Context: an optimization exercise on an open-source flow, tuned for small area. The choices shown serve that exercise and are no tape-out recipe. Where RTL was checked, it was by simulation tests only, not by an equivalence proof against the original. Not every run is shown, and edits may drop behaviour that the tests do not exercise. Only the layout flow was run in runs 2 to 6; the RTL was not checked for function there. Power is estimated from default activity; no workload was simulated.

==> design/flow/run.sh <==
#!/bin/bash
# synth_recipe.tcl (not shown) runs the flow's synth.tcl, then flattens the netlist and writes it again
# the make line also repeats each setting of config.mk as NAME=value (left out here)
make -C /OpenROAD-flow-scripts/flow DESIGN_CONFIG=/design/flow/config.mk WORK_HOME=/design/flow/orfs CLKGATE_MAP_FILE= SYNTH_SCRIPT=/design/flow/synth_recipe.tcl finish
==> design/flow/config.mk <==
export PLATFORM = sky130hd
export DESIGN_NAME = j1
export DESIGN_NICKNAME = j1
export VERILOG_FILES = /design/flow/design.v
export SDC_FILE = /design/flow/constraint.sdc
export NUM_CORES = 4
export LEC_CHECK = 0
export CAP_MARGIN = 20
export CORE_MARGIN = 2
export CORE_UTILIZATION = 40
export SLEW_MARGIN = 20
==> design/flow/constraint.sdc <==
create_clock -name core_clock -period 4.5 [get_ports {clk}]
set_input_delay 0.9000 -clock core_clock [delete_from_list [all_inputs] [get_ports {clk}]]
set_output_delay 0.9000 -clock core_clock [all_outputs]
set_load 0.01 [all_outputs]
==> design/flow/design.v <==
module stack( 
  input wire clk,
  input wire [4:0] ra,
  output wire [16-1:0] rd,
  input wire we,
  input wire [4:0] wa,
  input wire [16-1:0] wd);
  reg [16-1:0] store[0:7];
  always @(posedge clk)
    if (we)
      store[wa[2:0]] <= wd;
  assign rd = store[ra[2:0]];
endmodule
module j1(
  input wire clk,
  input wire resetq,
  output wire io_rd,
  output wire io_wr,
  output wire [15:0] mem_addr,
  output wire mem_wr,
  output wire [16-1:0] dout,
  input  wire [16-1:0] mem_din,
  input  wire [16-1:0] io_din,
  output wire [12:0] code_addr,
  input  wire [15:0] insn);
  reg [4:0] dsp, dspN;       
  reg [16-1:0] st0;      
  reg [16-1:0] st0N;
  reg dstkW;                 
  reg [12:0] pc, pcN;      
  reg [4:0] rsp, rspN;
  reg rstkW;           
  wire [16-1:0] rstkD;    
  reg reboot;
  wire [12:0] pc_plus_1 = pc + 1;
  assign mem_addr = st0[15:0];
  assign code_addr = {pcN};
  wire [16-1:0] st1, rst0;
  stack dstack(.clk(clk), .ra(dsp), .rd(st1), .we(dstkW), .wa(dspN), .wd(st0));
  stack rstack(.clk(clk), .ra(rsp), .rd(rst0), .we(rstkW), .wa(rspN), .wd(rstkD));
  always @*
  begin
    casez ({insn[15:8]})
      8'b1??_?????: st0N = { {(16 - 15){1'b0}}, insn[14:0] };     
      8'b000_?????: st0N = st0;                      
      8'b010_?????: st0N = st0;                      
      8'b001_?????: st0N = st1;                      
      8'b011_?0000: st0N = st0;                      
      8'b011_?0001: st0N = st1;
      8'b011_?0010: st0N = st0 + st1;
      8'b011_?0011: st0N = st0 & st1;
      8'b011_?0100: st0N = st0 | st1;
      8'b011_?0101: st0N = st0 ^ st1;
      8'b011_?0110: st0N = ~st0;
      8'b011_?0111: st0N = {16{(st1 == st0)}};
      8'b011_?1000: st0N = {16{($signed(st1) < $signed(st0))}};
      8'b011_?1001: st0N = st1 >> st0[4:0];
      8'b011_?1010: st0N = st1 << st0[4:0];
      8'b011_?1011: st0N = rst0;
      8'b011_?1100: st0N = mem_din;
      8'b011_?1101: st0N = io_din;
      8'b011_?1110: st0N = {{(16 - 10){1'b0}}, rsp, dsp};
      8'b011_?1111: st0N = {16{(st1 < st0)}};
      default: st0N = st0;
    endcase
  end
  wire func_T_N =   (insn[6:4] == 1);
  wire func_T_R =   (insn[6:4] == 2);
  wire func_write = (insn[6:4] == 3);
  wire func_iow =   (insn[6:4] == 4);
  wire func_ior =   (insn[6:4] == 5);
  wire is_alu = (insn[15:13] == 3'b011);
  assign mem_wr = !reboot & is_alu & func_write;
  assign dout = st1;
  assign io_wr = !reboot & is_alu & func_iow;
  assign io_rd = !reboot & is_alu & func_ior;
  assign rstkD = (insn[13] == 1'b0) ? {{(16 - 14){1'b0}}, pc_plus_1, 1'b0} : st0;
  reg [4:0] dspI, rspI;
  always @*
  begin
    casez ({insn[15:13]})
    3'b1??:   {dstkW, dspI} = {1'b1,      5'b00001};
    3'b001:   {dstkW, dspI} = {1'b0,      5'b11111};
    3'b011:   {dstkW, dspI} = {func_T_N,  {insn[1], insn[1], insn[1], insn[1:0]}};
    default:  {dstkW, dspI} = {1'b0,      5'b00000};
    endcase
    dspN = dsp + dspI;
    casez ({insn[15:13]})
    3'b010:   {rstkW, rspI} = {1'b1,      5'b00001};
    3'b011:   {rstkW, rspI} = {func_T_R,  {insn[3], insn[3], insn[3], insn[3:2]}};
    default:  {rstkW, rspI} = {1'b0,      5'b00000};
    endcase
    rspN = rsp + rspI;
    casez ({reboot, insn[15:13], insn[7], |st0})
    6'b1_???_?_?:   pcN = 0;
    6'b0_000_?_?,
    6'b0_010_?_?,
    6'b0_001_?_0:   pcN = insn[12:0];
    6'b0_011_1_?:   pcN = rst0[13:1];
    default:        pcN = pc_plus_1;
    endcase
  end
  always @(negedge resetq or posedge clk)
  begin
    if (!resetq) begin
      reboot <= 1'b1;
      { pc, dsp, st0, rsp } <= 0;
    end else begin
      reboot <= 0;
      { pc, dsp, st0, rsp } <= { pcN, dspN, st0N, rspN };
    end
  end
endmodule
==> results.txt, run 1 <==
GRT Residual Overflow=0; initial core utilization=between 40% and 50%; RSZ-0062 raised after global routing=false; Synth area leader=edfxtp_1; CP Max Fanout=14; Hold Slack=between 0.4 and 0.5 ns; Post-CTS Setup Inserts=0; initial antenna violation count=1; DR iter-0 viols=around 1400; vias in the first global route=~12000; share of the yosys chip area belonging to registers=54.7%; Net Sw Frac=between 40% and 50%; data required time at the worst endpoint=3.60 ns; fmax=233 MHz; synth unique cells=just over 80; synth warn=2; die width=203 um; CTS sink count=~300; Clk pwr share=between 10% and 20%; largest net degree at the start of global routing=41; worst path bufs/invs=2; # hold bufs at CTS=0; DRC violations left=0; CTS tree=built; worst path cell trace=nor4_4, nand2_1, nor4_1, nand3_1, a21oi_4, buf_4, a22oi_1, o22ai_1, clkdlybuf4s50_1; die outline area=~41000 um2; Final Cycle Share=95.6%; Final nets=1523; Logic pwr share=between 50% and 60%; clk_skew=between 0.04 and 0.05 ns; Cell Pwr Density=between 600 and 700 nW/um2; num ports=98; die height=a little over 200 um; EDFF count, synth=~260; first-pass GRT wire length=80400 um; kind of end point of the critical path=primary output; worst setup path class=register to primary output; endpoints failing hold=0; DPL Wire Length=40600 um; worst min-delay path category=primary input to asynchronous set/reset pin; CTS buffer count=31; synthesized instance count=roughly 1200; FP Rows=72; Worst Max-Slew Pin Slew=approximately 0.89 ns; Place WS=-0.00767 ns; Slew Limit Fails=0; aggregate global-route resource usage=26.6%; Max Buffers Root-to-Sink=3; worst vdd ir=roughly 320 uV; wire per inst=about 28 um; Tmin final=approximately 4.3 ns; Slew HR=40.3%; H-tree Lvls=1; count leader, synth=edfxtp_1; Resized cells post-CTS=3; CP startpoint kind=register; fin worst setup slack=0.200 ns; prevailing post-synth register cell=edfxtp_1; Pleak=a little over 7 nW; Internal Power=about 8.2 mW; top post-synthesis cells by area=edfxtp_1, mux4_2, dfrtp_1; Routed Antenna Nets=0; Yosys reg bits=roughly 300; status=no timing/DRC/antenna violations; CTS root buffer=clkbuf_16; Crit path max-delay family=simple AND/OR/NAND/NOR gates; post-synth design cell area=between 15000 and 20000 um2; fillers=3400; First-pass DRT Iterations=8; Synth top cells by count=edfxtp_1, nor2_1, mux4_2, ha_1, nand2_1; Cells after DPL=between 1500 and 2000; layout cells sized above 1=24.2%; GP Congestion=around 0.95; clock slew at reported path FFs=0.07 ns; Critical Path Max Stage Delay=0.60 ns; Worst Path Arrival=roughly 3.4 ns; Layout area overhead=23.3%; Flop pwr share=about 28%; post-detailed-route via-to-cell ratio=~6.1; Finish-stage setup viols=0; NetSw=~5.5 mW; antenna cells=0; Max-cap violations=0; area share of the largest cell type after synthesis=between 40% and 50%; PortBufs=between 90 and 100; Async S/R FF share, synth=13.5%; Avg Inst Size Synth=approximately 13 um2; syn_nets=~1300; setup TNS=0 ns; slowest CP cell=clkdlybuf4s50_1
## run 1: final cells by class
| cell class | instances | area, um2 | area share (%) |
|---|---|---|---|
| clock buffer | 33 | 783 | 4.00 |
| clock inverter | 25 | 231 | 1.18 |
| inverter | 48 | 180 | 0.920 |
| multi-input combinational | 777 | 6820 | 34.8 |
| sequential | 296 | 8700 | 44.4 |
| tap | 518 | 648 | 3.31 |
| timing repair buffer | 257 | 2220 | 11.3 |
## run 1: state kept, by name, indices dropped and copies added, names as in the netlist
signal        flops
rstack.store    128
dstack.store    128
rsp               5
st0              16
reboot            1
pc               13
dsp               5
## run 1: metal layers
layer	up-vias	global-route usage [%]	share of wire, %
met1	6076	36.1	41
met3	123	5.59	8.6
met5	-	0	0.022
met2	615	42.4	46
li1	5178	-	-
met4	2	9.80	4.4
## run 1: cells by family after synthesis
group,after synthesis,share of synthesized area [%]
muxes,139,15.3
buffers and inverters,124,3.18
adders and majority gates,62,5.03
other,1,0.0236
DFF,296,54.7
AOI/OAI and AO/OA,276,11.9
xor gates and xnor gates,28,1.54
and+or+nand+nor,271,8.32
## run 1: stage by stage
stage               cell area (um2)  power, mW
global route                  19600       14.3
finish                        19600       13.7
floorplan                     15900       7.83
global placement              18500       11.0
detailed placement            18500       11.0
CTS                           19500       13.6
## run 1: path summary, 6_finish.rpt
| check | startpoint | end | depth (start not counted) | slack, ns |
|---|---|---|---|---|
| max | st0[2] | code_addr[4] | 9 | 0.20 |
| min | resetq | rsp[0] | 2 | 0.41 |
| max reg2reg | dsp[1] | st0[0] | 17 | 0.26 |
| min reg2reg | rsp[4] | rsp[4] | 2 | 0.61 |
| max in group asynchronous | resetq | dsp[1] | 2 | 3.60 |
| min in group core_clock | rsp[4] | rsp[4] | 2 | 0.61 |
## run 1: layout by cell type (no fill, tap or decap), types with 12 or more instances in the layout
master	synthesis	layout
inv_1	33	33
o21ai_0	39	38
clkinv_1	3	12
ha_1	59	59
xnor2_1	19	19
mux4_2	77	77
a221oi_1	14	14
dfrtp_1	39	35
nand3_1	26	26
nor2_1	79	79
edfxtp_1	256	256
mux2i_1	47	46
nand2_1	59	59
a21oi_1	49	46
buf_4	1	156
clkbuf_16	0	31
a22oi_1	26	26
clkdlybuf4s50_1	0	95
nor3_1	32	21
o22ai_1	33	30
nand2b_1	13	13
inv_2	12	12
a31oi_1	13	12
## run 1: power groups by stage
stage | combinational (mW) | clock [mW] | sequential (mW)
floorplan | 4.08 | 0 | 3.75
global placement | 7.09 | 0 | 3.88
detailed placement | 7.08 | 0 | 3.89
CTS | 7.14 | 2.59 | 3.84
global route | 7.71 | 2.70 | 3.89
finish | 7.26 | 2.56 | 3.84
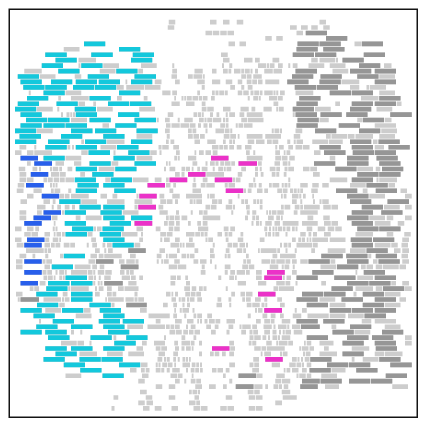
**Above:** run 1 (sequential cells grouped by signal name).
(2 px per um)
| colour | signal | sequential cells | where |
|---|---|---|---|
| cyan | rstack.store | 128 | a column on the left |
| magenta | st0 | 16 | middle |
| blue | pc | 13 | left middle |
Reg area: 8700 um2
fin util: 50.3%
seq pwr: 3.84 mW

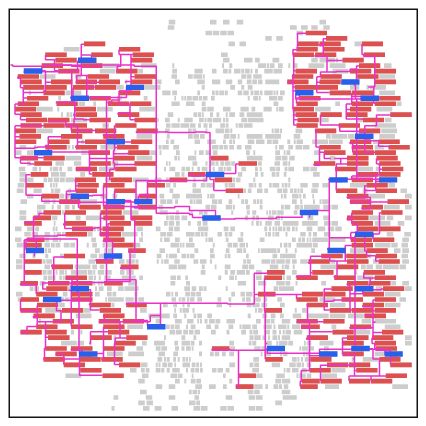
**Above:** run 1 (clock network drawn from the DEF).
(2 px per um)
[red] flip-flops | count: 296
[magenta] clock wires | length: 3560 um
[blue] clock drivers | count: 31
routed clock nets: 32
flops lie: all over the die
clock group power: 2.56 mW
clock latency (worst-skew pair): 0.59 ns

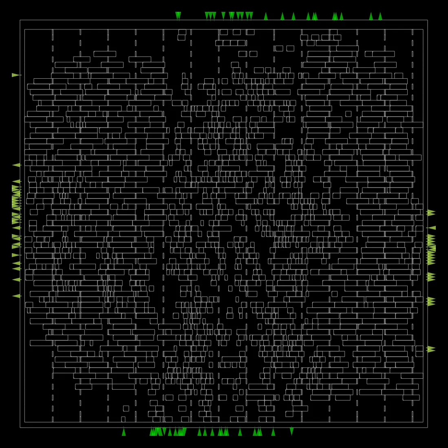
**Above:** run 1 (placement view).
core area: 38900 um2
non-filler instance count after layout: 1954
flip-flop and latch count: 296

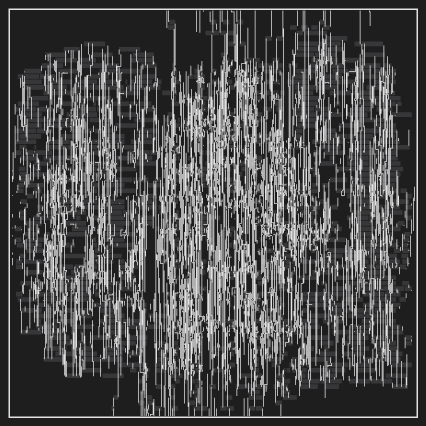
**Above:** run 1 (the metal 2 layer).
(2 px per um) Cells faint in the background.
main direction: vertical
longest straight run: 77.5 um
routed wire length: 55100 um
met2 usage: 42.4%
via total after detailed routing: 11994

**Run 1: clock tree after CTS**

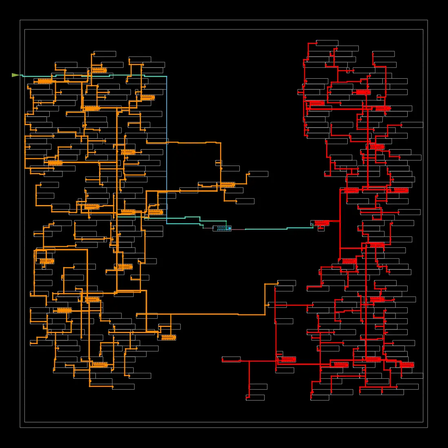

--- run 2 (diff from run 1) ---
==> design/flow/design.v (replaced) <==
module stack(
  input wire clk,
  input wire [2:0] ra,
  output wire [15:0] rd,
  input wire we,
  input wire [2:0] wa,
  input wire [15:0] wd);
  reg [15:0] store[0:7];
  always @(posedge clk)
    if (we)
      store[wa] <= wd;
  assign rd = store[ra];
endmodule
module j1(
  input wire clk,
  input wire resetq,
  output wire io_rd,
  output wire io_wr,
  output wire [15:0] mem_addr,
  output wire mem_wr,
  output wire [15:0] dout,
  input  wire [15:0] mem_din,
  input  wire [15:0] io_din,
  output wire [12:0] code_addr,
  input  wire [15:0] insn);
  reg [4:0] dsp, rsp;
  reg [15:0] st0;
  reg [12:0] pc;
  reg reboot;
  wire [15:0] st1, rst0;
  wire is_lit  = insn[15];
  wire is_jmp  = (insn[15:13] == 3'b000);
  wire is_cjmp = (insn[15:13] == 3'b001);
  wire is_call = (insn[15:13] == 3'b010);
  wire is_alu  = (insn[15:13] == 3'b011);
  wire [3:0] op = insn[11:8];
  wire [2:0] fn = insn[6:4];
  wire [15:0] T = st0;
  wire [15:0] N = st1;
  wire sub = op[3];
  wire [15:0] b = T ^ {16{sub}};
  wire [16:0] c;
  assign c[0] = sub;
  wire [15:0] add = N ^ b ^ c[15:0];
  assign c[16:1] = (N & b) | (c[15:0] & (N ^ b));
  wire ltu = ~c[16];
  wire lts = (N[15] ^ T[15]) ? N[15] : ltu;
  wire [15:0] x = T ^ N;
  wire eq = ~|x;
  wire left = ~op[0];
  wire [15:0] nrev, srev;
  wire [15:0] shin = left ? nrev : N;
  wire [15:0] shr = T[4] ? 16'd0 : (shin >> T[3:0]);
  genvar i;
  generate
    for (i = 0; i < 16; i = i + 1) begin : g_rev
      assign nrev[i] = N[15 - i];
      assign srev[i] = shr[15 - i];
    end
  endgenerate
  wire [15:0] sh = left ? srev : shr;
  reg [15:0] st0N;
  always @* begin
    if (is_lit)
      st0N = {1'b0, insn[14:0]};
    else if (is_cjmp)
      st0N = N;
    else if (!is_alu)
      st0N = T;
    else case (op)
      4'd0:  st0N = T;
      4'd1:  st0N = N;
      4'd2:  st0N = add;
      4'd3:  st0N = T & N;
      4'd4:  st0N = T | N;
      4'd5:  st0N = x;
      4'd6:  st0N = ~T;
      4'd7:  st0N = {16{eq}};
      4'd8:  st0N = {16{lts}};
      4'd9:  st0N = sh;
      4'd10: st0N = sh;
      4'd11: st0N = rst0;
      4'd12: st0N = mem_din;
      4'd13: st0N = io_din;
      4'd14: st0N = {6'b0, rsp, dsp};
      default: st0N = {16{ltu}};
    endcase
  end
  wire dstkW = is_lit | (is_alu & (fn == 3'd1));
  reg [4:0] dspI;
  always @* begin
    if (is_lit)       dspI = 5'b00001;
    else if (is_cjmp) dspI = 5'b11111;
    else if (is_alu)  dspI = {{3{insn[1]}}, insn[1:0]};
    else              dspI = 5'b00000;
  end
  wire [4:0] dc = {(dsp[3:0] & dspI[3:0]) | (dc[3:0] & (dsp[3:0] ^ dspI[3:0])), 1'b0};
  wire [4:0] dspN = dsp ^ dspI ^ dc;
  wire rstkW = is_call | (is_alu & (fn == 3'd2));
  wire [4:0] rspI = is_call ? 5'b00001 : is_alu ? {{3{insn[3]}}, insn[3:2]} : 5'b00000;
  wire [4:0] rc = {(rsp[3:0] & rspI[3:0]) | (rc[3:0] & (rsp[3:0] ^ rspI[3:0])), 1'b0};
  wire [4:0] rspN = rsp ^ rspI ^ rc;
  wire [12:0] pcc = {pcc[11:0] & pc[11:0], 1'b1};
  wire [12:0] pc_plus_1 = pc ^ pcc;
  wire [15:0] rstkD = insn[13] ? st0 : {2'b00, pc_plus_1, 1'b0};
  stack dstack(.clk(clk), .ra(dsp[2:0]), .rd(st1), .we(dstkW), .wa(dspN[2:0]), .wd(st0));
  stack rstack(.clk(clk), .ra(rsp[2:0]), .rd(rst0), .we(rstkW), .wa(rspN[2:0]), .wd(rstkD));
  reg [12:0] pcN;
  always @* begin
    if (reboot)
      pcN = 13'd0;
    else if (is_jmp | is_call | (is_cjmp & ~|st0))
      pcN = insn[12:0];
    else if (is_alu & insn[7])
      pcN = rst0[13:1];
    else
      pcN = pc_plus_1;
  end
  assign code_addr = pcN;
  assign mem_addr = st0;
  assign dout = st1;
  assign mem_wr = !reboot & is_alu & (fn == 3'd3);
  assign io_wr  = !reboot & is_alu & (fn == 3'd4);
  assign io_rd  = !reboot & is_alu & (fn == 3'd5);
  always @(negedge resetq or posedge clk)
  begin
    if (!resetq) begin
      reboot <= 1'b1;
      { pc, dsp, st0, rsp } <= 0;
    end else begin
      reboot <= 0;
      { pc, dsp, st0, rsp } <= { pcN, dspN, st0N, rspN };
    end
  end
endmodule
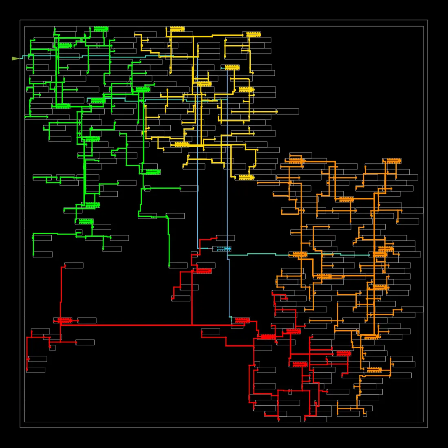
**Above:** run 2 (clock tree after CTS).
H-tree Lvls: 2
CTS sink count: 296
CTS root buffer: clkbuf_16
CTS buffer count: 34

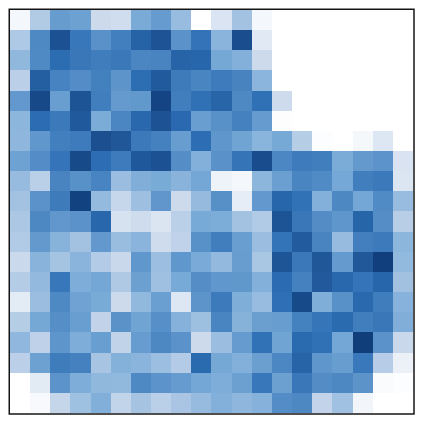
**Above:** run 2 (local utilization).
(2 px per um) 20 x 20 tiles, from white (low) to dark blue (high), 0 to 100% covered.
nearly empty tiles: 13%
emptiest ninth of the die: top right
tiles over 75% full: 12%
fullest tile: 94%
mean over tiles: 47%
fin util: 51.3%
initial core utilization: 40.4%
core area: 38600 um2

==> results.txt, run 2 <==
Worst Max-Slew Pin Slew=1.07 ns (+0.179 ns); status=complete, but fails checks; layout check faults=setup timing; setup TNS=-47.32 ns (-47.32 ns); Cell Pwr Density=740 nW/um2 (+6.1%); Tmin final=7.66 ns (+3.36 ns); fmax=131 MHz (-44%); Place WS=-3.26 ns (-3.25 ns); Layout area overhead=26.8%; worst setup path class=register to register; DR iter-0 viols=1210 (-14%); DRC violations left=0 (unchanged); Max-cap violations=0 (unchanged); Finish-stage setup viols=17 (+17); vias in the first global route=11251 (-5.1%); Cells after DPL=1779 (-6.2%); Async S/R FF share, synth=13.5% (unchanged); prevailing post-synth register cell=edfxtp_1; commonest non-fill, non-tap cell in the layout=edfxtp_1; Finished Cell Area=19800 um2 (+1.3%); die width=202 um (-0.78%); # hold bufs at CTS=0 (unchanged); placed cell areas=18300 um2 (-0.91%); fin worst setup slack=-3.16 ns (-3.36 ns); kind of end point of the critical path=register; FP Rows=72 (unchanged); Synth area leader=edfxtp_1; synth unique cells=82 (unchanged); GP Congestion=1.02 (+6.8%); Pleak=7.12 nW (+0.43%); PortBufs=97 (unchanged); initial antenna violation count=1 (unchanged); GRT Residual Overflow=0 (unchanged); DPL Wire Length=38400 um (-5.5%); post-synth design cell area=15600 um2 (-1.6%); count leader, synth=edfxtp_1; CP startpoint kind=register; Routed Antenna Nets=0 (unchanged); post-detailed-route via-to-cell ratio=6.06 (-1.2%); Yosys reg bits=296 (unchanged); share of the yosys chip area belonging to registers=55.6% (+0.88 points); CP Max Fanout=6 (-8); worst vdd ir=444 uV (+39%); CTS tree=built; synth warn=2 (unchanged); Worst Path Arrival=8.06 ns (+4.66 ns); Final Cycle Share=170% (+75 points); synthesized instance count=1092 (-8.8%); aggregate global-route resource usage=26.5% (-0.16 points); EDFF count, synth=256 (unchanged); top post-synthesis cells by area=edfxtp_1, mux4_2, dfrtp_1; Slew HR=27.7% (-13 points); First-pass DRT Iterations=5 (-3); data required time at the worst endpoint=4.90 ns (+1.30 ns); first-pass GRT wire length=77800 um (-3.2%); wire per inst=28.8 um (+2.1%); num ports=98 (unchanged); non-filler instance count after layout=1856 (-5.0%); syn_nets=1208 (-7.7%); largest net degree at the start of global routing=41 (unchanged); most frequent cells in the layout=edfxtp_1, buf_4, mux4_2, clkdlybuf4s50_1, nor2_1; routed wire length=53500 um (-3.0%); Final Power=14.7 mW (+7.4%); Slew Limit Fails=0 (unchanged); antenna cells=0 (unchanged); Hold Slack=0.479 ns (+0.0653 ns); endpoints failing hold=0 (unchanged); Max Buffers Root-to-Sink=3 (unchanged); via total after detailed routing=11255 (-6.2%); worst min-delay path category=primary input to asynchronous set/reset pin; Final nets=1428 (-6.2%); area share of the largest cell type after synthesis=49.2% (+0.78 points); die outline area=40700 um2 (-1.6%); Synth top cells by count=edfxtp_1, nor2_1, mux4_2, nand2_1, clkbuf_1; die height=202 um (-0.78%); layout cells sized above 1=30.3% (+6.1 points); RSZ-0062 raised after global routing=true; Avg Inst Size Synth=14.3 um2 (+7.9%)
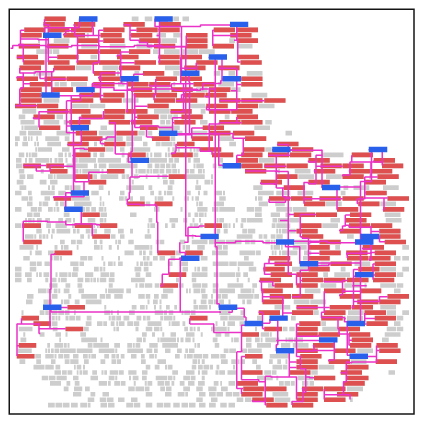
**Above:** run 2 (clock network drawn from the DEF).
(2 px per um)
[red] flip-flops | count: 296
[blue] clock drivers | count: 34
[magenta] clock wires | length: 3820 um
routed clock nets: 35
flops lie: all over the die
clock group power: 2.85 mW
clock latency (worst-skew pair): 0.54 ns
Clk pwr share: 19.4%
clk_skew: 0.0196 ns

-- run 2: changes by cell type after synthesis, sizes merged, moves of 12 or more --
cell   before  now
fa          3   21
ha         59   45
mux2        7   22
mux2i      55   42
nand3      26   14
nor3       32   13
o21ai      47   24
o22ai      33    7
xnor2      19    5
-- run 2: routing by layer --
metal | wire, um | track usage, % | up-vias
met5 | 0 | 0 | -
met4 | 2250 | 10.7 | 0
met3 | 3990 | 4.39 | 120
met2 | 24900 | 41.7 | 587
met1 | 22300 | 36.7 | 5798
li1 | - | - | 4750
-- run 2: path summary, 6_finish.rpt --
path,startpoint,to,slack [ns],depth (start not counted)
worst min-delay path,resetq,st0[12],0.48,2
worst min register to register,rsp[3],rsp[3],0.61,1
max in group asynchronous,resetq,rsp[0],3.54,2
min in group core_clock,rsp[3],rsp[3],0.61,1
worst max register to register,dsp[1],st0[15],-3.16,26
worst max-delay path,dsp[1],st0[15],-3.16,26
-- run 2: critical path, cell delays in order (launching register included) --
cell and delay (ns):
dfrtp_2 0.47, mux4_2 0.58, mux2i_4 0.19, inv_2 0.07, fa_2 0.39, fa_2 0.34
fa_2 0.39, fa_2 0.36, fa_2 0.35, fa_2 0.37, fa_2 0.41, fa_2 0.39
fa_2 0.36, fa_2 0.35, fa_2 0.36, fa_2 0.37, fa_2 0.35, fa_2 0.34
inv_2 0.06, fa_1 0.15, inv_1 0.04, a22oi_1 0.12, o21ai_1 0.08, nor4_1 0.24
o211a_1 0.20, a2bb2oi_2 0.13, o31ai_1 0.07
-- run 2: cell type report --
class | instances | area, um2
fill | 3298 | 18800
sequential | 296 | 8690
multi-input combinational | 670 | 6690
timing repair buffer | 258 | 2430
clock buffer | 44 | 930
tap | 518 | 648
clock inverter | 18 | 230
inverter | 52 | 200
-- run 2: timing repair --
| action | 4_1_cts | 5_1_grt |
|---|---|---|
| endpoints found under the setup margin | 28 | 25 |
| pin swaps | 16 | 8 |
| buffers inserted | 12 | 1 |
| cloned | 2 | 0 |
| endpoints found under the hold margin | 0 | 0 |
| resized for setup | 55 | 13 |
-- run 2: kinds of logic (layout without fill, tap and decap cells) --
logic type                 count (synthesis)  count (layout)  synth area share, %
xor gates and xnor gates                  22              22                 1.23
muxes                                    146             146                 16.6
adders and majority gates                 66              66                 6.29
AOI/OAI and AO/OA                        204             204                 9.43
and+or+nand+nor                          231             231                 7.30
other                                      1               1               0.0240
buffers and inverters                    126             372                 3.54
DFF                                      296             296                 55.6
-- run 2: where the power goes --
part,total (mW),leakage (nW),switching [mW],internal (mW)
Sequential,3.97,2.84,0.289,3.68
Combinational,7.85,3.73,4.50,3.35
Clock,2.85,0.553,1.14,1.71
**Run 2: placement view**

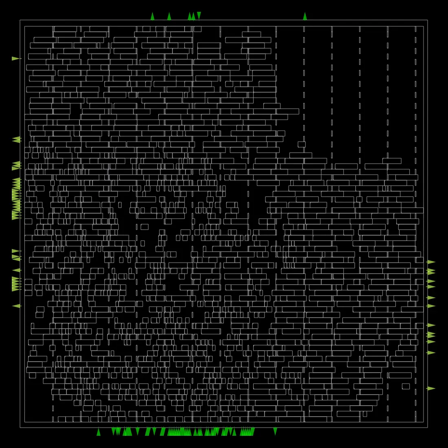

--- run 3 (diff from run 2) ---
--- a/design/flow/design.v
+++ b/design/flow/design.v
@@ -37,16 +37,16 @@
   wire [2:0] fn = insn[6:4];
   wire [15:0] T = st0;
   wire [15:0] N = st1;
-  wire sub = op[3];
+  wire sub = op[0] | op[3];
   wire [15:0] b = T ^ {16{sub}};
+  wire [15:0] p = N ^ b;
   wire [16:0] c;
   assign c[0] = sub;
-  wire [15:0] add = N ^ b ^ c[15:0];
-  assign c[16:1] = (N & b) | (c[15:0] & (N ^ b));
+  assign c[16:1] = (N & b) | (c[15:0] & p);
+  wire [15:0] add = p ^ c[15:0];
   wire ltu = ~c[16];
   wire lts = (N[15] ^ T[15]) ? N[15] : ltu;
-  wire [15:0] x = T ^ N;
-  wire eq = ~|x;
+  wire eq = &p;
   wire left = ~op[0];
   wire [15:0] nrev, srev;
   wire [15:0] shin = left ? nrev : N;
@@ -58,34 +58,47 @@
       assign srev[i] = shr[15 - i];
     end
   endgenerate
-  wire [15:0] sh = left ? srev : shr;
-  reg [15:0] st0N;
+  reg [3:0] k;
   always @* begin
     if (is_lit)
-      st0N = {1'b0, insn[14:0]};
+      k = 4'b0000;
     else if (is_cjmp)
-      st0N = N;
+      k = 4'b1010;
     else if (!is_alu)
-      st0N = T;
+      k = 4'b1100;
     else case (op)
-      4'd0:  st0N = T;
-      4'd1:  st0N = N;
-      4'd2:  st0N = add;
-      4'd3:  st0N = T & N;
-      4'd4:  st0N = T | N;
-      4'd5:  st0N = x;
-      4'd6:  st0N = ~T;
-      4'd7:  st0N = {16{eq}};
-      4'd8:  st0N = {16{lts}};
-      4'd9:  st0N = sh;
-      4'd10: st0N = sh;
-      4'd11: st0N = rst0;
-      4'd12: st0N = mem_din;
-      4'd13: st0N = io_din;
-      4'd14: st0N = {6'b0, rsp, dsp};
-      default: st0N = {16{ltu}};
+      4'd0: k = 4'b1100;
+      4'd1: k = 4'b1010;
+      4'd3: k = 4'b1000;
+      4'd4: k = 4'b1110;
+      4'd5: k = 4'b0110;
+      4'd6: k = 4'b0011;
+      default: k = 4'b0000;
     endcase
   end
+  wire [15:0] lu;
+  generate
+    for (i = 0; i < 16; i = i + 1) begin : g_lu
+      assign lu[i] = k[{T[i], N[i]}];
+    end
+  endgenerate
+  wire sel_flag = is_alu & ((op == 4'd7) ? eq : (op == 4'd8) ? lts : (op == 4'd15) ? ltu : 1'b0);
+  wire sel_add = is_alu & (op == 4'd2);
+  wire sel_shr = is_alu & (op == 4'd9);
+  wire sel_shl = is_alu & (op == 4'd10);
+  wire sel_r   = is_alu & (op == 4'd11);
+  wire sel_mem = is_alu & (op == 4'd12);
+  wire sel_io  = is_alu & (op == 4'd13);
+  wire sel_dep = is_alu & (op == 4'd14);
+  wire [15:0] st0N = lu | {16{sel_flag}}
+                   | ({16{sel_add}} & add)
+                   | ({16{sel_shr}} & shr)
+                   | ({16{sel_shl}} & srev)
+                   | ({16{sel_r}}   & rst0)
+                   | ({16{sel_mem}} & mem_din)
+                   | ({16{sel_io}}  & io_din)
+                   | ({16{sel_dep}} & {6'b0, rsp, dsp})
+                   | ({16{is_lit}}  & {1'b0, insn[14:0]});
   wire dstkW = is_lit | (is_alu & (fn == 3'd1));
   reg [4:0] dspI;
   always @* begin
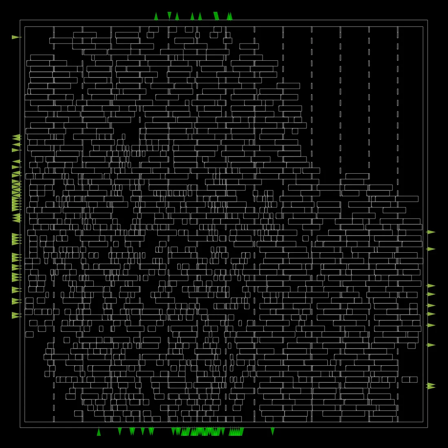
**Above:** run 3 (placement view).
core area: 36500 um2
Seq area share: 47.0%
non-filler instance count after layout: 1634

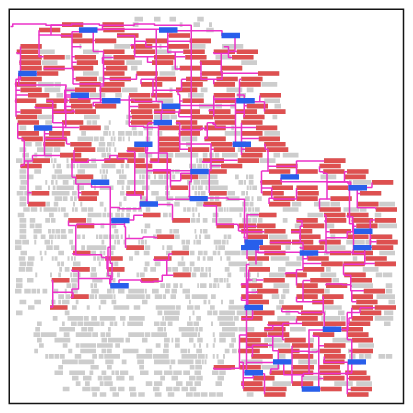
**Above:** run 3 (clock network drawn from the DEF).
(2 px per um)
[red] flip-flops | count: 296
[magenta] clock wires | length: 3500 um
[blue] clock drivers | count: 31
routed clock nets: 32
clock latency (worst-skew pair): 0.59 ns
clock group power: 2.65 mW

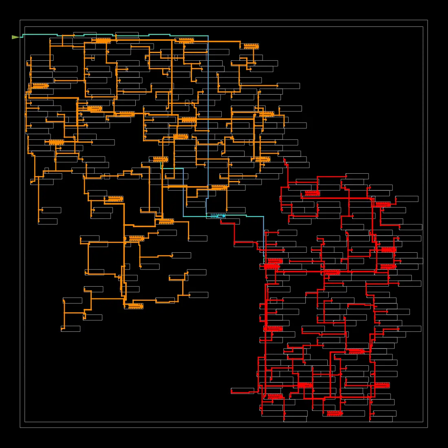
**Above:** run 3 (clock tree after CTS).
H-tree Lvls: 1
CTS buffer count: 31

==> results.txt, run 3 <==
routed wire length=45400 um (-15%); placed cell areas=17200 um2 (-6.1%); syn_nets=1033 (-14%); commonest non-fill, non-tap cell in the layout=edfxtp_1; prevailing post-synth register cell=edfxtp_1; endpoints failing hold=0 (unchanged); data required time at the worst endpoint=4.99 ns (+0.09 ns); layout check faults=setup timing; GP Congestion=0.957 (-6.0%); status=complete, but fails checks; initial antenna violation count=0 (-1); Finish-stage setup viols=16 (-1); CTS tree=built; worst min-delay path category=primary input to asynchronous set/reset pin; DPL Wire Length=32700 um (-15%); antenna cells=0 (unchanged); first-pass GRT wire length=66600 um (-14%); most frequent cells in the layout=edfxtp_1, buf_4, clkdlybuf4s50_1; Yosys reg bits=296 (unchanged); post-detailed-route via-to-cell ratio=5.81 (-4.1%); Finished Cell Area=18500 um2 (-6.7%); Tmin final=7.94 ns (+0.281 ns); setup slack, reg-to-reg=-3.44 ns (-0.28 ns); Slew HR=34.7% (+7.0 points); num ports=98 (unchanged); Critical Path Max Stage Delay=0.47 ns (-0.11 ns); PortBufs=97 (unchanged); largest net degree at the start of global routing=41 (unchanged); Async S/R FF share, synth=13.5% (unchanged); Max-cap violations=0 (unchanged); First-pass DRT Iterations=8 (+3); via total after detailed routing=9499 (-16%); CTS sink count=296 (unchanged); reg2reg path depth=30 (+15%); aggregate global-route resource usage=24.0% (-2.4 points); vias in the first global route=9757 (-13%); reg-to-reg endpoint=st0[15]; Cell Pwr Density=743 nW/um2 (+0.44%); Slew Limit Fails=0 (unchanged); Layout area overhead=24.9%; Final nets=1240 (-13%); post-synth design cell area=14800 um2 (-5.3%); synth unique cells=66 (-20%); fin worst setup slack=-3.44 ns (-0.281 ns)
run 3: report_power, final:
group | leakage (nW) | switching (mW) | internal (mW)
registers | 2.84 | 0.299 | 3.74
clock network | 0.521 | 1.08 | 1.57
logic | 3.29 | 3.93 | 3.13
total | 6.65 | 5.31 | 8.44
run 3: kinds of logic after synthesis:
kind of cell	after synthesis	share of synthesized area [%]
other	1	0.0253
and+or+nand+nor	182	6.05
adders and majority gates	50	5.28
buffers and inverters	98	2.99
AOI/OAI and AO/OA	126	6.06
muxes	159	19.6
xor gates and xnor gates	22	1.30
DFF	296	58.7
run 3: worst max path at each step:
stage                     slack [ns]       to      from  cells past startpoint
final                          -3.44  st0[15]    dsp[0]                     30
after global routing           -3.75  st0[14]    dsp[0]                     30
after CTS                      -3.43  st0[14]    dsp[0]                     30
after detailed placement       -3.85  st0[14]  insn[11]                     29
after global placement         -3.82  st0[14]  insn[11]                     29
after floorplan                -3.79   st0[9]   insn[8]                     32
run 3: layer usage:
metal	global-route usage (%)	share of wire [%]	up-vias
li1	-	-	4141
met3	5.14	7.6	96
met1	32.5	42	4821
met5	0	0	-
met4	8.56	3.7	0
met2	38.6	47	441
run 3: cell type report:
type                    instances  area, um2
flip-flops and latches        296       8690
fillers                      3074      18000
well taps                     468        586
inverters                      38        143
repair buffers                234       2060
multi-input cells             540       5930
clock inverters                19        224
clock buffers                  39        846
run 3: timing repair:
item / CTS / global route
endpoints found under the setup margin: 22 / 20
gates resized for setup: 42 / 6
hold buffers: 0 / 0
pin swaps: 9 / 7
buffers inserted: 2 / 1
run 3: worst max-delay path, delay by kind of cell, from the launching register on:
kind / cells / cell delay [ns]
adder cells (fa/ha/maj): 16 / 5.39
buffers and inverters: 7 / 0.65
multiplexers: 2 / 0.65
flip-flops: 1 / 0.43
AO/OA/AOI/OAI: 3 / 0.40
AND/OR/NAND/NOR: 2 / 0.32
run 3: metrics by stage:
stage / std cells / util (%) / power (mW)
global placement: 1572 / 47.1 / 11.0
CTS: 1632 / 50.4 / 13.7
detailed placement: 1572 / 47.1 / 11.0
floorplan: 934 / - / 7.84
global route: 1634 / 50.6 / 14.4
finish: 1634 / 50.6 / 13.7
**Run 3: the metal 2 layer**

(2 px per um) Cells faint in the background.
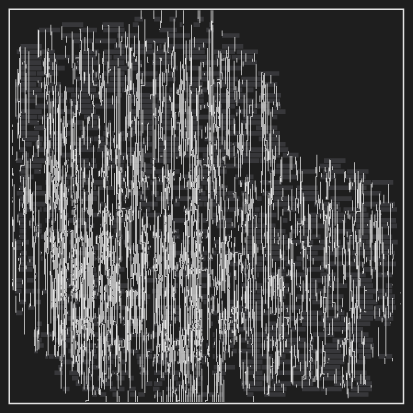

--- run 4 (diff from run 3) ---
--- a/design/flow/design.v
+++ b/design/flow/design.v
@@ -35,14 +35,45 @@
   wire is_alu  = (insn[15:13] == 3'b011);
   wire [3:0] op = insn[11:8];
   wire [2:0] fn = insn[6:4];
+  genvar i;
   wire [15:0] T = st0;
   wire [15:0] N = st1;
   wire sub = op[0] | op[3];
   wire [15:0] b = T ^ {16{sub}};
   wire [15:0] p = N ^ b;
-  wire [16:0] c;
-  assign c[0] = sub;
-  assign c[16:1] = (N & b) | (c[15:0] & p);
+  wire [15:0] g0 = {N[15:1] & b[15:1], (N[0] & b[0]) | (p[0] & sub)};
+  wire [15:0] g1, g2, g3, g4, p1, p2, p3, p4;
+  generate
+    for (i = 0; i < 16; i = i + 1) begin : g_pfx
+      if (i & 1) begin : l1
+        assign g1[i] = g0[i] | (p[i] & g0[i - 1]);
+        assign p1[i] = p[i] & p[i - 1];
+      end else begin : l1n
+        assign g1[i] = g0[i];
+        assign p1[i] = p[i];
+      end
+      if (i & 2) begin : l2
+        assign g2[i] = g1[i] | (p1[i] & g1[(i & ~1) - 1]);
+        assign p2[i] = p1[i] & p1[(i & ~1) - 1];
+      end else begin : l2n
+        assign g2[i] = g1[i];
+        assign p2[i] = p1[i];
+      end
+      if (i & 4) begin : l3
+        assign g3[i] = g2[i] | (p2[i] & g2[(i & ~3) - 1]);
+        assign p3[i] = p2[i] & p2[(i & ~3) - 1];
+      end else begin : l3n
+        assign g3[i] = g2[i];
+        assign p3[i] = p2[i];
+      end
+      if (i & 8) begin : l4
+        assign g4[i] = g3[i] | (p3[i] & g3[7]);
+      end else begin : l4n
+        assign g4[i] = g3[i];
+      end
+    end
+  endgenerate
+  wire [16:0] c = {g4, sub};
   wire [15:0] add = p ^ c[15:0];
   wire ltu = ~c[16];
   wire lts = (N[15] ^ T[15]) ? N[15] : ltu;
@@ -51,7 +82,6 @@
   wire [15:0] nrev, srev;
   wire [15:0] shin = left ? nrev : N;
   wire [15:0] shr = T[4] ? 16'd0 : (shin >> T[3:0]);
-  genvar i;
   generate
     for (i = 0; i < 16; i = i + 1) begin : g_rev
       assign nrev[i] = N[15 - i];
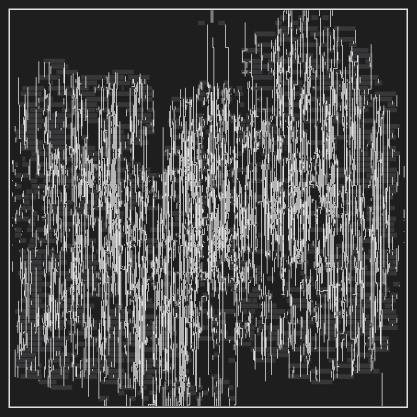
**Above:** run 4 (the metal 2 layer).
(2 px per um) Cells faint in the background.
nets with wire on the layer: 1232
longest straight run: 94.0 um
share of all routed wire: 48%
met2 usage: 42.4%
via total after detailed routing: 10924
routed wire length: 49100 um

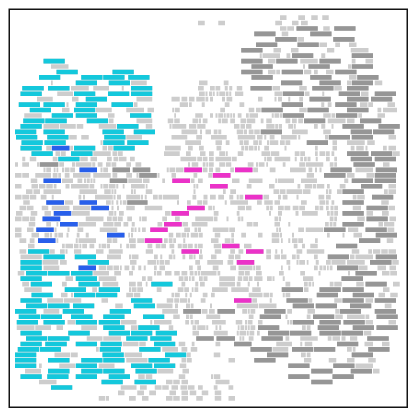
**Above:** run 4 (sequential cells grouped by signal name).
(2 px per um)
| colour | signal | sequential cells |
|---|---|---|
| blue | pc | 13 |
| cyan | rstack.store | 128 |
| magenta | st0 | 16 |
not coloured: 139
seq pwr: 4.08 mW
fin util: 50.3%
Reg area: 8690 um2
Seq area share: 46.2%

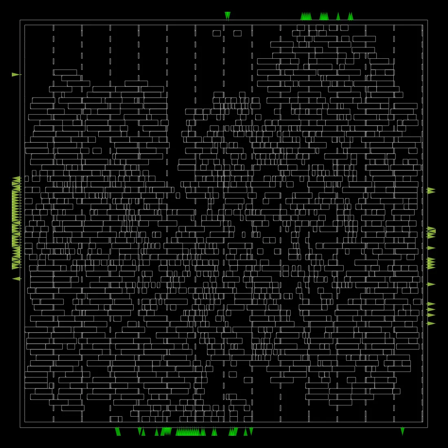
**Above:** run 4 (placement view).
tap cells: 511
FP Rows: 71
fillers: 3199

==> results.txt, run 4 <==
worst min-delay path category=primary input to asynchronous set/reset pin; Slew Limit Fails=0 (unchanged); Crit path max-delay family=adder cells; Final nets=1372 (+11%); Finished Cell Area=18800 um2 (+1.7%); vias in the first global route=10861 (+11%); Logic pwr share=52.4% (+1.0 points); status=no timing/DRC/antenna violations; endpoints failing hold=0 (unchanged); Tmin final=4.40 ns (-3.54 ns); Cell Pwr Density=768 nW/um2 (+3.3%); # hold bufs at CTS=0 (unchanged); First-pass DRT Iterations=6 (-2); mux share of post-synthesis cell area=15.8% (-3.8 points); clock latency (worst-skew pair)=0.53 ns (-0.06 ns); CTS tree=built; area of the multi-input gates=6170 um2 (+4.0%); Internal Power=8.61 mW (+2.1%); initial antenna violation count=2 (+2); Met2 Routed Length=23600 um (+10%); most frequent cells in the layout=edfxtp_1, buf_4, clkdlybuf4s50_1; Final Power=14.4 mW (+5.1%); placed cell areas=17500 um2 (+1.7%); data required time at the worst endpoint=3.60 ns (-1.39 ns); first-pass GRT wire length=72200 um (+8.5%); post-synthesis xor/xnor area fraction=1.68% (+0.38 points); post-synthesis simple-gate area fraction=7.59% (+1.5 points); aggregate global-route resource usage=25.5% (+1.4 points); Post-Synth Adder-Cell Area=3.65% (-1.6 points); worst path bufs/invs=1 (-6); Net Sw Frac=40.4% (+1.8 points); Async S/R FF share, synth=13.5% (unchanged); core area=37400 um2 (+2.4%); prevailing post-synth register cell=edfxtp_1; post-detailed-route via-to-cell ratio=6.00 (+3.1%); wl on met1=20400 um (+7.3%); largest net degree at the start of global routing=28 (-32%); Slew HR=24.9% (-9.7 points); num ports=98 (unchanged); post-synth design cell area=15100 um2 (+2.0%); CTS buffer count=35 (+13%)
## run 4: cell count changes after synthesis, sizes merged, moves of 8 or more
cell / change
mux2: +61
o21ai: +39
mux4: -36
o22ai: +32
mux2i: -29
nand2: +17
clkbuf: +12
fa: -11
nor2: +11
buf: -10
or2: +9
nand4: +8
## run 4: path summary, 6_finish.rpt
path | endpoint | cells past startpoint | slack, ns | from
max | code_addr[12] | 17 | 0.10 | pc[0]
max reg2reg | st0[14] | 15 | 0.34 | dsp[2]
min in group core_clock | rsp[3] | 1 | 0.58 | rsp[3]
min reg2reg | rsp[3] | 1 | 0.58 | rsp[3]
min | pc[7] | 1 | 0.29 | resetq
max in group asynchronous | dsp[2] | 2 | 3.43 | resetq
## run 4: what timing repair did
item | 4_1_cts | 5_1_grt
setup endpoints to repair | 6 | 7
setup buffers | 8 | 0
gates cloned | 0 | 0
pin swaps | 8 | 7
resized for setup | 20 | 19
## run 4: power by group through the flow
stage	combinational, mW	sequential (mW)	clock, mW
floorplan	4.14	4.07	0
global placement	7.42	4.12	0
detailed placement	7.45	4.13	0
CTS	7.50	4.08	2.83
finish	7.57	4.08	2.79
global route	8.08	4.13	2.94
## run 4: per-stage QoR
step                      setup slack [ns]  std cells  TNS, ns
after floorplan                     0.0523       1074        0
after global placement             -0.0599       1750  -0.0599
after detailed placement           -0.0857       1750  -0.0857
after CTS                          -0.0315       1821  -0.0496
after global routing               -0.0586       1821  -0.0586
final                                0.102       1822        0
## run 4: cells by family after synthesis
group / count (synthesis)
adder cells (fa/ha/maj): 38
AO/OA/AOI/OAI: 230
XOR/XNOR: 29
multiplexers: 155
flip-flops: 296
other: 1
AND/OR/NAND/NOR: 231
buffers and inverters: 94
## run 4: layout make-up
class	count	share of cell area (%)
flip-flops and latches	296	46.2
multi-input cells	684	32.8
repair buffers	235	10.9
clock buffers	43	5.04
well taps	511	3.40
clock inverters	20	0.958
inverters	32	0.639
diodes	1	0.0133
## run 4: routing by layer
layer / track usage, % / up-vias
met5: 0 / -
met4: 7.80 / 0
met3: 3.92 / 107
met2: 42.4 / 524
met1: 34.5 / 5578
li1: - / 4715
**Run 4: clock network drawn from the DEF**

(2 px per um)
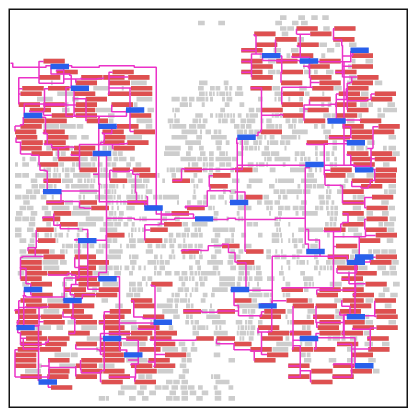

--- run 5 (diff from run 4) ---
--- a/design/flow/config.mk
+++ b/design/flow/config.mk
@@ -8,4 +8,7 @@
 export CAP_MARGIN = 20
 export CORE_MARGIN = 2
 export CORE_UTILIZATION = 40
+export CTS_BUF_LIST = sky130_fd_sc_hd__clkbuf_16
+export CTS_CLUSTER_DIAMETER = 100
+export CTS_CLUSTER_SIZE = 24
 export SLEW_MARGIN = 20
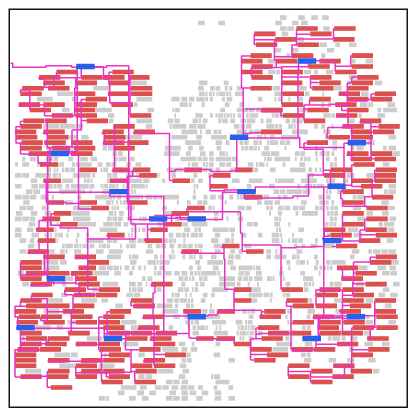
**Above:** run 5 (clock network drawn from the DEF).
(2 px per um)
[magenta] clock wires | length: 3500 um
[blue] clock drivers | count: 17
[red] flip-flops | count: 296
routed clock nets: 18
clk_skew: 0.0278 ns
clock group power: 1.64 mW

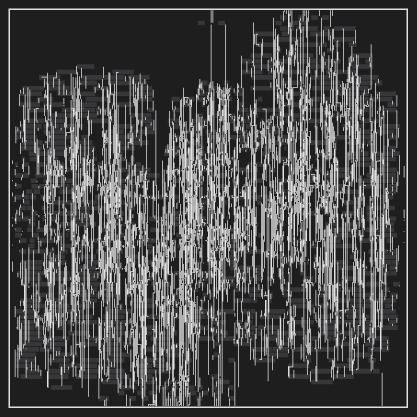
**Above:** run 5 (the metal 2 layer).
(2 px per um) Cells faint in the background.
longest straight run: 78.2 um
main direction: vertical
via total after detailed routing: 10704
routed wire length: 48700 um
met2 usage: 42.0%

==> results.txt, run 5 <==
Avg Inst Size Synth=14.1 um2; Synth top cells by count=edfxtp_1, nor2_1, mux4_2, o21ai_0, mux2_1; post-detailed-route via-to-cell ratio=6.00 (about the same); num ports=98 (unchanged); largest net degree at the start of global routing=28 (unchanged); Tmin final=4.44 ns (+0.0429 ns); fin worst setup slack=0.0591 ns (-0.0429 ns); Internal Power=7.64 mW (-11%); wire per inst=about 27 um; core area=37400 um2 (unchanged); Final nets=1354 (-1.3%); Reg area=8690 um2 (unchanged); Net Sw Frac=42.5% (+2.2 points); endpoints failing hold=0 (unchanged); Slew HR=25.5% (+0.52 points); status=no timing/DRC/antenna violations; data required time at the worst endpoint=3.60 ns (about the same); first-pass GRT wire length=71400 um (-1.2%); NetSw=5.65 mW; DRC violations left=0; aggregate global-route resource usage=25.2% (-0.33 points); initial antenna violation count=0 (-2); top post-synthesis cells by area=edfxtp_1, mux4_2, dfrtp_1; Cell Pwr Density=732 nW/um2 (-4.7%); prevailing post-synth register cell=edfxtp_1; Max Buffers Root-to-Sink=3; Async S/R FF share, synth=13.5% (unchanged); worst path cell trace=ha_2, ha_4, ha_4, ha_4, ha_4, ha_4, ha_4, ha_4, ha_4, ha_4, ha_4, xor2_2, nor2_2, a211oi_2, a21oi_1, nor2_1, buf_2; CP Max Fanout=2; CTS root buffer=clkbuf_16; post-synth design cell area=15100 um2 (unchanged); # hold bufs at CTS=0 (unchanged); vias in the first global route=10682 (-1.6%); clock latency (worst-skew pair)=0.53 ns (about the same); die outline area=around 39000 um2; DPL Wire Length=between 30000 and 40000 um; CTS sink count=between 200 and 300; Layout area overhead=20.4%; die width=198 um; Slew Limit Fails=0 (unchanged); Logic pwr share=57.0% (+4.6 points); H-tree Lvls=1; syn_nets=around 1200; worst path bufs/invs=1 (unchanged); worst min-delay path category=primary input to asynchronous set/reset pin; Crit path max-delay family=adder cells; CTS tree=built; DR iter-0 viols=1163; area of the multi-input gates=6170 um2 (unchanged); Yosys reg bits=296; CTS buffer count=17 (-51%); Routed Antenna Nets=0; EDFF count, synth=256; most frequent cells in the layout=edfxtp_1, buf_4, clkdlybuf4s50_1; fillers=3271 (+2.3%); FP Rows=71 (unchanged); Place WS=-0.0857 ns (unchanged); First-pass DRT Iterations=5 (-1)
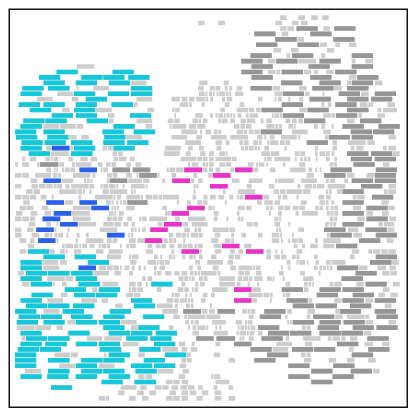
**Above:** run 5 (sequential cells grouped by signal name).
(2 px per um)
| colour | signal | sequential cells |
|---|---|---|
| cyan | rstack.store | 128 |
| blue | pc | 13 |
| magenta | st0 | 16 |
not coloured: 139
fin util: 48.6%
seq pwr: 4.07 mW
Seq area share: 47.8%

-- run 5: area by class of cell --
class	instances	area share, %
Clock buffer	17	2.34
Timing Repair Buffer	235	11.3
Multi-Input combinational cell	684	34.0
Antenna cell	1	0.0138
Sequential cell	296	47.8
Clock inverter	9	0.365
Tap cell	511	3.52
Inverter	32	0.661
-- run 5: path summary, 6_finish.rpt --
check / from / endpoint / slack (ns) / depth (start not counted)
min in group core_clock: rsp[3] / rsp[3] / 0.60 / 1
setup / recovery: pc[0] / code_addr[12] / 0.06 / 17
hold / removal: resetq / pc[7] / 0.28 / 1
max in group asynchronous: resetq / dsp[2] / 3.43 / 2
setup reg to reg: dsp[2] / st0[14] / 0.33 / 15
hold reg to reg: rsp[3] / rsp[3] / 0.60 / 1
-- run 5: stage by stage --
step	util (%)	setup TNS, ns	std cells	power, mW	cell area [um2]
6_report	48.6	0	1785	13.3	18200
5_1_grt	48.6	-0.0765	1784	14.0	18200
4_1_cts	48.2	-0.0572	1784	13.2	18000
3_5_place_dp	46.7	-0.0857	1750	11.6	17500
3_3_place_gp	46.7	-0.0599	1750	11.5	17500
2_1_floorplan	-	0	1074	8.21	15100
-- run 5: per-layer routing --
layer / GRT usage, % / vias to the layer above / share of wire (%)
met1: 34.1 / 5497 / 42
met3: 3.90 / 90 / 7.2
li1: - / 4661 / -
met4: 7.18 / 0 / 3.0
met2: 42.0 / 456 / 48
met5: 0 / - / 0
-- run 5: logic make-up after synthesis --
family          share of synthesized area (%)
fa+ha+maj                                3.65
xor+xnor                                 1.68
buf+inv                                  2.83
simple gates                             7.59
compound gates                           10.8
flops                                    57.6
other cells                            0.0248
mux                                      15.8
-- run 5: what timing repair did --
item | 4_1_cts | 5_1_grt
hold endpoints to repair | 0 | 0
resized for setup | 21 | 18
setup buffers | 8 | 0
pin swaps | 8 | 8
endpoints found under the setup margin | 6 | 7
-- run 5: power by group through the flow --
stage	clock (mW)	sequential [mW]	combinational, mW
4_1_cts	1.66	4.07	7.50
3_5_place_dp	0	4.13	7.45
3_3_place_gp	0	4.12	7.42
6_report	1.64	4.07	7.58
5_1_grt	1.75	4.13	8.10
2_1_floorplan	0	4.07	4.14
**Run 5: local utilization**

(2 px per um) 20 x 20 tiles, from white (low) to dark blue (high), 0 to 100% covered.
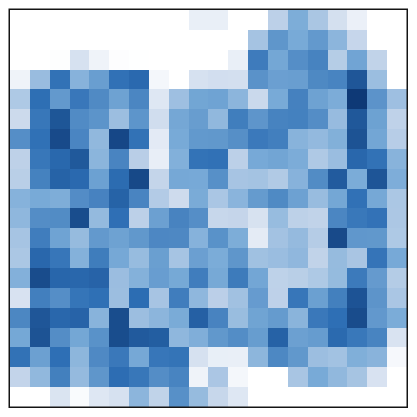

--- run 6 (diff from run 5) ---
==> design/flow/flow/run.sh (new file) <==
#!/bin/bash
# The standard layout (standard.sh) with: the smallest buffer on each port,
# timing-driven placement that does not keep its trial buffering, and a
# clock tree of clkbuf_16 leaf buffers without dummy loads.
set -euo pipefail
export BUFFER_PORTS_ARGS="-buffer_cell sky130_fd_sc_hd__buf_1"
export GPL_KEEP_OVERFLOW=0
export CTS_ARGS="-sink_clustering_enable -repair_clock_nets -buf_list sky130_fd_sc_hd__clkbuf_16 -sink_clustering_size 24 -sink_clustering_max_diameter 100 -dont_use_dummy_load"
bash standard.sh > standard.log 2>&1
==> design/flow/standard.sh (new file) <==
#!/bin/bash
# synth_recipe.tcl (not shown) runs the flow's synth.tcl, then flattens the netlist and writes it again
# the make line also repeats each setting of config.mk as NAME=value (left out here)
make -C /OpenROAD-flow-scripts/flow DESIGN_CONFIG=/design/flow/config.mk WORK_HOME=/design/flow/orfs CLKGATE_MAP_FILE= SYNTH_SCRIPT=/design/flow/synth_recipe.tcl "${@:-finish}"
--- a/design/flow/config.mk
+++ b/design/flow/config.mk
@@ -8,7 +8,4 @@
 export CAP_MARGIN = 20
 export CORE_MARGIN = 2
 export CORE_UTILIZATION = 40
-export CTS_BUF_LIST = sky130_fd_sc_hd__clkbuf_16
-export CTS_CLUSTER_DIAMETER = 100
-export CTS_CLUSTER_SIZE = 24
 export SLEW_MARGIN = 20
removed: design/flow/run.sh
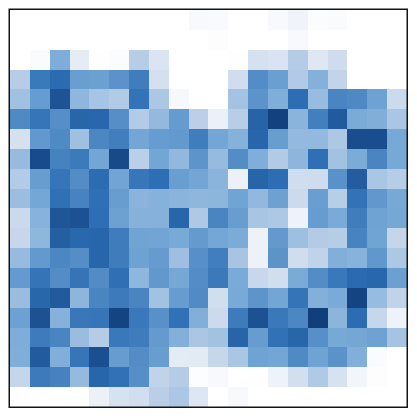
**Above:** run 6 (local utilization).
(2 px per um) 20 x 20 tiles, from white (low) to dark blue (high), 0 to 100% covered.
mean over tiles: 41%
emptiest ninth of the die: top middle
nearly empty tiles: 18%
tiles over 75% full: 10%
fin util: 45.0%
initial core utilization: 40.4%
core area: 37400 um2

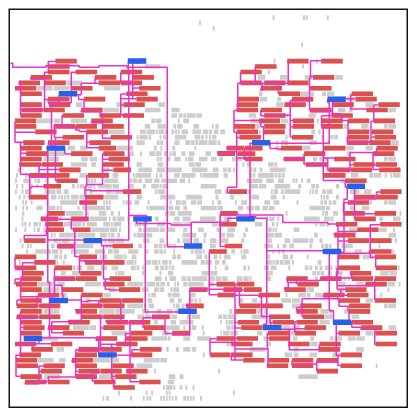
**Above:** run 6 (clock network drawn from the DEF).
(2 px per um)
[magenta] clock wires | length: 3360 um
[red] flip-flops | count: 296
[blue] clock drivers | count: 17
routed clock nets: 18
flops lie: all over the die
clock latency (worst-skew pair): 0.54 ns
clk_skew: 0.0501 ns
Clk pwr share: 12.7%

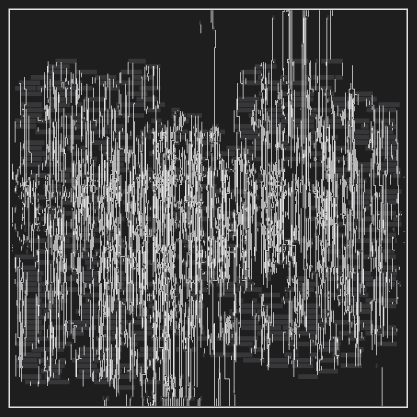
**Above:** run 6 (the metal 2 layer).
(2 px per um) Cells faint in the background.
main direction: vertical
share of all routed wire: 48%
longest straight run: 83.1 um
routed wire length: 46000 um
met2 usage: 39.1%
via total after detailed routing: 10224

==> results.txt, run 6 <==
status=no timing/DRC/antenna violations; Tmin final=4.39 ns (-0.0553 ns); DRC violations left=0 (unchanged); CTS root buffer=clkbuf_16; largest net degree at the start of global routing=48 (+71%); fillers=3387 (+3.5%); Slew Limit Fails=0 (unchanged); H-tree Lvls=1 (unchanged); prevailing post-synth register cell=edfxtp_1; vias in the first global route=10195 (-4.6%); share of the yosys chip area belonging to registers=between 50% and 60%; syn_nets=1162 (unchanged); EDFF count, synth=256 (unchanged); worst min-delay path category=primary input to asynchronous set/reset pin; Cell Pwr Density=715 nW/um2 (-2.2%); worst path bufs/invs=1 (unchanged); Layout area overhead=11.4%; setup slack, reg-to-reg=0.24 ns (-0.09 ns); Final Power=12.0 mW (-9.6%); most frequent cells in the layout=edfxtp_1, buf_1, nor2_1; top post-synthesis cells by area=edfxtp_1, mux4_2, dfrtp_1; Synth top cells by count=edfxtp_1, nor2_1, mux4_2, o21ai_0, mux2_1; Async S/R FF share, synth=13.5% (unchanged); Routed Antenna Nets=0 (unchanged); Yosys reg bits=296 (unchanged); wire per inst=27.6 um (+1.3%); RR Startpoint=dsp[2]; Worst Setup EP=code_addr[12]; CP Depth=17 (unchanged); fin worst setup slack=0.114 ns (+0.0553 ns); CP Max Fanout=2 (unchanged); DPL Wire Length=32800 um (-9.0%); DR iter-0 viols=1063 (-8.6%); die width=198 um (unchanged); non-filler instance count after layout=1663 (-6.8%); Final nets=1242 (-8.3%); post-detailed-route via-to-cell ratio=6.15 (+2.5%); data required time at the worst endpoint=3.60 ns (about the same); reg-to-reg endpoint=st0[9]; Cells after DPL=1642 (-6.2%); # hold bufs at CTS=0 (unchanged); num ports=98 (unchanged); worst path cell trace=ha_2, ha_2, ha_4, ha_4, ha_4, ha_4, ha_4, ha_4, ha_4, ha_4, ha_4, xor2_1, nor2_1, a211oi_1, a21oi_1, nor2_1, buf_2; first-pass GRT wire length=67900 um (-4.8%); post-synth design cell area=15100 um2 (unchanged); antenna cells=0 (-1); reg2reg path depth=15 (unchanged); CTS sink count=296 (unchanged); die outline area=39300 um2 (unchanged); critical path launch point=pc[0]; Max Buffers Root-to-Sink=3 (unchanged); CTS tree=built; Slew HR=27.9% (+2.4 points); aggregate global-route resource usage=23.7% (-1.5 points); initial antenna violation count=1 (+1)
[run 6: cell counts after synthesis]
No cell type changed its count.
[run 6: per-layer routing]
layer / GRT usage [%] / vias up / part of all wire [%]
met5: 0 / - / 0.033
met4: 7.80 / 2 / 3.5
met3: 4.12 / 97 / 8.5
met2: 39.1 / 507 / 48
met1: 31.8 / 5208 / 40
li1: - / 4410 / -
[run 6: cell type report]
cell class | instances | area (um2) | share of cell area (%)
flip-flops and latches | 296 | 8700 | 51.8
multi-input cells | 684 | 6270 | 37.3
repair buffers | 123 | 654 | 3.89
well taps | 511 | 639 | 3.80
clock buffers | 17 | 425 | 2.53
inverters | 32 | 120 | 0.714
[run 6: cells by family after synthesis]
logic type               count (synthesis)  synth area share, %
buffers and inverters                   94                 2.83
other                                    1               0.0248
flip-flops                             296                 57.6
XOR/XNOR                                29                 1.68
adder cells (fa/ha/maj)                 38                 3.65
multiplexers                           155                 15.8
AND/OR/NAND/NOR                        231                 7.59
AO/OA/AOI/OAI                          230                 10.8
[run 6: stage by stage]
stage | util (%) | setup TNS, ns | instance area (um2)
after floorplan | - | 0 | 15100
after global placement | 42.2 | -349.70 | 15800
after detailed placement | 43.3 | -11.23 | 16200
after CTS | 44.6 | 0 | 16700
after global routing | 45.0 | -0.0230 | 16800
final | 45.0 | 0 | 16800
[run 6: power breakdown]
group	switching [mW]	internal (mW)	leakage [nW]	total [mW]
clock network	0.851	0.677	0.209	1.53
registers	0.787	3.75	2.83	4.54
logic	3.67	2.29	2.51	5.96
[run 6: worst register-to-register path, delay by kind of cell (launching register included)]
kind / cells / cell delay (ns)
adders and majority gates: 2 / 0.80
AOI/OAI and AO/OA: 5 / 1.10
xor gates and xnor gates: 1 / 0.16
buffers and inverters: 2 / 0.46
and+or+nand+nor: 4 / 0.63
muxes: 1 / 0.43
DFF: 1 / 0.50
[run 6: repair_timing]
action,CTS,global route
setup buffers,1,3
cloned,0,0
hold endpoints to repair,0,0
setup endpoints to repair,28,22
pin swaps,6,4
resized for setup,21,19
[run 6: worst min-delay path by stage]
| stage | depth (start not counted) | endpoint | slack [ns] |
|---|---|---|---|
| after floorplan | 1 | rsp[0] | 0.51 |
| after global placement | 1 | rsp[3] | 0.57 |
| after detailed placement | 2 | dsp[4] | 0.60 |
| after CTS | 1 | rsp[0] | 0.35 |
| after global routing | 1 | rsp[0] | 0.38 |
| final | 1 | pc[3] | 0.36 |
**Run 6: clock tree after CTS**

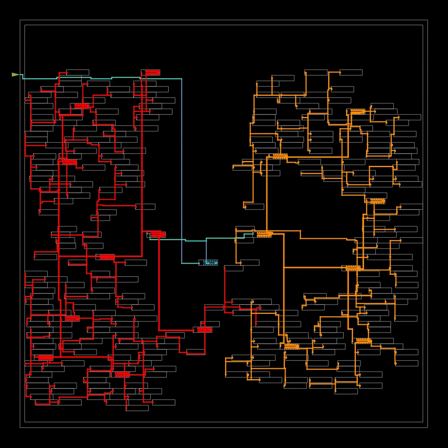

--- run 7 (diff from run 6) ---
--- a/design/flow/design.v
+++ b/design/flow/design.v
@@ -1,15 +1,14 @@
-module stack(
-  input wire clk,
-  input wire [2:0] ra,
-  output wire [15:0] rd,
-  input wire we,
-  input wire [2:0] wa,
-  input wire [15:0] wd);
-  reg [15:0] store[0:7];
-  always @(posedge clk)
-    if (we)
-      store[wa] <= wd;
-  assign rd = store[ra];
+module stack_rd(
+  input wire [127:0] d,
+  input wire [7:0] sel,
+  output wire [15:0] q);
+  genvar i;
+  generate
+    for (i = 0; i < 16; i = i + 1) begin : g_bit
+      assign q[i] = |({d[112 + i], d[96 + i], d[80 + i], d[64 + i],
+                       d[48 + i], d[32 + i], d[16 + i], d[i]} & sel);
+    end
+  endgenerate
 endmodule
 module j1(
   input wire clk,
@@ -39,10 +38,10 @@
   wire [15:0] T = st0;
   wire [15:0] N = st1;
   wire sub = op[0] | op[3];
-  wire [15:0] b = T ^ {16{sub}};
-  wire [15:0] p = N ^ b;
-  wire [15:0] g0 = {N[15:1] & b[15:1], (N[0] & b[0]) | (p[0] & sub)};
-  wire [15:0] g1, g2, g3, g4, p1, p2, p3, p4;
+  wire [15:0] a = N ^ {16{sub}};
+  wire [15:0] p = a ^ T;
+  wire [15:0] g0 = a & T;
+  wire [15:0] g1, g2, g3, g4, p1, p2, p3;
   generate
     for (i = 0; i < 16; i = i + 1) begin : g_pfx
       if (i & 1) begin : l1
@@ -73,15 +72,17 @@
       end
     end
   endgenerate
-  wire [16:0] c = {g4, sub};
-  wire [15:0] add = p ^ c[15:0];
-  wire ltu = ~c[16];
+  wire [15:0] add = p ^ {g4[14:0], 1'b0};
+  wire ltu = g4[15];
   wire lts = (N[15] ^ T[15]) ? N[15] : ltu;
   wire eq = &p;
   wire left = ~op[0];
   wire [15:0] nrev, srev;
   wire [15:0] shin = left ? nrev : N;
-  wire [15:0] shr = T[4] ? 16'd0 : (shin >> T[3:0]);
+  wire [15:0] s1 = T[3] ? {8'b0, shin[15:8]} : shin;
+  wire [15:0] s2 = T[2] ? {4'b0, s1[15:4]} : s1;
+  wire [15:0] s3 = T[1] ? {2'b0, s2[15:2]} : s2;
+  wire [15:0] shr = T[0] ? {1'b0, s3[15:1]} : s3;
   generate
     for (i = 0; i < 16; i = i + 1) begin : g_rev
       assign nrev[i] = N[15 - i];
@@ -114,8 +115,8 @@
   endgenerate
   wire sel_flag = is_alu & ((op == 4'd7) ? eq : (op == 4'd8) ? lts : (op == 4'd15) ? ltu : 1'b0);
   wire sel_add = is_alu & (op == 4'd2);
-  wire sel_shr = is_alu & (op == 4'd9);
-  wire sel_shl = is_alu & (op == 4'd10);
+  wire sel_shr = is_alu & (op == 4'd9) & ~T[4];
+  wire sel_shl = is_alu & (op == 4'd10) & ~T[4];
   wire sel_r   = is_alu & (op == 4'd11);
   wire sel_mem = is_alu & (op == 4'd12);
   wire sel_io  = is_alu & (op == 4'd13);
@@ -146,8 +147,20 @@
   wire [12:0] pcc = {pcc[11:0] & pc[11:0], 1'b1};
   wire [12:0] pc_plus_1 = pc ^ pcc;
   wire [15:0] rstkD = insn[13] ? st0 : {2'b00, pc_plus_1, 1'b0};
-  stack dstack(.clk(clk), .ra(dsp[2:0]), .rd(st1), .we(dstkW), .wa(dspN[2:0]), .wd(st0));
-  stack rstack(.clk(clk), .ra(rsp[2:0]), .rd(rst0), .we(rstkW), .wa(rspN[2:0]), .wd(rstkD));
+  reg [15:0] dstk [0:7];
+  reg [15:0] rstk [0:7];
+  always @(posedge clk) begin
+    if (dstkW)
+      dstk[dspN[2:0]] <= st0;
+    if (rstkW)
+      rstk[rspN[2:0]] <= rstkD;
+  end
+  wire [7:0] dsel = 8'd1 << dsp[2:0];
+  wire [7:0] rsel = 8'd1 << rsp[2:0];
+  stack_rd dread(.d({dstk[7], dstk[6], dstk[5], dstk[4], dstk[3], dstk[2], dstk[1], dstk[0]}),
+                 .sel(dsel), .q(st1));
+  stack_rd rread(.d({rstk[7], rstk[6], rstk[5], rstk[4], rstk[3], rstk[2], rstk[1], rstk[0]}),
+                 .sel(rsel), .q(rst0));
   reg [12:0] pcN;
   always @* begin
     if (reboot)
--- a/design/flow/config.mk
+++ b/design/flow/config.mk
@@ -9,3 +9,4 @@
 export CORE_MARGIN = 2
 export CORE_UTILIZATION = 40
 export SLEW_MARGIN = 20
+export SYNTH_HIERARCHICAL = 1
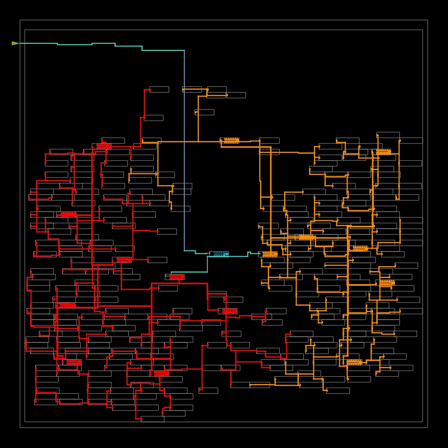
**Above:** run 7 (clock tree after CTS).
CTS buffer count: 16

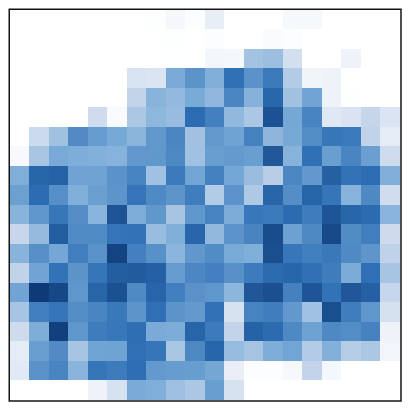
**Above:** run 7 (local utilization).
(2 px per um) 20 x 20 tiles, from white (low) to dark blue (high), 0 to 100% covered.
emptiest ninth of the die: top left
fullest tile: 96%
tiles over 75% full: 11%
fin util: 45.9%
core area: 35700 um2
initial core utilization: 40.9%

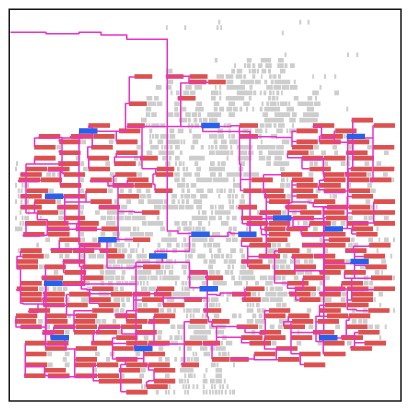
**Above:** run 7 (clock network drawn from the DEF).
(2 px per um)
[magenta] clock wires | length: 3240 um
[red] flip-flops | count: 296
[blue] clock drivers | count: 16
routed clock nets: 17
Clk pwr share: 11.8%
clock group power: 1.48 mW

==> results.txt, run 7 <==
Post-Synth Adder-Cell Area=3.85% (+0.21 points); first-pass GRT wire length=67900 um (about the same); prevailing post-synth register cell=edfxtp_1; RR Startpoint=dsp[1]; vias in the first global route=9983 (-2.1%); post-detailed-route via-to-cell ratio=6.38 (+3.8%); post-synthesis simple-gate area fraction=9.05% (+1.5 points); largest net degree at the start of global routing=40 (-17%); post-synthesis xor/xnor area fraction=1.86% (+0.18 points); Final nets=1257 (+1.2%); CTS sink count=296 (unchanged); DPL Wire Length=33200 um (+1.0%); CTS root buffer=clkbuf_16; fillers=3201 (-5.5%); routed wire length=46600 um (+1.4%); Synth top cells by count=edfxtp_1, a22oi_1, nor2_1, nand2_1, nand4_1; DR iter-0 viols=1016 (-4.4%); H-tree Lvls=1 (unchanged); Tmin final=4.43 ns (+0.0411 ns); die outline area=38100 um2 (-3.2%); Async S/R FF share, synth=13.5% (unchanged); Yosys reg bits=296 (unchanged); top post-synthesis cells by area=edfxtp_1, a22oi_1, dfrtp_1; Reg area=8700 um2 (about the same); num ports=98 (unchanged); area of the multi-input gates=5590 um2 (-11%); share of the yosys chip area belonging to registers=59.5% (+1.9 points); largest family of logic cells by synthesized area=compound AO/OA/AOI/OAI gates; most frequent cells in the layout=edfxtp_1, a22oi_1, buf_1; CTS tree=built; Slew Limit Fails=0 (unchanged); via total after detailed routing=10393 (+1.7%); initial antenna violation count=2 (+1); critical path launch point=pc[0]; clock latency (worst-skew pair)=0.51 ns (-0.03 ns); Final Power=12.5 mW (+3.9%); Layout area overhead=12.4%; Routed Antenna Nets=0 (unchanged); syn_nets=1152 (-0.86%); EDFF count, synth=256 (unchanged); DRC violations left=0 (unchanged); Cell Pwr Density=761 nW/um2 (+6.4%); worst min-delay path category=primary input to asynchronous set/reset pin; wire per inst=28.6 um (+3.5%); status=no timing/DRC/antenna violations; CP Max Fanout=2 (unchanged); Max Buffers Root-to-Sink=3 (unchanged); clk_skew=0.0242 ns (-0.0259 ns)
## run 7: area by class of cell
| cell class | instances | share of cell area, % |
|---|---|---|
| repair buffers | 169 | 6.59 |
| well taps | 461 | 3.51 |
| inverters | 18 | 0.412 |
| clock buffers | 16 | 2.44 |
| flip-flops and latches | 296 | 53.0 |
| multi-input cells | 667 | 34.0 |
| diodes | 2 | 0.0305 |
## run 7: critical path: stages (launching register included)
cell      delay [ns]
dfrtp_1         0.40
ha_2            0.18
ha_1            0.18
ha_2            0.20
ha_4            0.16
ha_4            0.15
ha_4            0.16
ha_4            0.16
ha_4            0.16
ha_4            0.17
ha_4            0.17
ha_4            0.27
nand2_2         0.05
a311oi_2        0.40
buf_2           0.20
## run 7: modules after synthesis, one instance, submodules excluded
module / cell area, um2 / cells / flops+latches / times used
j1: 13100 / 871 / 296 / 1
stack_rd: 758 / 96 / 0 / 2
## run 7: report_power, final
group | switching (mW) | internal (mW)
Sequential | 0.752 | 3.77
Clock | 0.839 | 0.640
Combinational | 3.90 | 2.59
Total | 5.49 | 7.00
## run 7: worst paths after layout
check / end / slack, ns / cells after the start
min in group core_clock: dsp[3] / 0.60 / 1
min reg2reg: dsp[3] / 0.60 / 1
max: code_addr[11] / 0.07 / 14
min: pc[2] / 0.30 / 1
max reg2reg: st0[9] / 0.10 / 18
max in group asynchronous: st0[10] / 3.66 / 2
## run 7: through the flow
stage                     hold slack [ns]  setup WS, ns  area, um2  instances
after floorplan                     0.506      0.000870      14600       1063
after global placement              0.572         -2.36      15000       1539
after detailed placement            0.571        -0.300      15600       1583
after CTS                           0.307       0.00649      16200       1610
after global routing                0.309        -0.150      16400       1627
final                               0.302        0.0732      16400       1629
## run 7: logic make-up (layout without fill, tap and decap cells)
logic type | Yosys count | in the layout
buffers and inverters | 100 | 203
muxes | 74 | 74
other | 1 | 3
DFF | 296 | 296
xor gates and xnor gates | 31 | 31
adders and majority gates | 39 | 39
and+or+nand+nor | 258 | 258
AOI/OAI and AO/OA | 264 | 264
## run 7: metal layers
| metal | vias up | part of all wire (%) | GRT usage, % |
|---|---|---|---|
| met5 | - | 0 | 0 |
| met4 | 0 | 5.1 | 10.7 |
| met1 | 5329 | 40 | 31.7 |
| met3 | 115 | 7.5 | 3.90 |
| li1 | 4446 | - | - |
| met2 | 503 | 48 | 39.4 |
## run 7: repair_timing
action,in CTS,in global routing
pin swaps,9,10
resized for setup,26,13
buffers inserted,11,17
hold buffers,0,0
setup endpoints to repair,19,24
**Run 7: placement view**

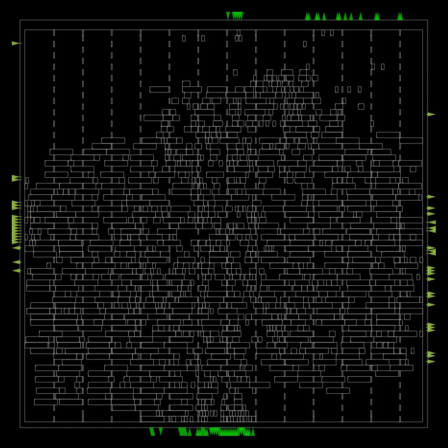

--- run 8 (diff from run 7) ---
==> design/flow/run.sh (new file) <==
#!/bin/bash
# synth_recipe.tcl (not shown) runs the flow's synth.tcl, then flattens the netlist and writes it again
# the make line also repeats each setting of config.mk as NAME=value (left out here)
make -C /OpenROAD-flow-scripts/flow DESIGN_CONFIG=/design/flow/config.mk WORK_HOME=/design/flow/orfs CLKGATE_MAP_FILE= SYNTH_SCRIPT=/design/flow/synth_recipe.tcl finish
--- a/design/flow/config.mk
+++ b/design/flow/config.mk
@@ -8,5 +8,8 @@
 export CAP_MARGIN = 20
 export CORE_MARGIN = 2
 export CORE_UTILIZATION = 40
+export CTS_BUF_LIST = sky130_fd_sc_hd__clkbuf_16
+export CTS_CLUSTER_DIAMETER = 100
+export CTS_CLUSTER_SIZE = 24
 export SLEW_MARGIN = 20
 export SYNTH_HIERARCHICAL = 1
removed: design/flow/flow/run.sh
removed: design/flow/standard.sh
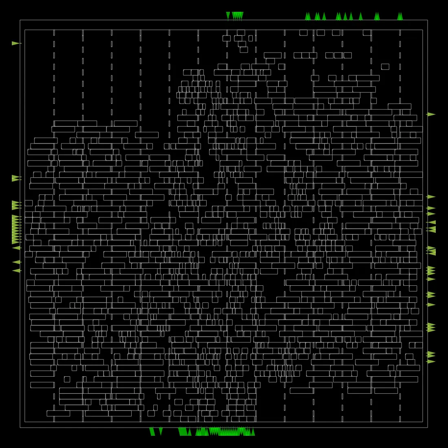
**Above:** run 8 (placement view).
fillers: 3195
non-filler instance count after layout: 1670
Seq area share: 51.0%

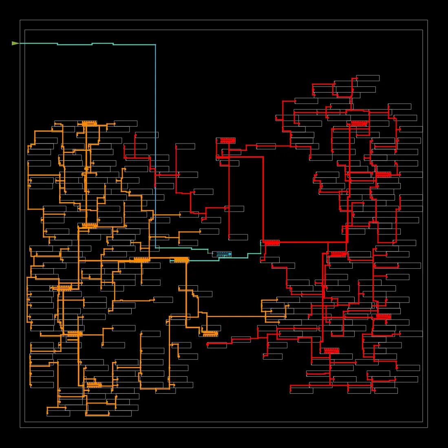
**Above:** run 8 (clock tree after CTS).

==> results.txt, run 8 <==
most frequent cells in the layout=edfxtp_1, a22oi_1, buf_4; Async S/R FF share, synth=13.5% (unchanged); routed wire length=45600 um (-2.1%); DPL Wire Length=32400 um (-2.1%); EDFF count, synth=256 (unchanged); fin worst setup slack=0.0794 ns (+0.00624 ns); crit-path most repeated cell=ha_4; share of the yosys chip area belonging to registers=59.5% (unchanged); CTS root buffer=clkbuf_16; Final nets=1288 (+2.5%); Layout area overhead=16.7%; worst min-delay path category=primary input to asynchronous set/reset pin; Cell Pwr Density=760 nW/um2 (-0.11%); slowest CP cell=dfrtp_1; critical path launch point=pc[0]; Critical Path Max Stage Delay=0.40 ns (about the same); worst setup path class=register to primary output; core area=35700 um2 (unchanged); CTS buffer count=16 (unchanged); antenna cells=0 (-2); CP Max Fanout=2 (unchanged); wire per inst=27.3 um (-4.5%); clk_skew=0.0253 ns (+0.00110 ns); Slew Limit Fails=0 (unchanged); die outline area=38100 um2 (unchanged); Max Buffers Root-to-Sink=3 (unchanged); vias in the first global route=10023 (+0.40%); initial core utilization=40.9% (unchanged); DRC violations left=0 (unchanged); status=no timing/DRC/antenna violations; Cells after DPL=1641 (+3.7%); area of the multi-input gates=5480 um2 (-1.9%); DR iter-0 viols=1098 (+8.1%); reg-to-reg endpoint=st0[9]; via total after detailed routing=10305 (-0.85%); kind of end point of the critical path=primary output; post-detailed-route via-to-cell ratio=6.17 (-3.3%); Routed Antenna Nets=0 (unchanged); CTS tree=built; Synth top cells by count=edfxtp_1, a22oi_1, nor2_1, nand2_1, nand4_1; initial antenna violation count=0 (-2); first-pass GRT wire length=66900 um (-1.5%); CTS sink count=296 (unchanged); worst path cell trace=ha_2, ha_2, ha_2, ha_1, ha_2, ha_4, ha_4, ha_4, ha_4, ha_4, ha_4, xor2_2, mux2i_1, mux2i_1, nor2b_4, buf_6; H-tree Lvls=1 (unchanged); Tmin final=4.42 ns (-0.00624 ns); setup slack, reg-to-reg=0.33 ns (+0.23 ns); syn_nets=1152 (unchanged); RR Startpoint=dsp[1]; Yosys reg bits=296 (unchanged); prevailing post-synth register cell=edfxtp_1; largest net degree at the start of global routing=41 (+2.5%); num ports=98 (unchanged); top post-synthesis cells by area=edfxtp_1, a22oi_1, dfrtp_1; reg2reg path depth=18 (unchanged); clock latency (worst-skew pair)=0.51 ns (about the same)
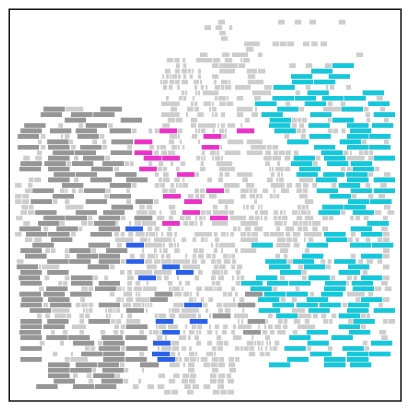
**Above:** run 8 (sequential cells grouped by signal name).
(2 px per um)
| colour | signal | sequential cells |
|---|---|---|
| magenta | st0 | 16 |
| cyan | dstk | 128 |
| blue | pc | 13 |
seq pwr: 4.01 mW
Reg area: 8690 um2
fin util: 47.7%

==> run 8: cell counts after synthesis <==
No cell type changed its count.
==> run 8: per-module statistics from Yosys, one instance, submodules excluded <==
module / flip-flops and latches / cells / copies in the design / cell area [um2]
j1: 296 / 871 / 1 / 13100
stack_rd: 0 / 96 / 2 / 758
==> run 8: worst max-delay path by stage <==
stage                               end  slack [ns]
after floorplan                  st0[9]      0.0009
after global routing      code_addr[12]       0.007
after CTS                 code_addr[12]      0.0005
after global placement    code_addr[12]       -0.15
after detailed placement  code_addr[12]       -0.22
final                     code_addr[12]        0.08
==> run 8: final cells by class <==
| cell class | instances | area share, % |
|---|---|---|
| clock buffer | 17 | 2.49 |
| timing repair buffer | 200 | 10.3 |
| multi-input combinational | 667 | 32.1 |
| clock inverter | 11 | 0.315 |
| tap | 461 | 3.38 |
| sequential | 296 | 51.0 |
| inverter | 18 | 0.396 |
==> run 8: cell families after synthesis <==
family                     after synthesis  share of synthesized area (%)
xor gates and xnor gates                31                           1.86
muxes                                   74                           7.73
other                                    1                         0.0257
DFF                                    296                           59.5
AOI/OAI and AO/OA                      264                           13.5
buffers and inverters                  100                           4.53
adders and majority gates               39                           3.85
and+or+nand+nor                        258                           9.05
==> run 8: critical path: cells and delay by family, from the launching register on <==
| kind | cells | cell delay, ns |
|---|---|---|
| adders and majority gates | 11 | 1.84 |
| DFF | 1 | 0.40 |
| muxes | 2 | 0.30 |
| and+or+nand+nor | 1 | 0.21 |
| xor gates and xnor gates | 1 | 0.16 |
| buffers and inverters | 1 | 0.12 |
==> run 8: metal layers <==
| layer | track usage, % | up-vias | wire [um] |
|---|---|---|---|
| met5 | 0 | - | 0 |
| met3 | 3.01 | 86 | 3070 |
| met4 | 8.76 | 0 | 1850 |
| met2 | 38.5 | 449 | 21400 |
| met1 | 32.6 | 5253 | 19300 |
| li1 | - | 4517 | - |
==> run 8: repair_timing <==
item / CTS / global route
setup endpoints to repair: 5 / 12
pin swaps: 2 / 1
hold buffers: 0 / 0
setup buffers: 0 / 1
gates resized for setup: 28 / 11
==> run 8: report_power, final <==
part	switching, mW	internal [mW]
Clock	0.874	0.699
Sequential	0.239	3.77
Combinational	4.51	2.88
==> run 8: per-stage QoR <==
| step | hold WS [ns] | power (mW) | cell area (um2) | TNS (ns) |
|---|---|---|---|---|
| floorplan | 0.506 | 8.34 | 14600 | 0 |
| global placement | 0.577 | 11.2 | 16400 | -0.148 |
| detailed placement | 0.575 | 11.3 | 16400 | -0.224 |
| CTS | 0.568 | 12.9 | 17000 | 0 |
| global route | 0.615 | 13.6 | 17100 | 0 |
| finish | 0.538 | 13.0 | 17100 | 0 |
**Run 8: the metal 2 layer**

(2 px per um) Cells faint in the background.
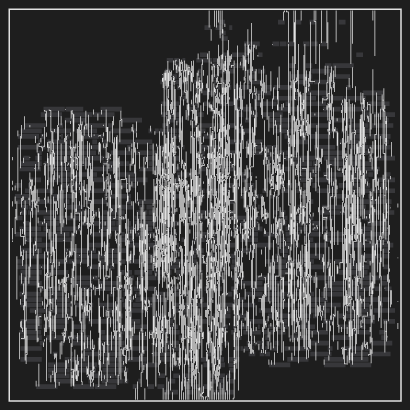

--- run 9 (diff from run 8) ---
==> design/flow/flow/run.sh (new file) <==
#!/bin/bash
# The standard layout (standard.sh) with these changes:
# - synthesis is the standard one except that ABC maps the logic with the
#   area-oriented script flow/area.abc (registers are untouched by ABC);
# - the smallest buffer on each port;
# - timing-driven placement that does not keep its trial buffering;
# - a clock tree of clkbuf_16 leaf buffers without dummy loads.
set -euo pipefail
W=$PWD
sed 's|^source \$::env(SCRIPTS_DIR)/synth_preamble.tcl$|&\nset abc_args [list -script '"$W"'/flow/area.abc {*}[lrange $abc_args 2 end]]|' \
  "$FLOW_HOME/scripts/synth.tcl" > my_synth_body.tcl
grep -q "flow/area.abc" my_synth_body.tcl
sed 's|^source \$::env(SCRIPTS_DIR)/synth.tcl$|source '"$W"'/my_synth_body.tcl|' synth_recipe.tcl > my_synth.tcl
grep -q "my_synth_body.tcl" my_synth.tcl
sed 's|SYNTH_SCRIPT=[^ ]*|SYNTH_SCRIPT='"$W"'/my_synth.tcl|' standard.sh > my_standard.sh
grep -q "SYNTH_SCRIPT=$W/my_synth.tcl" my_standard.sh
export BUFFER_PORTS_ARGS="-buffer_cell sky130_fd_sc_hd__buf_1"
export GPL_KEEP_OVERFLOW=0
export CTS_ARGS="-sink_clustering_enable -repair_clock_nets -buf_list sky130_fd_sc_hd__clkbuf_16 -sink_clustering_size 24 -sink_clustering_max_diameter 100 -dont_use_dummy_load"
bash my_standard.sh > standard.log 2>&1
==> design/flow/flow/area.abc (new file) <==
strash
dch
map -a
topo
dnsize -c
==> design/flow/standard.sh (new file) <==
#!/bin/bash
# synth_recipe.tcl (not shown) runs the flow's synth.tcl, then flattens the netlist and writes it again
# the make line also repeats each setting of config.mk as NAME=value (left out here)
make -C /OpenROAD-flow-scripts/flow DESIGN_CONFIG=/design/flow/config.mk WORK_HOME=/design/flow/orfs CLKGATE_MAP_FILE= SYNTH_SCRIPT=/design/flow/synth_recipe.tcl "${@:-finish}"
--- a/design/flow/config.mk
+++ b/design/flow/config.mk
@@ -8,8 +8,5 @@
 export CAP_MARGIN = 20
 export CORE_MARGIN = 2
 export CORE_UTILIZATION = 40
-export CTS_BUF_LIST = sky130_fd_sc_hd__clkbuf_16
-export CTS_CLUSTER_DIAMETER = 100
-export CTS_CLUSTER_SIZE = 24
 export SLEW_MARGIN = 20
 export SYNTH_HIERARCHICAL = 1
removed: design/flow/run.sh
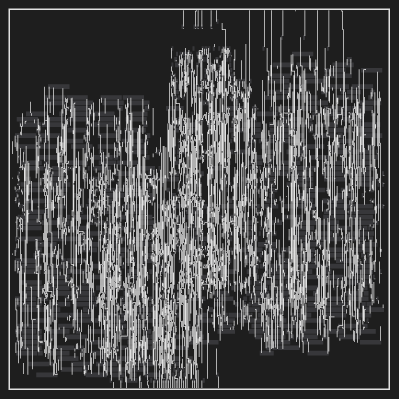
**Above:** run 9 (the metal 2 layer).
(2 px per um) Cells faint in the background.
main direction: vertical
nets with wire on the layer: 1238
via total after detailed routing: 11096
met2 usage: 42.0%

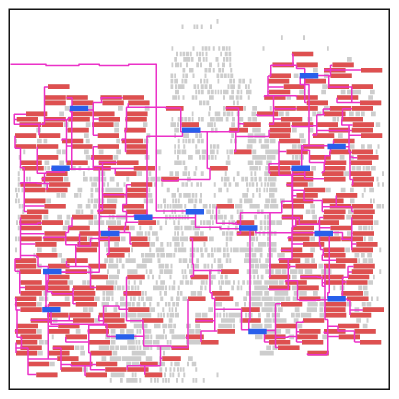
**Above:** run 9 (clock network drawn from the DEF).
(2 px per um)
[red] flip-flops | count: 296
[magenta] clock wires | length: 3160 um
[blue] clock drivers | count: 16
flops lie: all over the die
Clk pwr share: 12.0%
clock latency (worst-skew pair): 0.53 ns
clk_skew: 0.0478 ns
clock group power: 1.47 mW

==> results.txt, run 9 <==
status=no timing/DRC/antenna violations; DR iter-0 viols=1199 (+9.2%); most frequent cells in the layout=edfxtp_1, a22oi_1, nand2_1; initial antenna violation count=0 (unchanged); EDFF count, synth=256 (unchanged); Layout area overhead=19.3%; CTS sink count=296 (unchanged); wire per inst=25.7 um (-5.8%); largest family of logic cells by synthesized area=compound AO/OA/AOI/OAI gates; first-pass GRT wire length=68800 um (+2.9%); antenna cells=0 (unchanged); CTS root buffer=clkbuf_16; GRT Residual Overflow=0; fmax=225 MHz; Tmin final=4.44 ns (+0.0182 ns); routed wire length=46600 um (+2.2%); setup slack, reg-to-reg=0.28 ns (-0.05 ns); top post-synthesis cells by area=edfxtp_1, a22oi_1, dfrtp_1; syn_nets=1250 (+8.5%); core area=33700 um2 (-5.7%); post-detailed-route via-to-cell ratio=6.12 (-0.82%); num ports=98 (unchanged); worst vdd ir=around 330 uV; initial core utilization=40.7% (-0.13 points); Final Power=12.2 mW (-6.0%); Final Cycle Share=between 90% and 100%; setup TNS=0 ns (unchanged); Reg area=8690 um2 (about the same); Post-Synth Adder-Cell Area=4.10% (+0.25 points); CTS buffer count=16 (unchanged); Cell Pwr Density=744 nW/um2 (-2.1%); compound-gate portion of the synthesized area=17.7% (+4.2 points); Final nets=1456 (+13%); DRC violations left=0 (unchanged); worst path cell trace=ha_2, ha_2, ha_2, ha_2, ha_2, ha_1, ha_2, ha_2, ha_2, ha_2, ha_4, xnor2_2, a21oi_1, a31oi_1, a21oi_2, buf_2; worst min-delay path category=primary input to asynchronous set/reset pin; die outline area=35800 um2 (-5.9%); crit-path most repeated cell=ha_2; area of the multi-input gates=5050 um2 (-7.8%); DPL Wire Length=32700 um (+0.81%); CP Max Fanout=2 (unchanged); slowest CP cell=dfrtp_1; share of the yosys chip area belonging to registers=63.3% (+3.8 points); Max Buffers Root-to-Sink=3 (unchanged); post-synthesis simple-gate area fraction=10.5% (+1.5 points); Routed Antenna Nets=0 (unchanged); prevailing post-synth register cell=edfxtp_1; Async S/R FF share, synth=13.5% (unchanged); post-synthesis xor/xnor area fraction=1.53% (-0.33 points); Critical Path Max Stage Delay=0.40 ns (about the same); Synth top cells by count=edfxtp_1, a22oi_1, nand2_1, clkinv_1, o21ai_0; worst setup path class=register to primary output; Slew Limit Fails=0 (unchanged); H-tree Lvls=1 (unchanged)
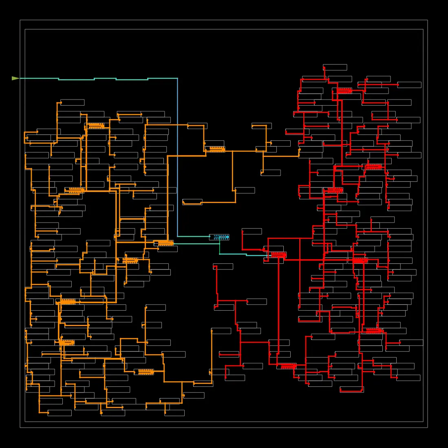
**Above:** run 9 (clock tree after CTS).

[run 9: worst paths after layout]
kind | startpoint | end | cells past startpoint
setup / recovery | pc[0] | code_addr[12] | 16
hold / removal | resetq | pc[5] | 1
setup reg to reg | dsp[0] | st0[15] | 17
hold reg to reg | dsp[3] | dsp[3] | 1
max in group asynchronous | resetq | reboot | 2
min in group core_clock | dsp[3] | dsp[3] | 1
[run 9: power breakdown]
group,internal [mW],leakage (nW),switching [mW]
combinational,2.21,2.35,4.15
sequential,3.76,2.80,0.604
clock,0.640,0.197,0.829
[run 9: timing repair]
item                       in CTS  in global routing
gates resized for setup        24                 22
setup endpoints to repair     296                 86
pin swaps                      16                  7
hold buffers                    0                  0
hold endpoints to repair        0                  0
cloned                          1                  0
buffers inserted               31                 24
[run 9: layout make-up]
| type | count | share of cell area [%] |
|---|---|---|
| Inverter | 98 | 2.31 |
| Multi-Input combinational cell | 768 | 30.9 |
| Sequential cell | 296 | 53.1 |
| Tap cell | 448 | 3.42 |
| Clock buffer | 16 | 2.44 |
| Timing Repair Buffer | 187 | 7.89 |
[run 9: logic make-up after synthesis]
group | count (synthesis)
xor gates and xnor gates | 24
and+or+nand+nor | 325
AOI/OAI and AO/OA | 376
buffers and inverters | 98
adders and majority gates | 39
other | 1
DFF | 296
muxes | 2
[run 9: stage by stage]
stage                     cell area, um2  setup slack (ns)  hold WS, ns  std cells  util [%]
after floorplan                    13800           -0.0694        0.544       1161         -
after global placement             14700             -2.80        0.567       1706      43.7
after detailed placement           15300             -2.41        0.564       1741      45.4
after CTS                          16100           0.00387        0.389       1789      47.9
after global routing               16400           -0.0274        0.418       1813      48.6
final                              16400            0.0612        0.373       1813      48.6
[run 9: per-module statistics from Yosys (local to each module, per instance)]
module / flops+latches / copies in the design / cells inside / area [um2]
stack_rd: 0 / 2 / 80 / 581
j1: 296 / 1 / 1001 / 12600
[run 9: routing by layer]
| metal | vias up | global-route usage (%) | part of all wire [%] |
|---|---|---|---|
| li1 | 4918 | - | - |
| met1 | 5453 | 35.0 | 39 |
| met2 | 604 | 42.0 | 47 |
| met3 | 121 | 3.08 | 8.5 |
| met4 | 0 | 12.4 | 5.5 |
| met5 | - | 0 | 0 |
[run 9: worst max-delay path, delay by kind of cell, from the launching register on]
family / cells / cell delay [ns]
adder cells (fa/ha/maj): 11 / 1.87
AO/OA/AOI/OAI: 3 / 0.43
flip-flops: 1 / 0.40
buffers and inverters: 1 / 0.17
XOR/XNOR: 1 / 0.14
**Run 9: placement view**

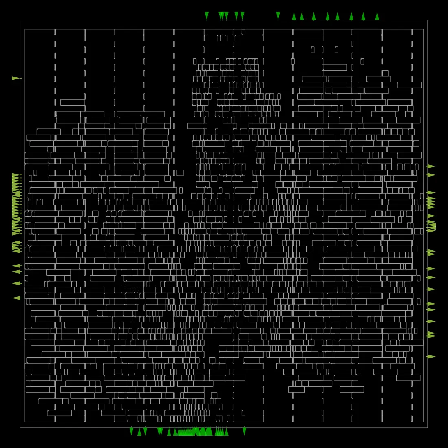

--- run 10 (diff from run 9) ---
==> design/flow/flow/area.abc (replaced) <==
strash
&get -n
&st
&syn2
&dch
&nf
&st
&syn2
&dch
&nf
&put
topo
dnsize -c
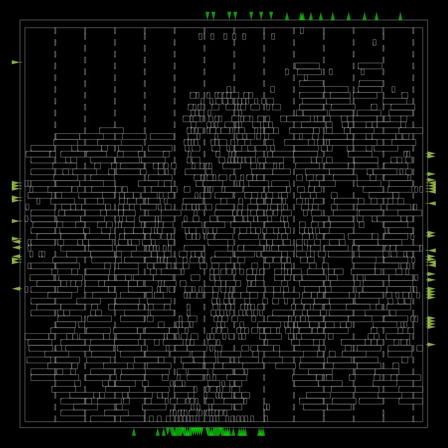
**Above:** run 10 (placement view).
non-filler instance count after layout: 1653
Seq area share: 54.1%

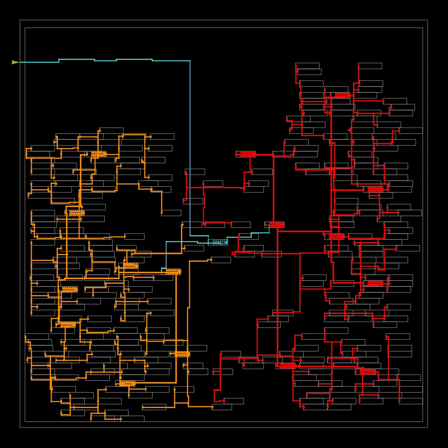
**Above:** run 10 (clock tree after CTS).
CTS buffer count: 17

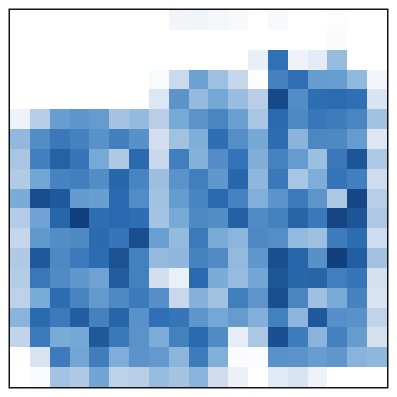
**Above:** run 10 (local utilization).
(2 px per um) 19 x 19 tiles, from white (low) to dark blue (high), 0 to 100% covered.
emptiest ninth of the die: top left
tiles over 75% full: 13%
nearly empty tiles: 19%
fullest tile: 94%
mean over tiles: 44%
initial core utilization: 40.6%
core area: 33500 um2
fin util: 47.9%

==> results.txt, run 10 <==
status=no timing/DRC/antenna violations; fmax=229 MHz (+1.5%); initial antenna violation count=2 (+2); CP Max Fanout=27 (+25); Hold Slack=0.291 ns (-0.0816 ns); reg2reg path depth=14 (-3); data required time at the worst endpoint=between 3 and 4 ns; endpoints failing hold=0; worst vdd ir=346 uV (+3.8%); die outline area=35500 um2 (-0.76%); Yosys reg bits=between 200 and 300; DRC violations left=0 (unchanged); die height=about 190 um; Final nets=1295 (-11%); Max Buffers Root-to-Sink=3 (unchanged); first-pass GRT wire length=64200 um (-6.7%); Tmin final=4.37 ns (-0.0640 ns); Synth top cells by count=edfxtp_1, a22oi_1, nand2_1, nor2_1; clock latency (worst-skew pair)=0.52 ns (about the same); EDFF count, synth=256 (unchanged); post-synth design cell area=~14000 um2; Final Cycle Share=97.2% (-1.4 points); CTS sink count=296 (unchanged); DPL Wire Length=31100 um (-5.1%); routed wire length=44300 um (-5.1%); # hold bufs at CTS=0 (unchanged); via total after detailed routing=10322 (-7.0%); wire per inst=26.8 um (+4.1%); num ports=98 (unchanged); H-tree Lvls=1 (unchanged); Cells after DPL=1582 (-9.1%); Slew Limit Fails=0 (unchanged); DR iter-0 viols=1285 (+7.2%); fillers=3037; Layout area overhead=18.0%; GP Congestion=roughly 0.92; post-detailed-route via-to-cell ratio=6.24 (+2.0%); CTS root buffer=clkbuf_16; Cell Pwr Density=746 nW/um2 (+0.23%); prevailing post-synth register cell=edfxtp_1; top post-synthesis cells by area=edfxtp_1, a22oi_1, dfrtp_1; worst setup path class=primary input to primary output; Final Power=12.0 mW (-1.7%); Routed Antenna Nets=0 (unchanged); Avg Inst Size Synth=roughly 14 um2; most frequent cells in the layout=edfxtp_1, a22oi_1, buf_1; worst min-delay path category=primary input to asynchronous set/reset pin; clk_skew=0.0433 ns (-0.00452 ns); GRT Residual Overflow=0 (unchanged); Synth area leader=edfxtp_1; Finish-stage setup viols=0; syn_nets=1089 (-13%); share of the yosys chip area belonging to registers=63.8% (+0.49 points); commonest non-fill, non-tap cell in the layout=edfxtp_1; Async S/R FF share, synth=13.5% (unchanged); Max-cap violations=0; area share of the largest cell type after synthesis=between 50% and 60%
[run 10: worst max-delay path, cell delays in order]
cell      delay (ns)
buf_2           0.47
nor2b_1         0.40
nor2b_1         0.32
nand4_1         0.13
o22a_2          0.41
a311oi_1        0.61
buf_1           0.22
[run 10: kinds of logic after synthesis]
logic type / synth area share (%)
muxes: 3.96
other: 0.0275
and+or+nand+nor: 10.1
AOI/OAI and AO/OA: 15.7
adders and majority gates: 4.13
DFF: 63.8
xor gates and xnor gates: 1.80
buffers and inverters: 0.441
[run 10: routing by layer]
metal	GRT usage, %	vias up	wire, um
li1	-	4511	-
met1	31.9	5194	17400
met2	40.2	499	21400
met3	3.71	116	3240
met4	11.2	2	2220
met5	0	-	12
[run 10: path summary, 6_finish.rpt]
check                          from           end  slack (ns)
setup / recovery           insn[13]  code_addr[2]        0.13
hold / removal               resetq        dsp[0]        0.29
setup reg to reg             dsp[0]        st0[1]        0.22
hold reg to reg              rsp[3]        rsp[3]        0.59
max in group asynchronous    resetq        st0[0]        3.67
min in group core_clock      rsp[3]        rsp[3]        0.59
[run 10: timing repair]
action                     in CTS  in global routing
setup endpoints to repair      27                 72
resized for setup              13                 24
gates cloned                    0                  1
buffers inserted               18                 34
pin swaps                       8                  9
hold endpoints to repair        0                  0
[run 10: layout make-up]
class / count / area (um2) / area share [%]
multi-input combinational: 689 / 5150 / 32.1
inverter: 16 / 61.3 / 0.382
clock buffer: 17 / 425 / 2.65
sequential: 296 / 8700 / 54.1
antenna: 1 / 2.50 / 0.0156
timing repair buffer: 186 / 1170 / 7.29
tap: 448 / 561 / 3.49
[run 10: Yosys stat by module, one instance, submodules excluded]
module	times used	area (um2)
stack_rd	2	581
j1	1	12500
[run 10: where the power goes]
group	leakage [nW]	total, mW	switching (mW)	internal, mW
sequential	2.83	4.45	0.679	3.78
clock	0.209	1.52	0.843	0.678
combinational	2.27	6.01	3.75	2.26
[run 10: through the flow]
step	area, um2	util, %	TNS (ns)	setup slack (ns)
final	16100	47.9	0	0.125
after global routing	16100	47.9	-0.104	-0.0541
after CTS	15700	46.9	0	0.0122
after detailed placement	15100	45.1	-38.74	-1.01
after global placement	14600	43.6	-400.21	-2.50
after floorplan	13700	-	0	0.00935
**Run 10: clock network drawn from the DEF**

(2 px per um)
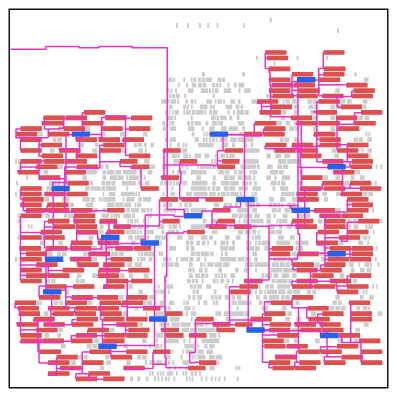

--- run 11 (diff from run 10) ---
==> design/flow/config.mk (replaced) <==
export PLATFORM = sky130hd
export DESIGN_NAME = j1
export DESIGN_NICKNAME = j1
export VERILOG_FILES = /design/flow/design.v
export SDC_FILE = /design/flow/constraint.sdc
export NUM_CORES = 4
export LEC_CHECK = 0
export CAP_MARGIN = 0
export CORE_MARGIN = 2
export CORE_UTILIZATION = 40
export SLEW_MARGIN = 0
export SYNTH_HIERARCHICAL = 1
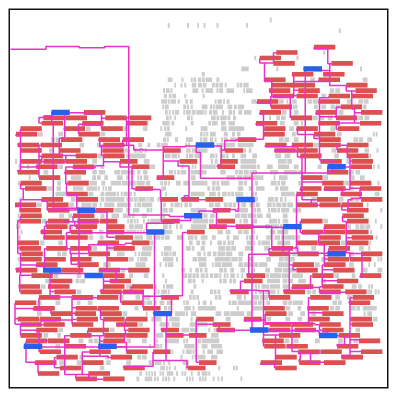
**Above:** run 11 (clock network drawn from the DEF).
(2 px per um)
[blue] clock drivers | count: 17
[magenta] clock wires | length: 3320 um
[red] flip-flops | count: 296
routed clock nets: 18
Clk pwr share: 12.5%
clk_skew: 0.0462 ns
clock group power: 1.52 mW

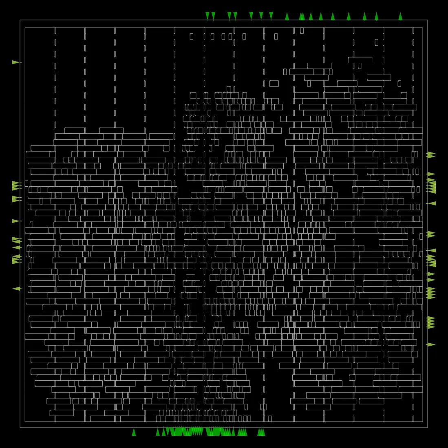
**Above:** run 11 (placement view).
non-filler instance count after layout: 1648
fillers: 3035
tap cells: 448
Seq area share: 53.8%

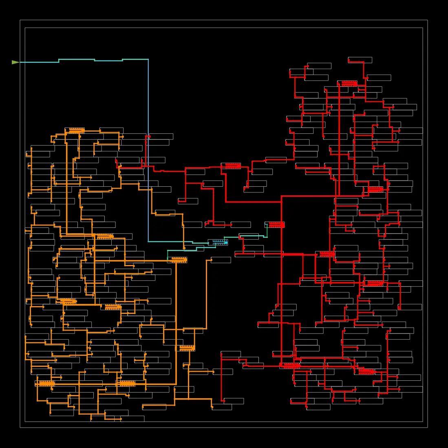
**Above:** run 11 (clock tree after CTS).

==> results.txt, run 11 <==
status=no timing/DRC/antenna violations; met2 usage=39.8% (-0.42 points); Cells after DPL=1571 (-0.70%); setup TNS=0 ns (unchanged); CTS sink count=296 (unchanged); DPL Wire Length=30500 um (-1.8%); Hold Slack=0.297 ns (+0.00614 ns); Tmin final=4.37 ns (-0.00206 ns); post-detailed-route via-to-cell ratio=6.32 (+1.3%); Finished Cell Area=16200 um2 (+0.60%); Final Power=12.2 mW (+1.4%); fin util=48.2% (+0.29 points); CTS buffer count=17 (unchanged); num ports=98 (unchanged); via total after detailed routing=10423 (+0.98%); top post-synthesis cells by area=edfxtp_1, a22oi_1, dfrtp_1; initial core utilization=40.6% (unchanged); worst min-delay path category=primary input to asynchronous set/reset pin; Routed Antenna Nets=0 (unchanged); setup slack, reg-to-reg=0.22 ns (about the same); reg2reg path depth=14 (unchanged); data required time at the worst endpoint=3.60 ns (about the same); CP Max Fanout=2 (-93%); Post-Synth Adder-Cell Area=4.13% (unchanged); share of the yosys chip area belonging to registers=63.8% (unchanged); Cell Pwr Density=752 nW/um2 (+0.81%); wire per inst=27.2 um (+1.7%); M3 GR Usage=3.41% (-0.30 points); area share of the largest cell type after synthesis=56.4% (unchanged); CTS root buffer=clkbuf_16; Place WS=-1.50 ns (-0.493 ns); post-synth design cell area=13600 um2 (unchanged); Synth area leader=edfxtp_1; initial antenna violation count=1 (-1); prevailing post-synth register cell=edfxtp_1; GRT Residual Overflow=0 (unchanged); die height=189 um (unchanged); GP Congestion=0.918 (unchanged); DRC violations left=0 (unchanged); clock latency (worst-skew pair)=0.52 ns (about the same); worst vdd ir=397 uV (+15%); # hold bufs at CTS=0 (unchanged); DR iter-0 viols=1369 (+6.5%); met1 Track Usage GR=33.2% (+1.3 points); Avg Inst Size Synth=13.6 um2 (unchanged); RR Startpoint=dsp[2]; Layout area overhead=18.7%; mux share of post-synthesis cell area=3.96% (unchanged); Finish-stage setup viols=0 (unchanged); placed cell areas=15100 um2 (-0.30%); post-synthesis xor/xnor area fraction=1.80% (unchanged); Max Buffers Root-to-Sink=3 (unchanged); Final Cycle Share=97.2% (about the same); Final nets=1289 (-0.46%); Synth top cells by count=edfxtp_1, a22oi_1, nand2_1, nor2_1; EDFF count, synth=256 (unchanged); most frequent cells in the layout=edfxtp_1, a22oi_1, buf_1; fin worst setup slack=0.127 ns (+0.00206 ns); commonest non-fill, non-tap cell in the layout=edfxtp_1; Yosys reg bits=296 (unchanged); compound-gate portion of the synthesized area=15.7% (unchanged); endpoints failing hold=0 (unchanged); GR peak layer=met2; fmax=229 MHz (about the same); core area=33500 um2 (unchanged); Max-cap violations=0 (unchanged); Slew Limit Fails=0 (unchanged); die outline area=35500 um2 (unchanged); largest family of logic cells by synthesized area=compound AO/OA/AOI/OAI gates; worst setup path class=register to primary output
[run 11: cell types whose count changed in the layout (fill, tap and decap cells not counted), moves of 4 or more]
cell      previous run  this run
a311oi_1            10         6
a311oi_2             1         5
buf_2                7         3
buf_4               63        58
buf_6               17         7
buf_8                6        13
[run 11: cell type report]
cell class | count | area [um2] | area share [%]
antenna | 2 | 5.00 | 0.0310
clock buffer | 17 | 425 | 2.63
inverter | 16 | 61.3 | 0.379
multi-input combinational | 689 | 5220 | 32.3
sequential | 296 | 8700 | 53.8
tap | 448 | 561 | 3.47
timing repair buffer | 180 | 1190 | 7.39
[run 11: logic make-up (layout without fill, tap and decap cells)]
kind of cell,Yosys count,after routing
AOI/OAI and AO/OA,301,301
DFF,296,296
and+or+nand+nor,282,283
adders and majority gates,39,39
muxes,37,37
xor gates and xnor gates,28,28
buffers and inverters,16,213
other,1,3
[run 11: what timing repair did]
action | in CTS | in global routing
pin swaps | 6 | 17
cloned | 0 | 1
setup buffers | 22 | 35
gates resized for setup | 33 | 24
endpoints found under the setup margin | 164 | 93
[run 11: power breakdown]
part	leakage, nW	total [mW]	switching (mW)	internal (mW)
combinational	2.27	6.18	3.81	2.37
clock	0.210	1.52	0.847	0.678
sequential	2.83	4.45	0.674	3.77
total	5.30	12.2	5.33	6.82
[run 11: critical path: stages, from the launching register on]
cell	delay (ns)
dfrtp_1	0.39
ha_2	0.17
ha_1	0.18
ha_2	0.19
ha_2	0.17
ha_2	0.16
ha_2	0.16
ha_1	0.18
ha_2	0.19
ha_4	0.16
ha_4	0.16
ha_4	0.15
xnor2_2	0.14
nor2_1	0.12
a21oi_2	0.05
a211oi_2	0.26
buf_2	0.17
[run 11: modules after synthesis, one instance, submodules excluded]
module,flip-flops and latches,copies in the design
j1,296,1
stack_rd,0,2
[run 11: worst max-delay path by stage]
| stage | end |
|---|---|
| 2_1_floorplan | st0[12] |
| 3_3_place_gp | rstk[2][12] |
| 3_5_place_dp | st0[12] |
| 4_1_cts | code_addr[12] |
| 5_1_grt | code_addr[12] |
| 6_report | code_addr[12] |
[run 11: routing by layer]
layer  up-vias  share of wire (%)
li1       4496                  -
met2       557                 48
met3       104                8.1
met4         2                4.8
met5         -              0.027
met1      5264                 39
**Run 11: local utilization**

(2 px per um) 19 x 19 tiles, from white (low) to dark blue (high), 0 to 100% covered.
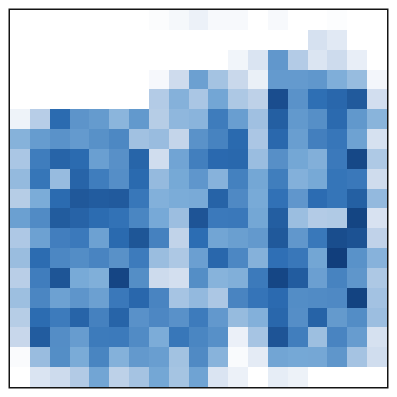

--- run 12 (diff from run 11) ---
--- a/design/flow/design.v
+++ b/design/flow/design.v
@@ -1,3 +1,16 @@
+module aoi222(
+  input wire a1, input wire a2,
+  input wire b1, input wire b2,
+  input wire c1, input wire c2,
+  output wire y);
+  assign y = ~((a1 & a2) | (b1 & b2) | (c1 & c2));
+endmodule
+module aoi22(
+  input wire a1, input wire a2,
+  input wire b1, input wire b2,
+  output wire y);
+  assign y = ~((a1 & a2) | (b1 & b2));
+endmodule
 module stack_rd(
   input wire [127:0] d,
   input wire [7:0] sel,
@@ -5,8 +18,11 @@
   genvar i;
   generate
     for (i = 0; i < 16; i = i + 1) begin : g_bit
-      assign q[i] = |({d[112 + i], d[96 + i], d[80 + i], d[64 + i],
-                       d[48 + i], d[32 + i], d[16 + i], d[i]} & sel);
+      wire y0, y1, y2;
+      aoi222 u0(.a1(d[i]), .a2(sel[0]), .b1(d[16 + i]), .b2(sel[1]), .c1(d[32 + i]), .c2(sel[2]), .y(y0));
+      aoi222 u1(.a1(d[48 + i]), .a2(sel[3]), .b1(d[64 + i]), .b2(sel[4]), .c1(d[80 + i]), .c2(sel[5]), .y(y1));
+      aoi22 u2(.a1(d[96 + i]), .a2(sel[6]), .b1(d[112 + i]), .b2(sel[7]), .y(y2));
+      assign q[i] = ~(y0 & y1 & y2);
     end
   endgenerate
 endmodule
@@ -144,7 +160,13 @@
   wire [4:0] rspI = is_call ? 5'b00001 : is_alu ? {{3{insn[3]}}, insn[3:2]} : 5'b00000;
   wire [4:0] rc = {(rsp[3:0] & rspI[3:0]) | (rc[3:0] & (rsp[3:0] ^ rspI[3:0])), 1'b0};
   wire [4:0] rspN = rsp ^ rspI ^ rc;
-  wire [12:0] pcc = {pcc[11:0] & pc[11:0], 1'b1};
+  wire [12:0] pcc;
+  generate
+    assign pcc[0] = 1'b1;
+    for (i = 1; i < 13; i = i + 1) begin : g_inc
+      assign pcc[i] = &pc[i - 1:0];
+    end
+  endgenerate
   wire [12:0] pc_plus_1 = pc ^ pcc;
   wire [15:0] rstkD = insn[13] ? st0 : {2'b00, pc_plus_1, 1'b0};
   reg [15:0] dstk [0:7];
--- a/design/flow/flow/run.sh
+++ b/design/flow/flow/run.sh
@@ -16,5 +16,5 @@
 grep -q "SYNTH_SCRIPT=$W/my_synth.tcl" my_standard.sh
 export BUFFER_PORTS_ARGS="-buffer_cell sky130_fd_sc_hd__buf_1"
 export GPL_KEEP_OVERFLOW=0
-export CTS_ARGS="-sink_clustering_enable -repair_clock_nets -buf_list sky130_fd_sc_hd__clkbuf_16 -sink_clustering_size 24 -sink_clustering_max_diameter 100 -dont_use_dummy_load"
+export CTS_ARGS="-sink_clustering_enable -repair_clock_nets -buf_list sky130_fd_sc_hd__clkbuf_16 -sink_clustering_size 26 -sink_clustering_max_diameter 110 -dont_use_dummy_load"
 bash my_standard.sh > standard.log 2>&1
==> design/flow/config.mk (replaced) <==
export PLATFORM = sky130hd
export DESIGN_NAME = j1
export DESIGN_NICKNAME = j1
export VERILOG_FILES = /design/flow/design.v
export SDC_FILE = /design/flow/constraint.sdc
export NUM_CORES = 4
export LEC_CHECK = 0
export CAP_MARGIN = 20
export CORE_MARGIN = 2
export CORE_UTILIZATION = 40
export GPL_TIMING_DRIVEN = 0
export SLEW_MARGIN = 20
export SYNTH_HIERARCHICAL = 1
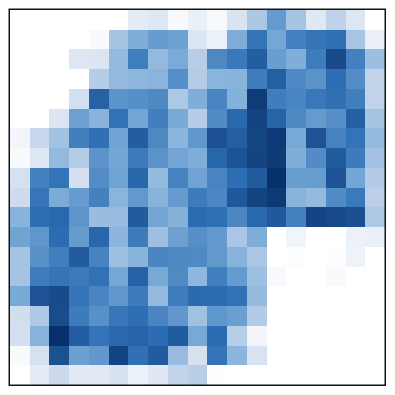
**Above:** run 12 (local utilization).
(2 px per um) 19 x 19 tiles, from white (low) to dark blue (high), 0 to 100% covered.
emptiest ninth of the die: bottom right
mean over tiles: 44%
tiles over 75% full: 16%
fin util: 47.6%
core area: 33300 um2

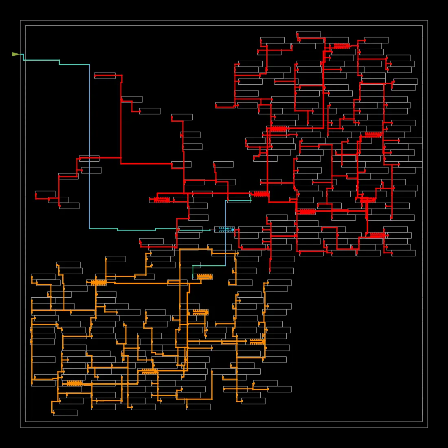
**Above:** run 12 (clock tree after CTS).
CTS buffer count: 15

==> results.txt, run 12 <==
status=no timing/DRC/antenna violations; GP Congestion=0.898 (-2.2%); worst setup path class=register to register; post-detailed-route via-to-cell ratio=6.35 (+0.34%); Finish-stage setup viols=0 (unchanged); num ports=98 (unchanged); die height=187 um (-0.67%); Max-cap violations=0 (unchanged); Yosys reg bits=296 (unchanged); fin worst setup slack=0.0931 ns (-0.0342 ns); Cells after DPL=1559 (-0.76%); fmax=227 MHz (-0.78%); NetSw=5.37 mW (+0.76%); # hold bufs at CTS=0 (unchanged); Tmin final=4.41 ns (+0.0342 ns); Synth area leader=edfxtp_1; non-filler instance count after layout=1623 (-1.5%); Clk pwr share=11.6% (-0.9 points); fillers=2988 (-1.5%); Layout area overhead=18.0%; Place WS=-1.42 ns (+0.0830 ns); CTS root buffer=clkbuf_16; worst min-delay path category=primary input to asynchronous set/reset pin; Final nets=1259 (-2.3%); Internal Power=6.72 mW (-1.5%); area share of the largest cell type after synthesis=57.2% (+0.78 points); commonest non-fill, non-tap cell in the layout=edfxtp_1; Final Cycle Share=97.9% (+0.76 points); share of the yosys chip area belonging to registers=64.7% (+0.89 points); Avg Inst Size Synth=13.7 um2 (+0.44%); wire per inst=27.0 um (-1.0%); prevailing post-synth register cell=edfxtp_1; DR iter-0 viols=1513 (+11%); DRC violations left=0 (unchanged); endpoints failing hold=0 (unchanged); initial antenna violation count=0 (-1); top post-synthesis cells by area=edfxtp_1, dfrtp_1, a222oi_1; Cell Pwr Density=763 nW/um2 (+1.5%); GRT Residual Overflow=0 (unchanged); data required time at the worst endpoint=4.93 ns (+1.33 ns); most frequent cells in the layout=edfxtp_1, buf_1, a222oi_1; EDFF count, synth=256 (unchanged); Routed Antenna Nets=0 (unchanged); DPL Wire Length=29900 um (-1.8%); CTS sink count=296 (unchanged); synth warn=7; Max Buffers Root-to-Sink=3 (unchanged); reg2reg path depth=17 (+3); Net Sw Frac=44.4% (+0.56 points); Synth top cells by count=edfxtp_1, nor2_1, a222oi_1, nand2_1, nand3_1; Slew Limit Fails=0 (unchanged); antenna cells=0 (-2); Worst Max-Slew Pin Slew=a little under 1 ns; Logic pwr share=51.7% (+0.8 points); clock latency (worst-skew pair)=0.53 ns (about the same); synthesized instance count=between 900 and 1000; initial core utilization=40.4% (-0.25 points); post-synth design cell area=13400 um2 (-1.4%); Flop pwr share=36.8% (+0.2 points); CP Max Fanout=10 (+8); Worst Path Arrival=just under 5 ns; die outline area=35100 um2 (-1.3%); worst vdd ir=322 uV (-19%)
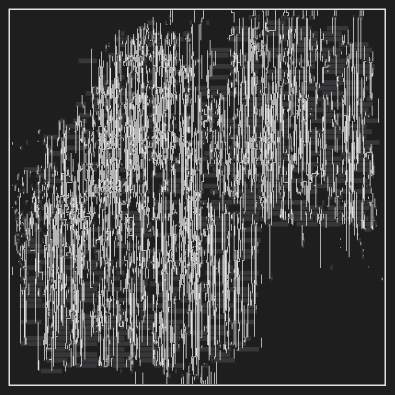
**Above:** run 12 (the metal 2 layer).
(2 px per um) Cells faint in the background.
longest straight run: 75.8 um
wire length on this layer: 20000 um
share of all routed wire: 46%
via total after detailed routing: 10300
met2 usage: 38.6%
routed wire length: 43800 um

## run 12: metrics by stage
stage	util [%]	cell area, um2	hold slack, ns	setup TNS (ns)	power [mW]
CTS	47.0	15600	0.322	0	11.6
global placement	43.3	14400	0.581	-395.58	9.64
floorplan	-	13500	0.544	0	7.61
global route	47.6	15900	0.334	-0.170	12.7
detailed placement	44.7	14900	0.616	-69.40	9.92
finish	47.6	15900	0.324	0	12.1
## run 12: path summary, 6_finish.rpt
path / start / to / slack [ns]
hold reg to reg: rsp[4] / rsp[4] / 0.64
min in group core_clock: rsp[4] / rsp[4] / 0.64
max in group asynchronous: resetq / reboot / 3.52
hold / removal: resetq / st0[2] / 0.32
setup / recovery: dsp[2] / st0[8] / 0.09
setup reg to reg: dsp[2] / st0[8] / 0.09
## run 12: routing by layer
metal	GRT usage (%)	wire, um	up-vias
met5	0	0	-
met3	6.30	5000	100
met4	8.61	1610	0
met2	38.6	20000	634
li1	-	-	4432
met1	33.0	17200	5134
## run 12: power groups by stage
| stage | clock (mW) | combinational (mW) | sequential, mW |
|---|---|---|---|
| final | 1.40 | 6.25 | 4.44 |
| after floorplan | 0 | 3.38 | 4.24 |
| after global routing | 1.50 | 6.70 | 4.50 |
| after detailed placement | 0 | 5.40 | 4.52 |
| after global placement | 0 | 5.16 | 4.48 |
| after CTS | 1.42 | 5.80 | 4.42 |
## run 12: critical path, cell delays in order, from the launching register on
cell	delay, ns
dfrtp_4	0.47
buf_6	0.14
buf_4	0.12
nor3b_4	0.04
buf_4	0.16
buf_4	0.19
a222oi_1	0.49
nand3_2	0.26
xnor2_1	0.21
ha_1	0.35
a21oi_1	0.17
o21ai_2	0.12
a221o_1	0.40
fa_1	0.50
a222oi_1	0.34
nand2_1	0.10
a211oi_2	0.15
nand2_1	0.07
## run 12: layout make-up
class	instances	area [um2]	area share (%)
Tap cell	448	561	3.54
Multi-Input combinational cell	665	5040	31.8
Clock buffer	15	375	2.37
Timing Repair Buffer	178	1090	6.90
Sequential cell	296	8700	54.9
Inverter	21	80.1	0.505
## run 12: what timing repair did
action | 4_1_cts | 5_1_grt
setup endpoints to repair | 29 | 108
setup buffers | 32 | 17
endpoints found under the hold margin | 0 | 0
resized for setup | 33 | 20
pin swaps | 11 | 16
## run 12: modules after synthesis (local to each module, per instance)
module	times used	flops+latches	cells inside	cell area (um2)
j1	1	296	854	12400
stack_rd	2	0	16	80.1
aoi222	64	0	1	10.0
aoi22	32	0	1	7.51
## run 12: cells by family (layout without fill, tap and decap cells)
kind of cell | after synthesis | after routing | share of synthesized area (%)
AO/OA/AOI/OAI | 279 | 279 | 15.5
XOR/XNOR | 34 | 34 | 2.22
adder cells (fa/ha/maj) | 32 | 32 | 3.54
buffers and inverters | 21 | 214 | 0.587
flip-flops | 296 | 296 | 64.7
multiplexers | 34 | 34 | 3.55
other | 1 | 1 | 0.0279
AND/OR/NAND/NOR | 285 | 285 | 9.89

==> layout pictures side by side <==
Placement view.
(a)
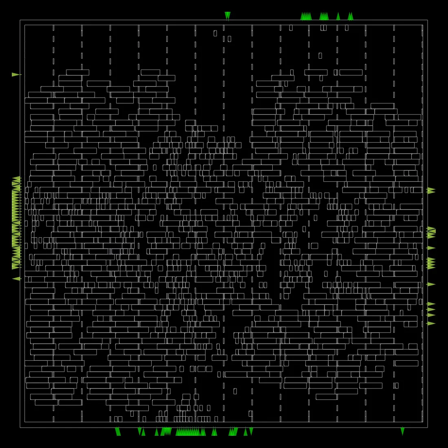
(b)
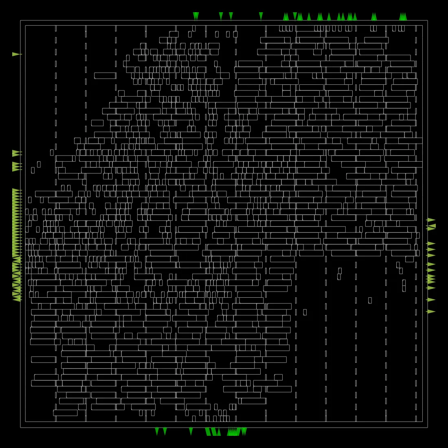
- (b) = run 12
- (a) = run 6


==> gallery <==
The metal 2 layer.
(2 px per um) Cells faint in the background.
image #1
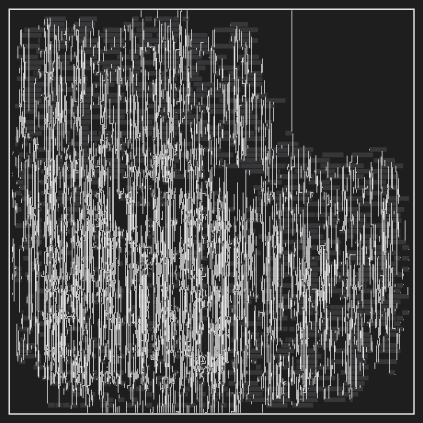
image #2
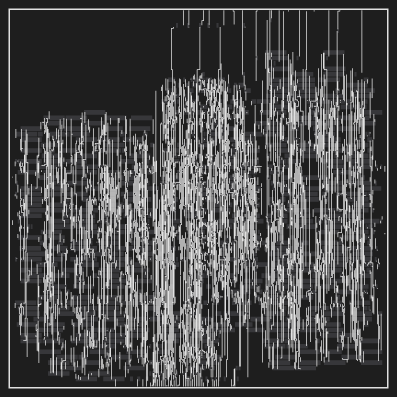
image #3
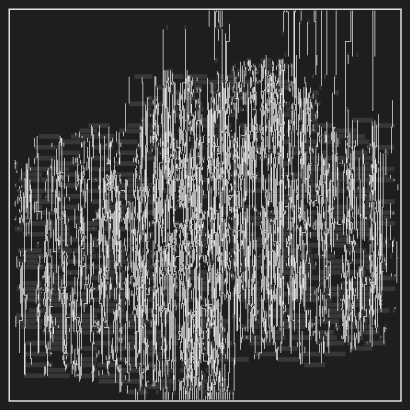
Image #3 is run 7.
Image #2 is run 10.
Image #1 is run 2.

[port drivers added, routing unchanged]
How much do the figures lean on ideal ports? The routed layouts below were timed once more, with nothing changed but the port constraints.
Step 1, drivers: a clkbuf_16 drives clk and a buf_2 each remaining input, both assumed.
Step 2 adds t to the input delays and takes it off the output delays; t is the mean of the earliest and latest rising clock arrival at the registers after step 1. Input paths then give back, and output paths get back, about the clock's delay inside the block.
Three values: no drivers, after step 1, after step 2; two values: the first two.
| run | t (ns) | setup slack, ns | worst data-port slew with drivers (ns) | pins driven straight from the clock port |
|---|---|---|---|---|
| run 1 | 0.619 | 0.200 / 0.148 / 0.202 | 0.04 | 1 |
| run 2 | 0.588 | -3.160 / -3.160 / -3.160 | 0.09 | 1 |
| run 3 | 0.624 | -3.441 / -3.441 / -3.834 | 0.07 | 1 |
| run 4 | 0.565 | 0.102 / 0.054 / 0.130 | 0.04 | 1 |
| run 5 | 0.566 | 0.059 / 0.009 / 0.092 | 0.04 | 1 |
| run 6 | 0.569 | 0.114 / 0.063 / -0.228 | 0.07 | 1 |
| run 7 | 0.555 | 0.073 / 0.020 / -0.244 | 0.10 | 1 |
| run 8 | 0.553 | 0.079 / 0.028 / 0.122 | 0.09 | 1 |
| run 9 | 0.549 | 0.061 / 0.014 / -0.326 | 0.05 | 1 |
| run 10 | 0.549 | 0.125 / 0.079 / -0.304 | 0.12 | 1 |
| run 11 | 0.546 | 0.127 / 0.076 / -0.306 | 0.11 | 1 |
| run 12 | 0.549 | 0.093 / 0.093 / -0.304 | 0.05 | 1 |
Met with ideal ports but missed after step 2: setup timing in 6 of these runs. The setup slack of run 11, which loses most, moves by -0.051 ns with the drivers and by -0.433 ns with both steps.
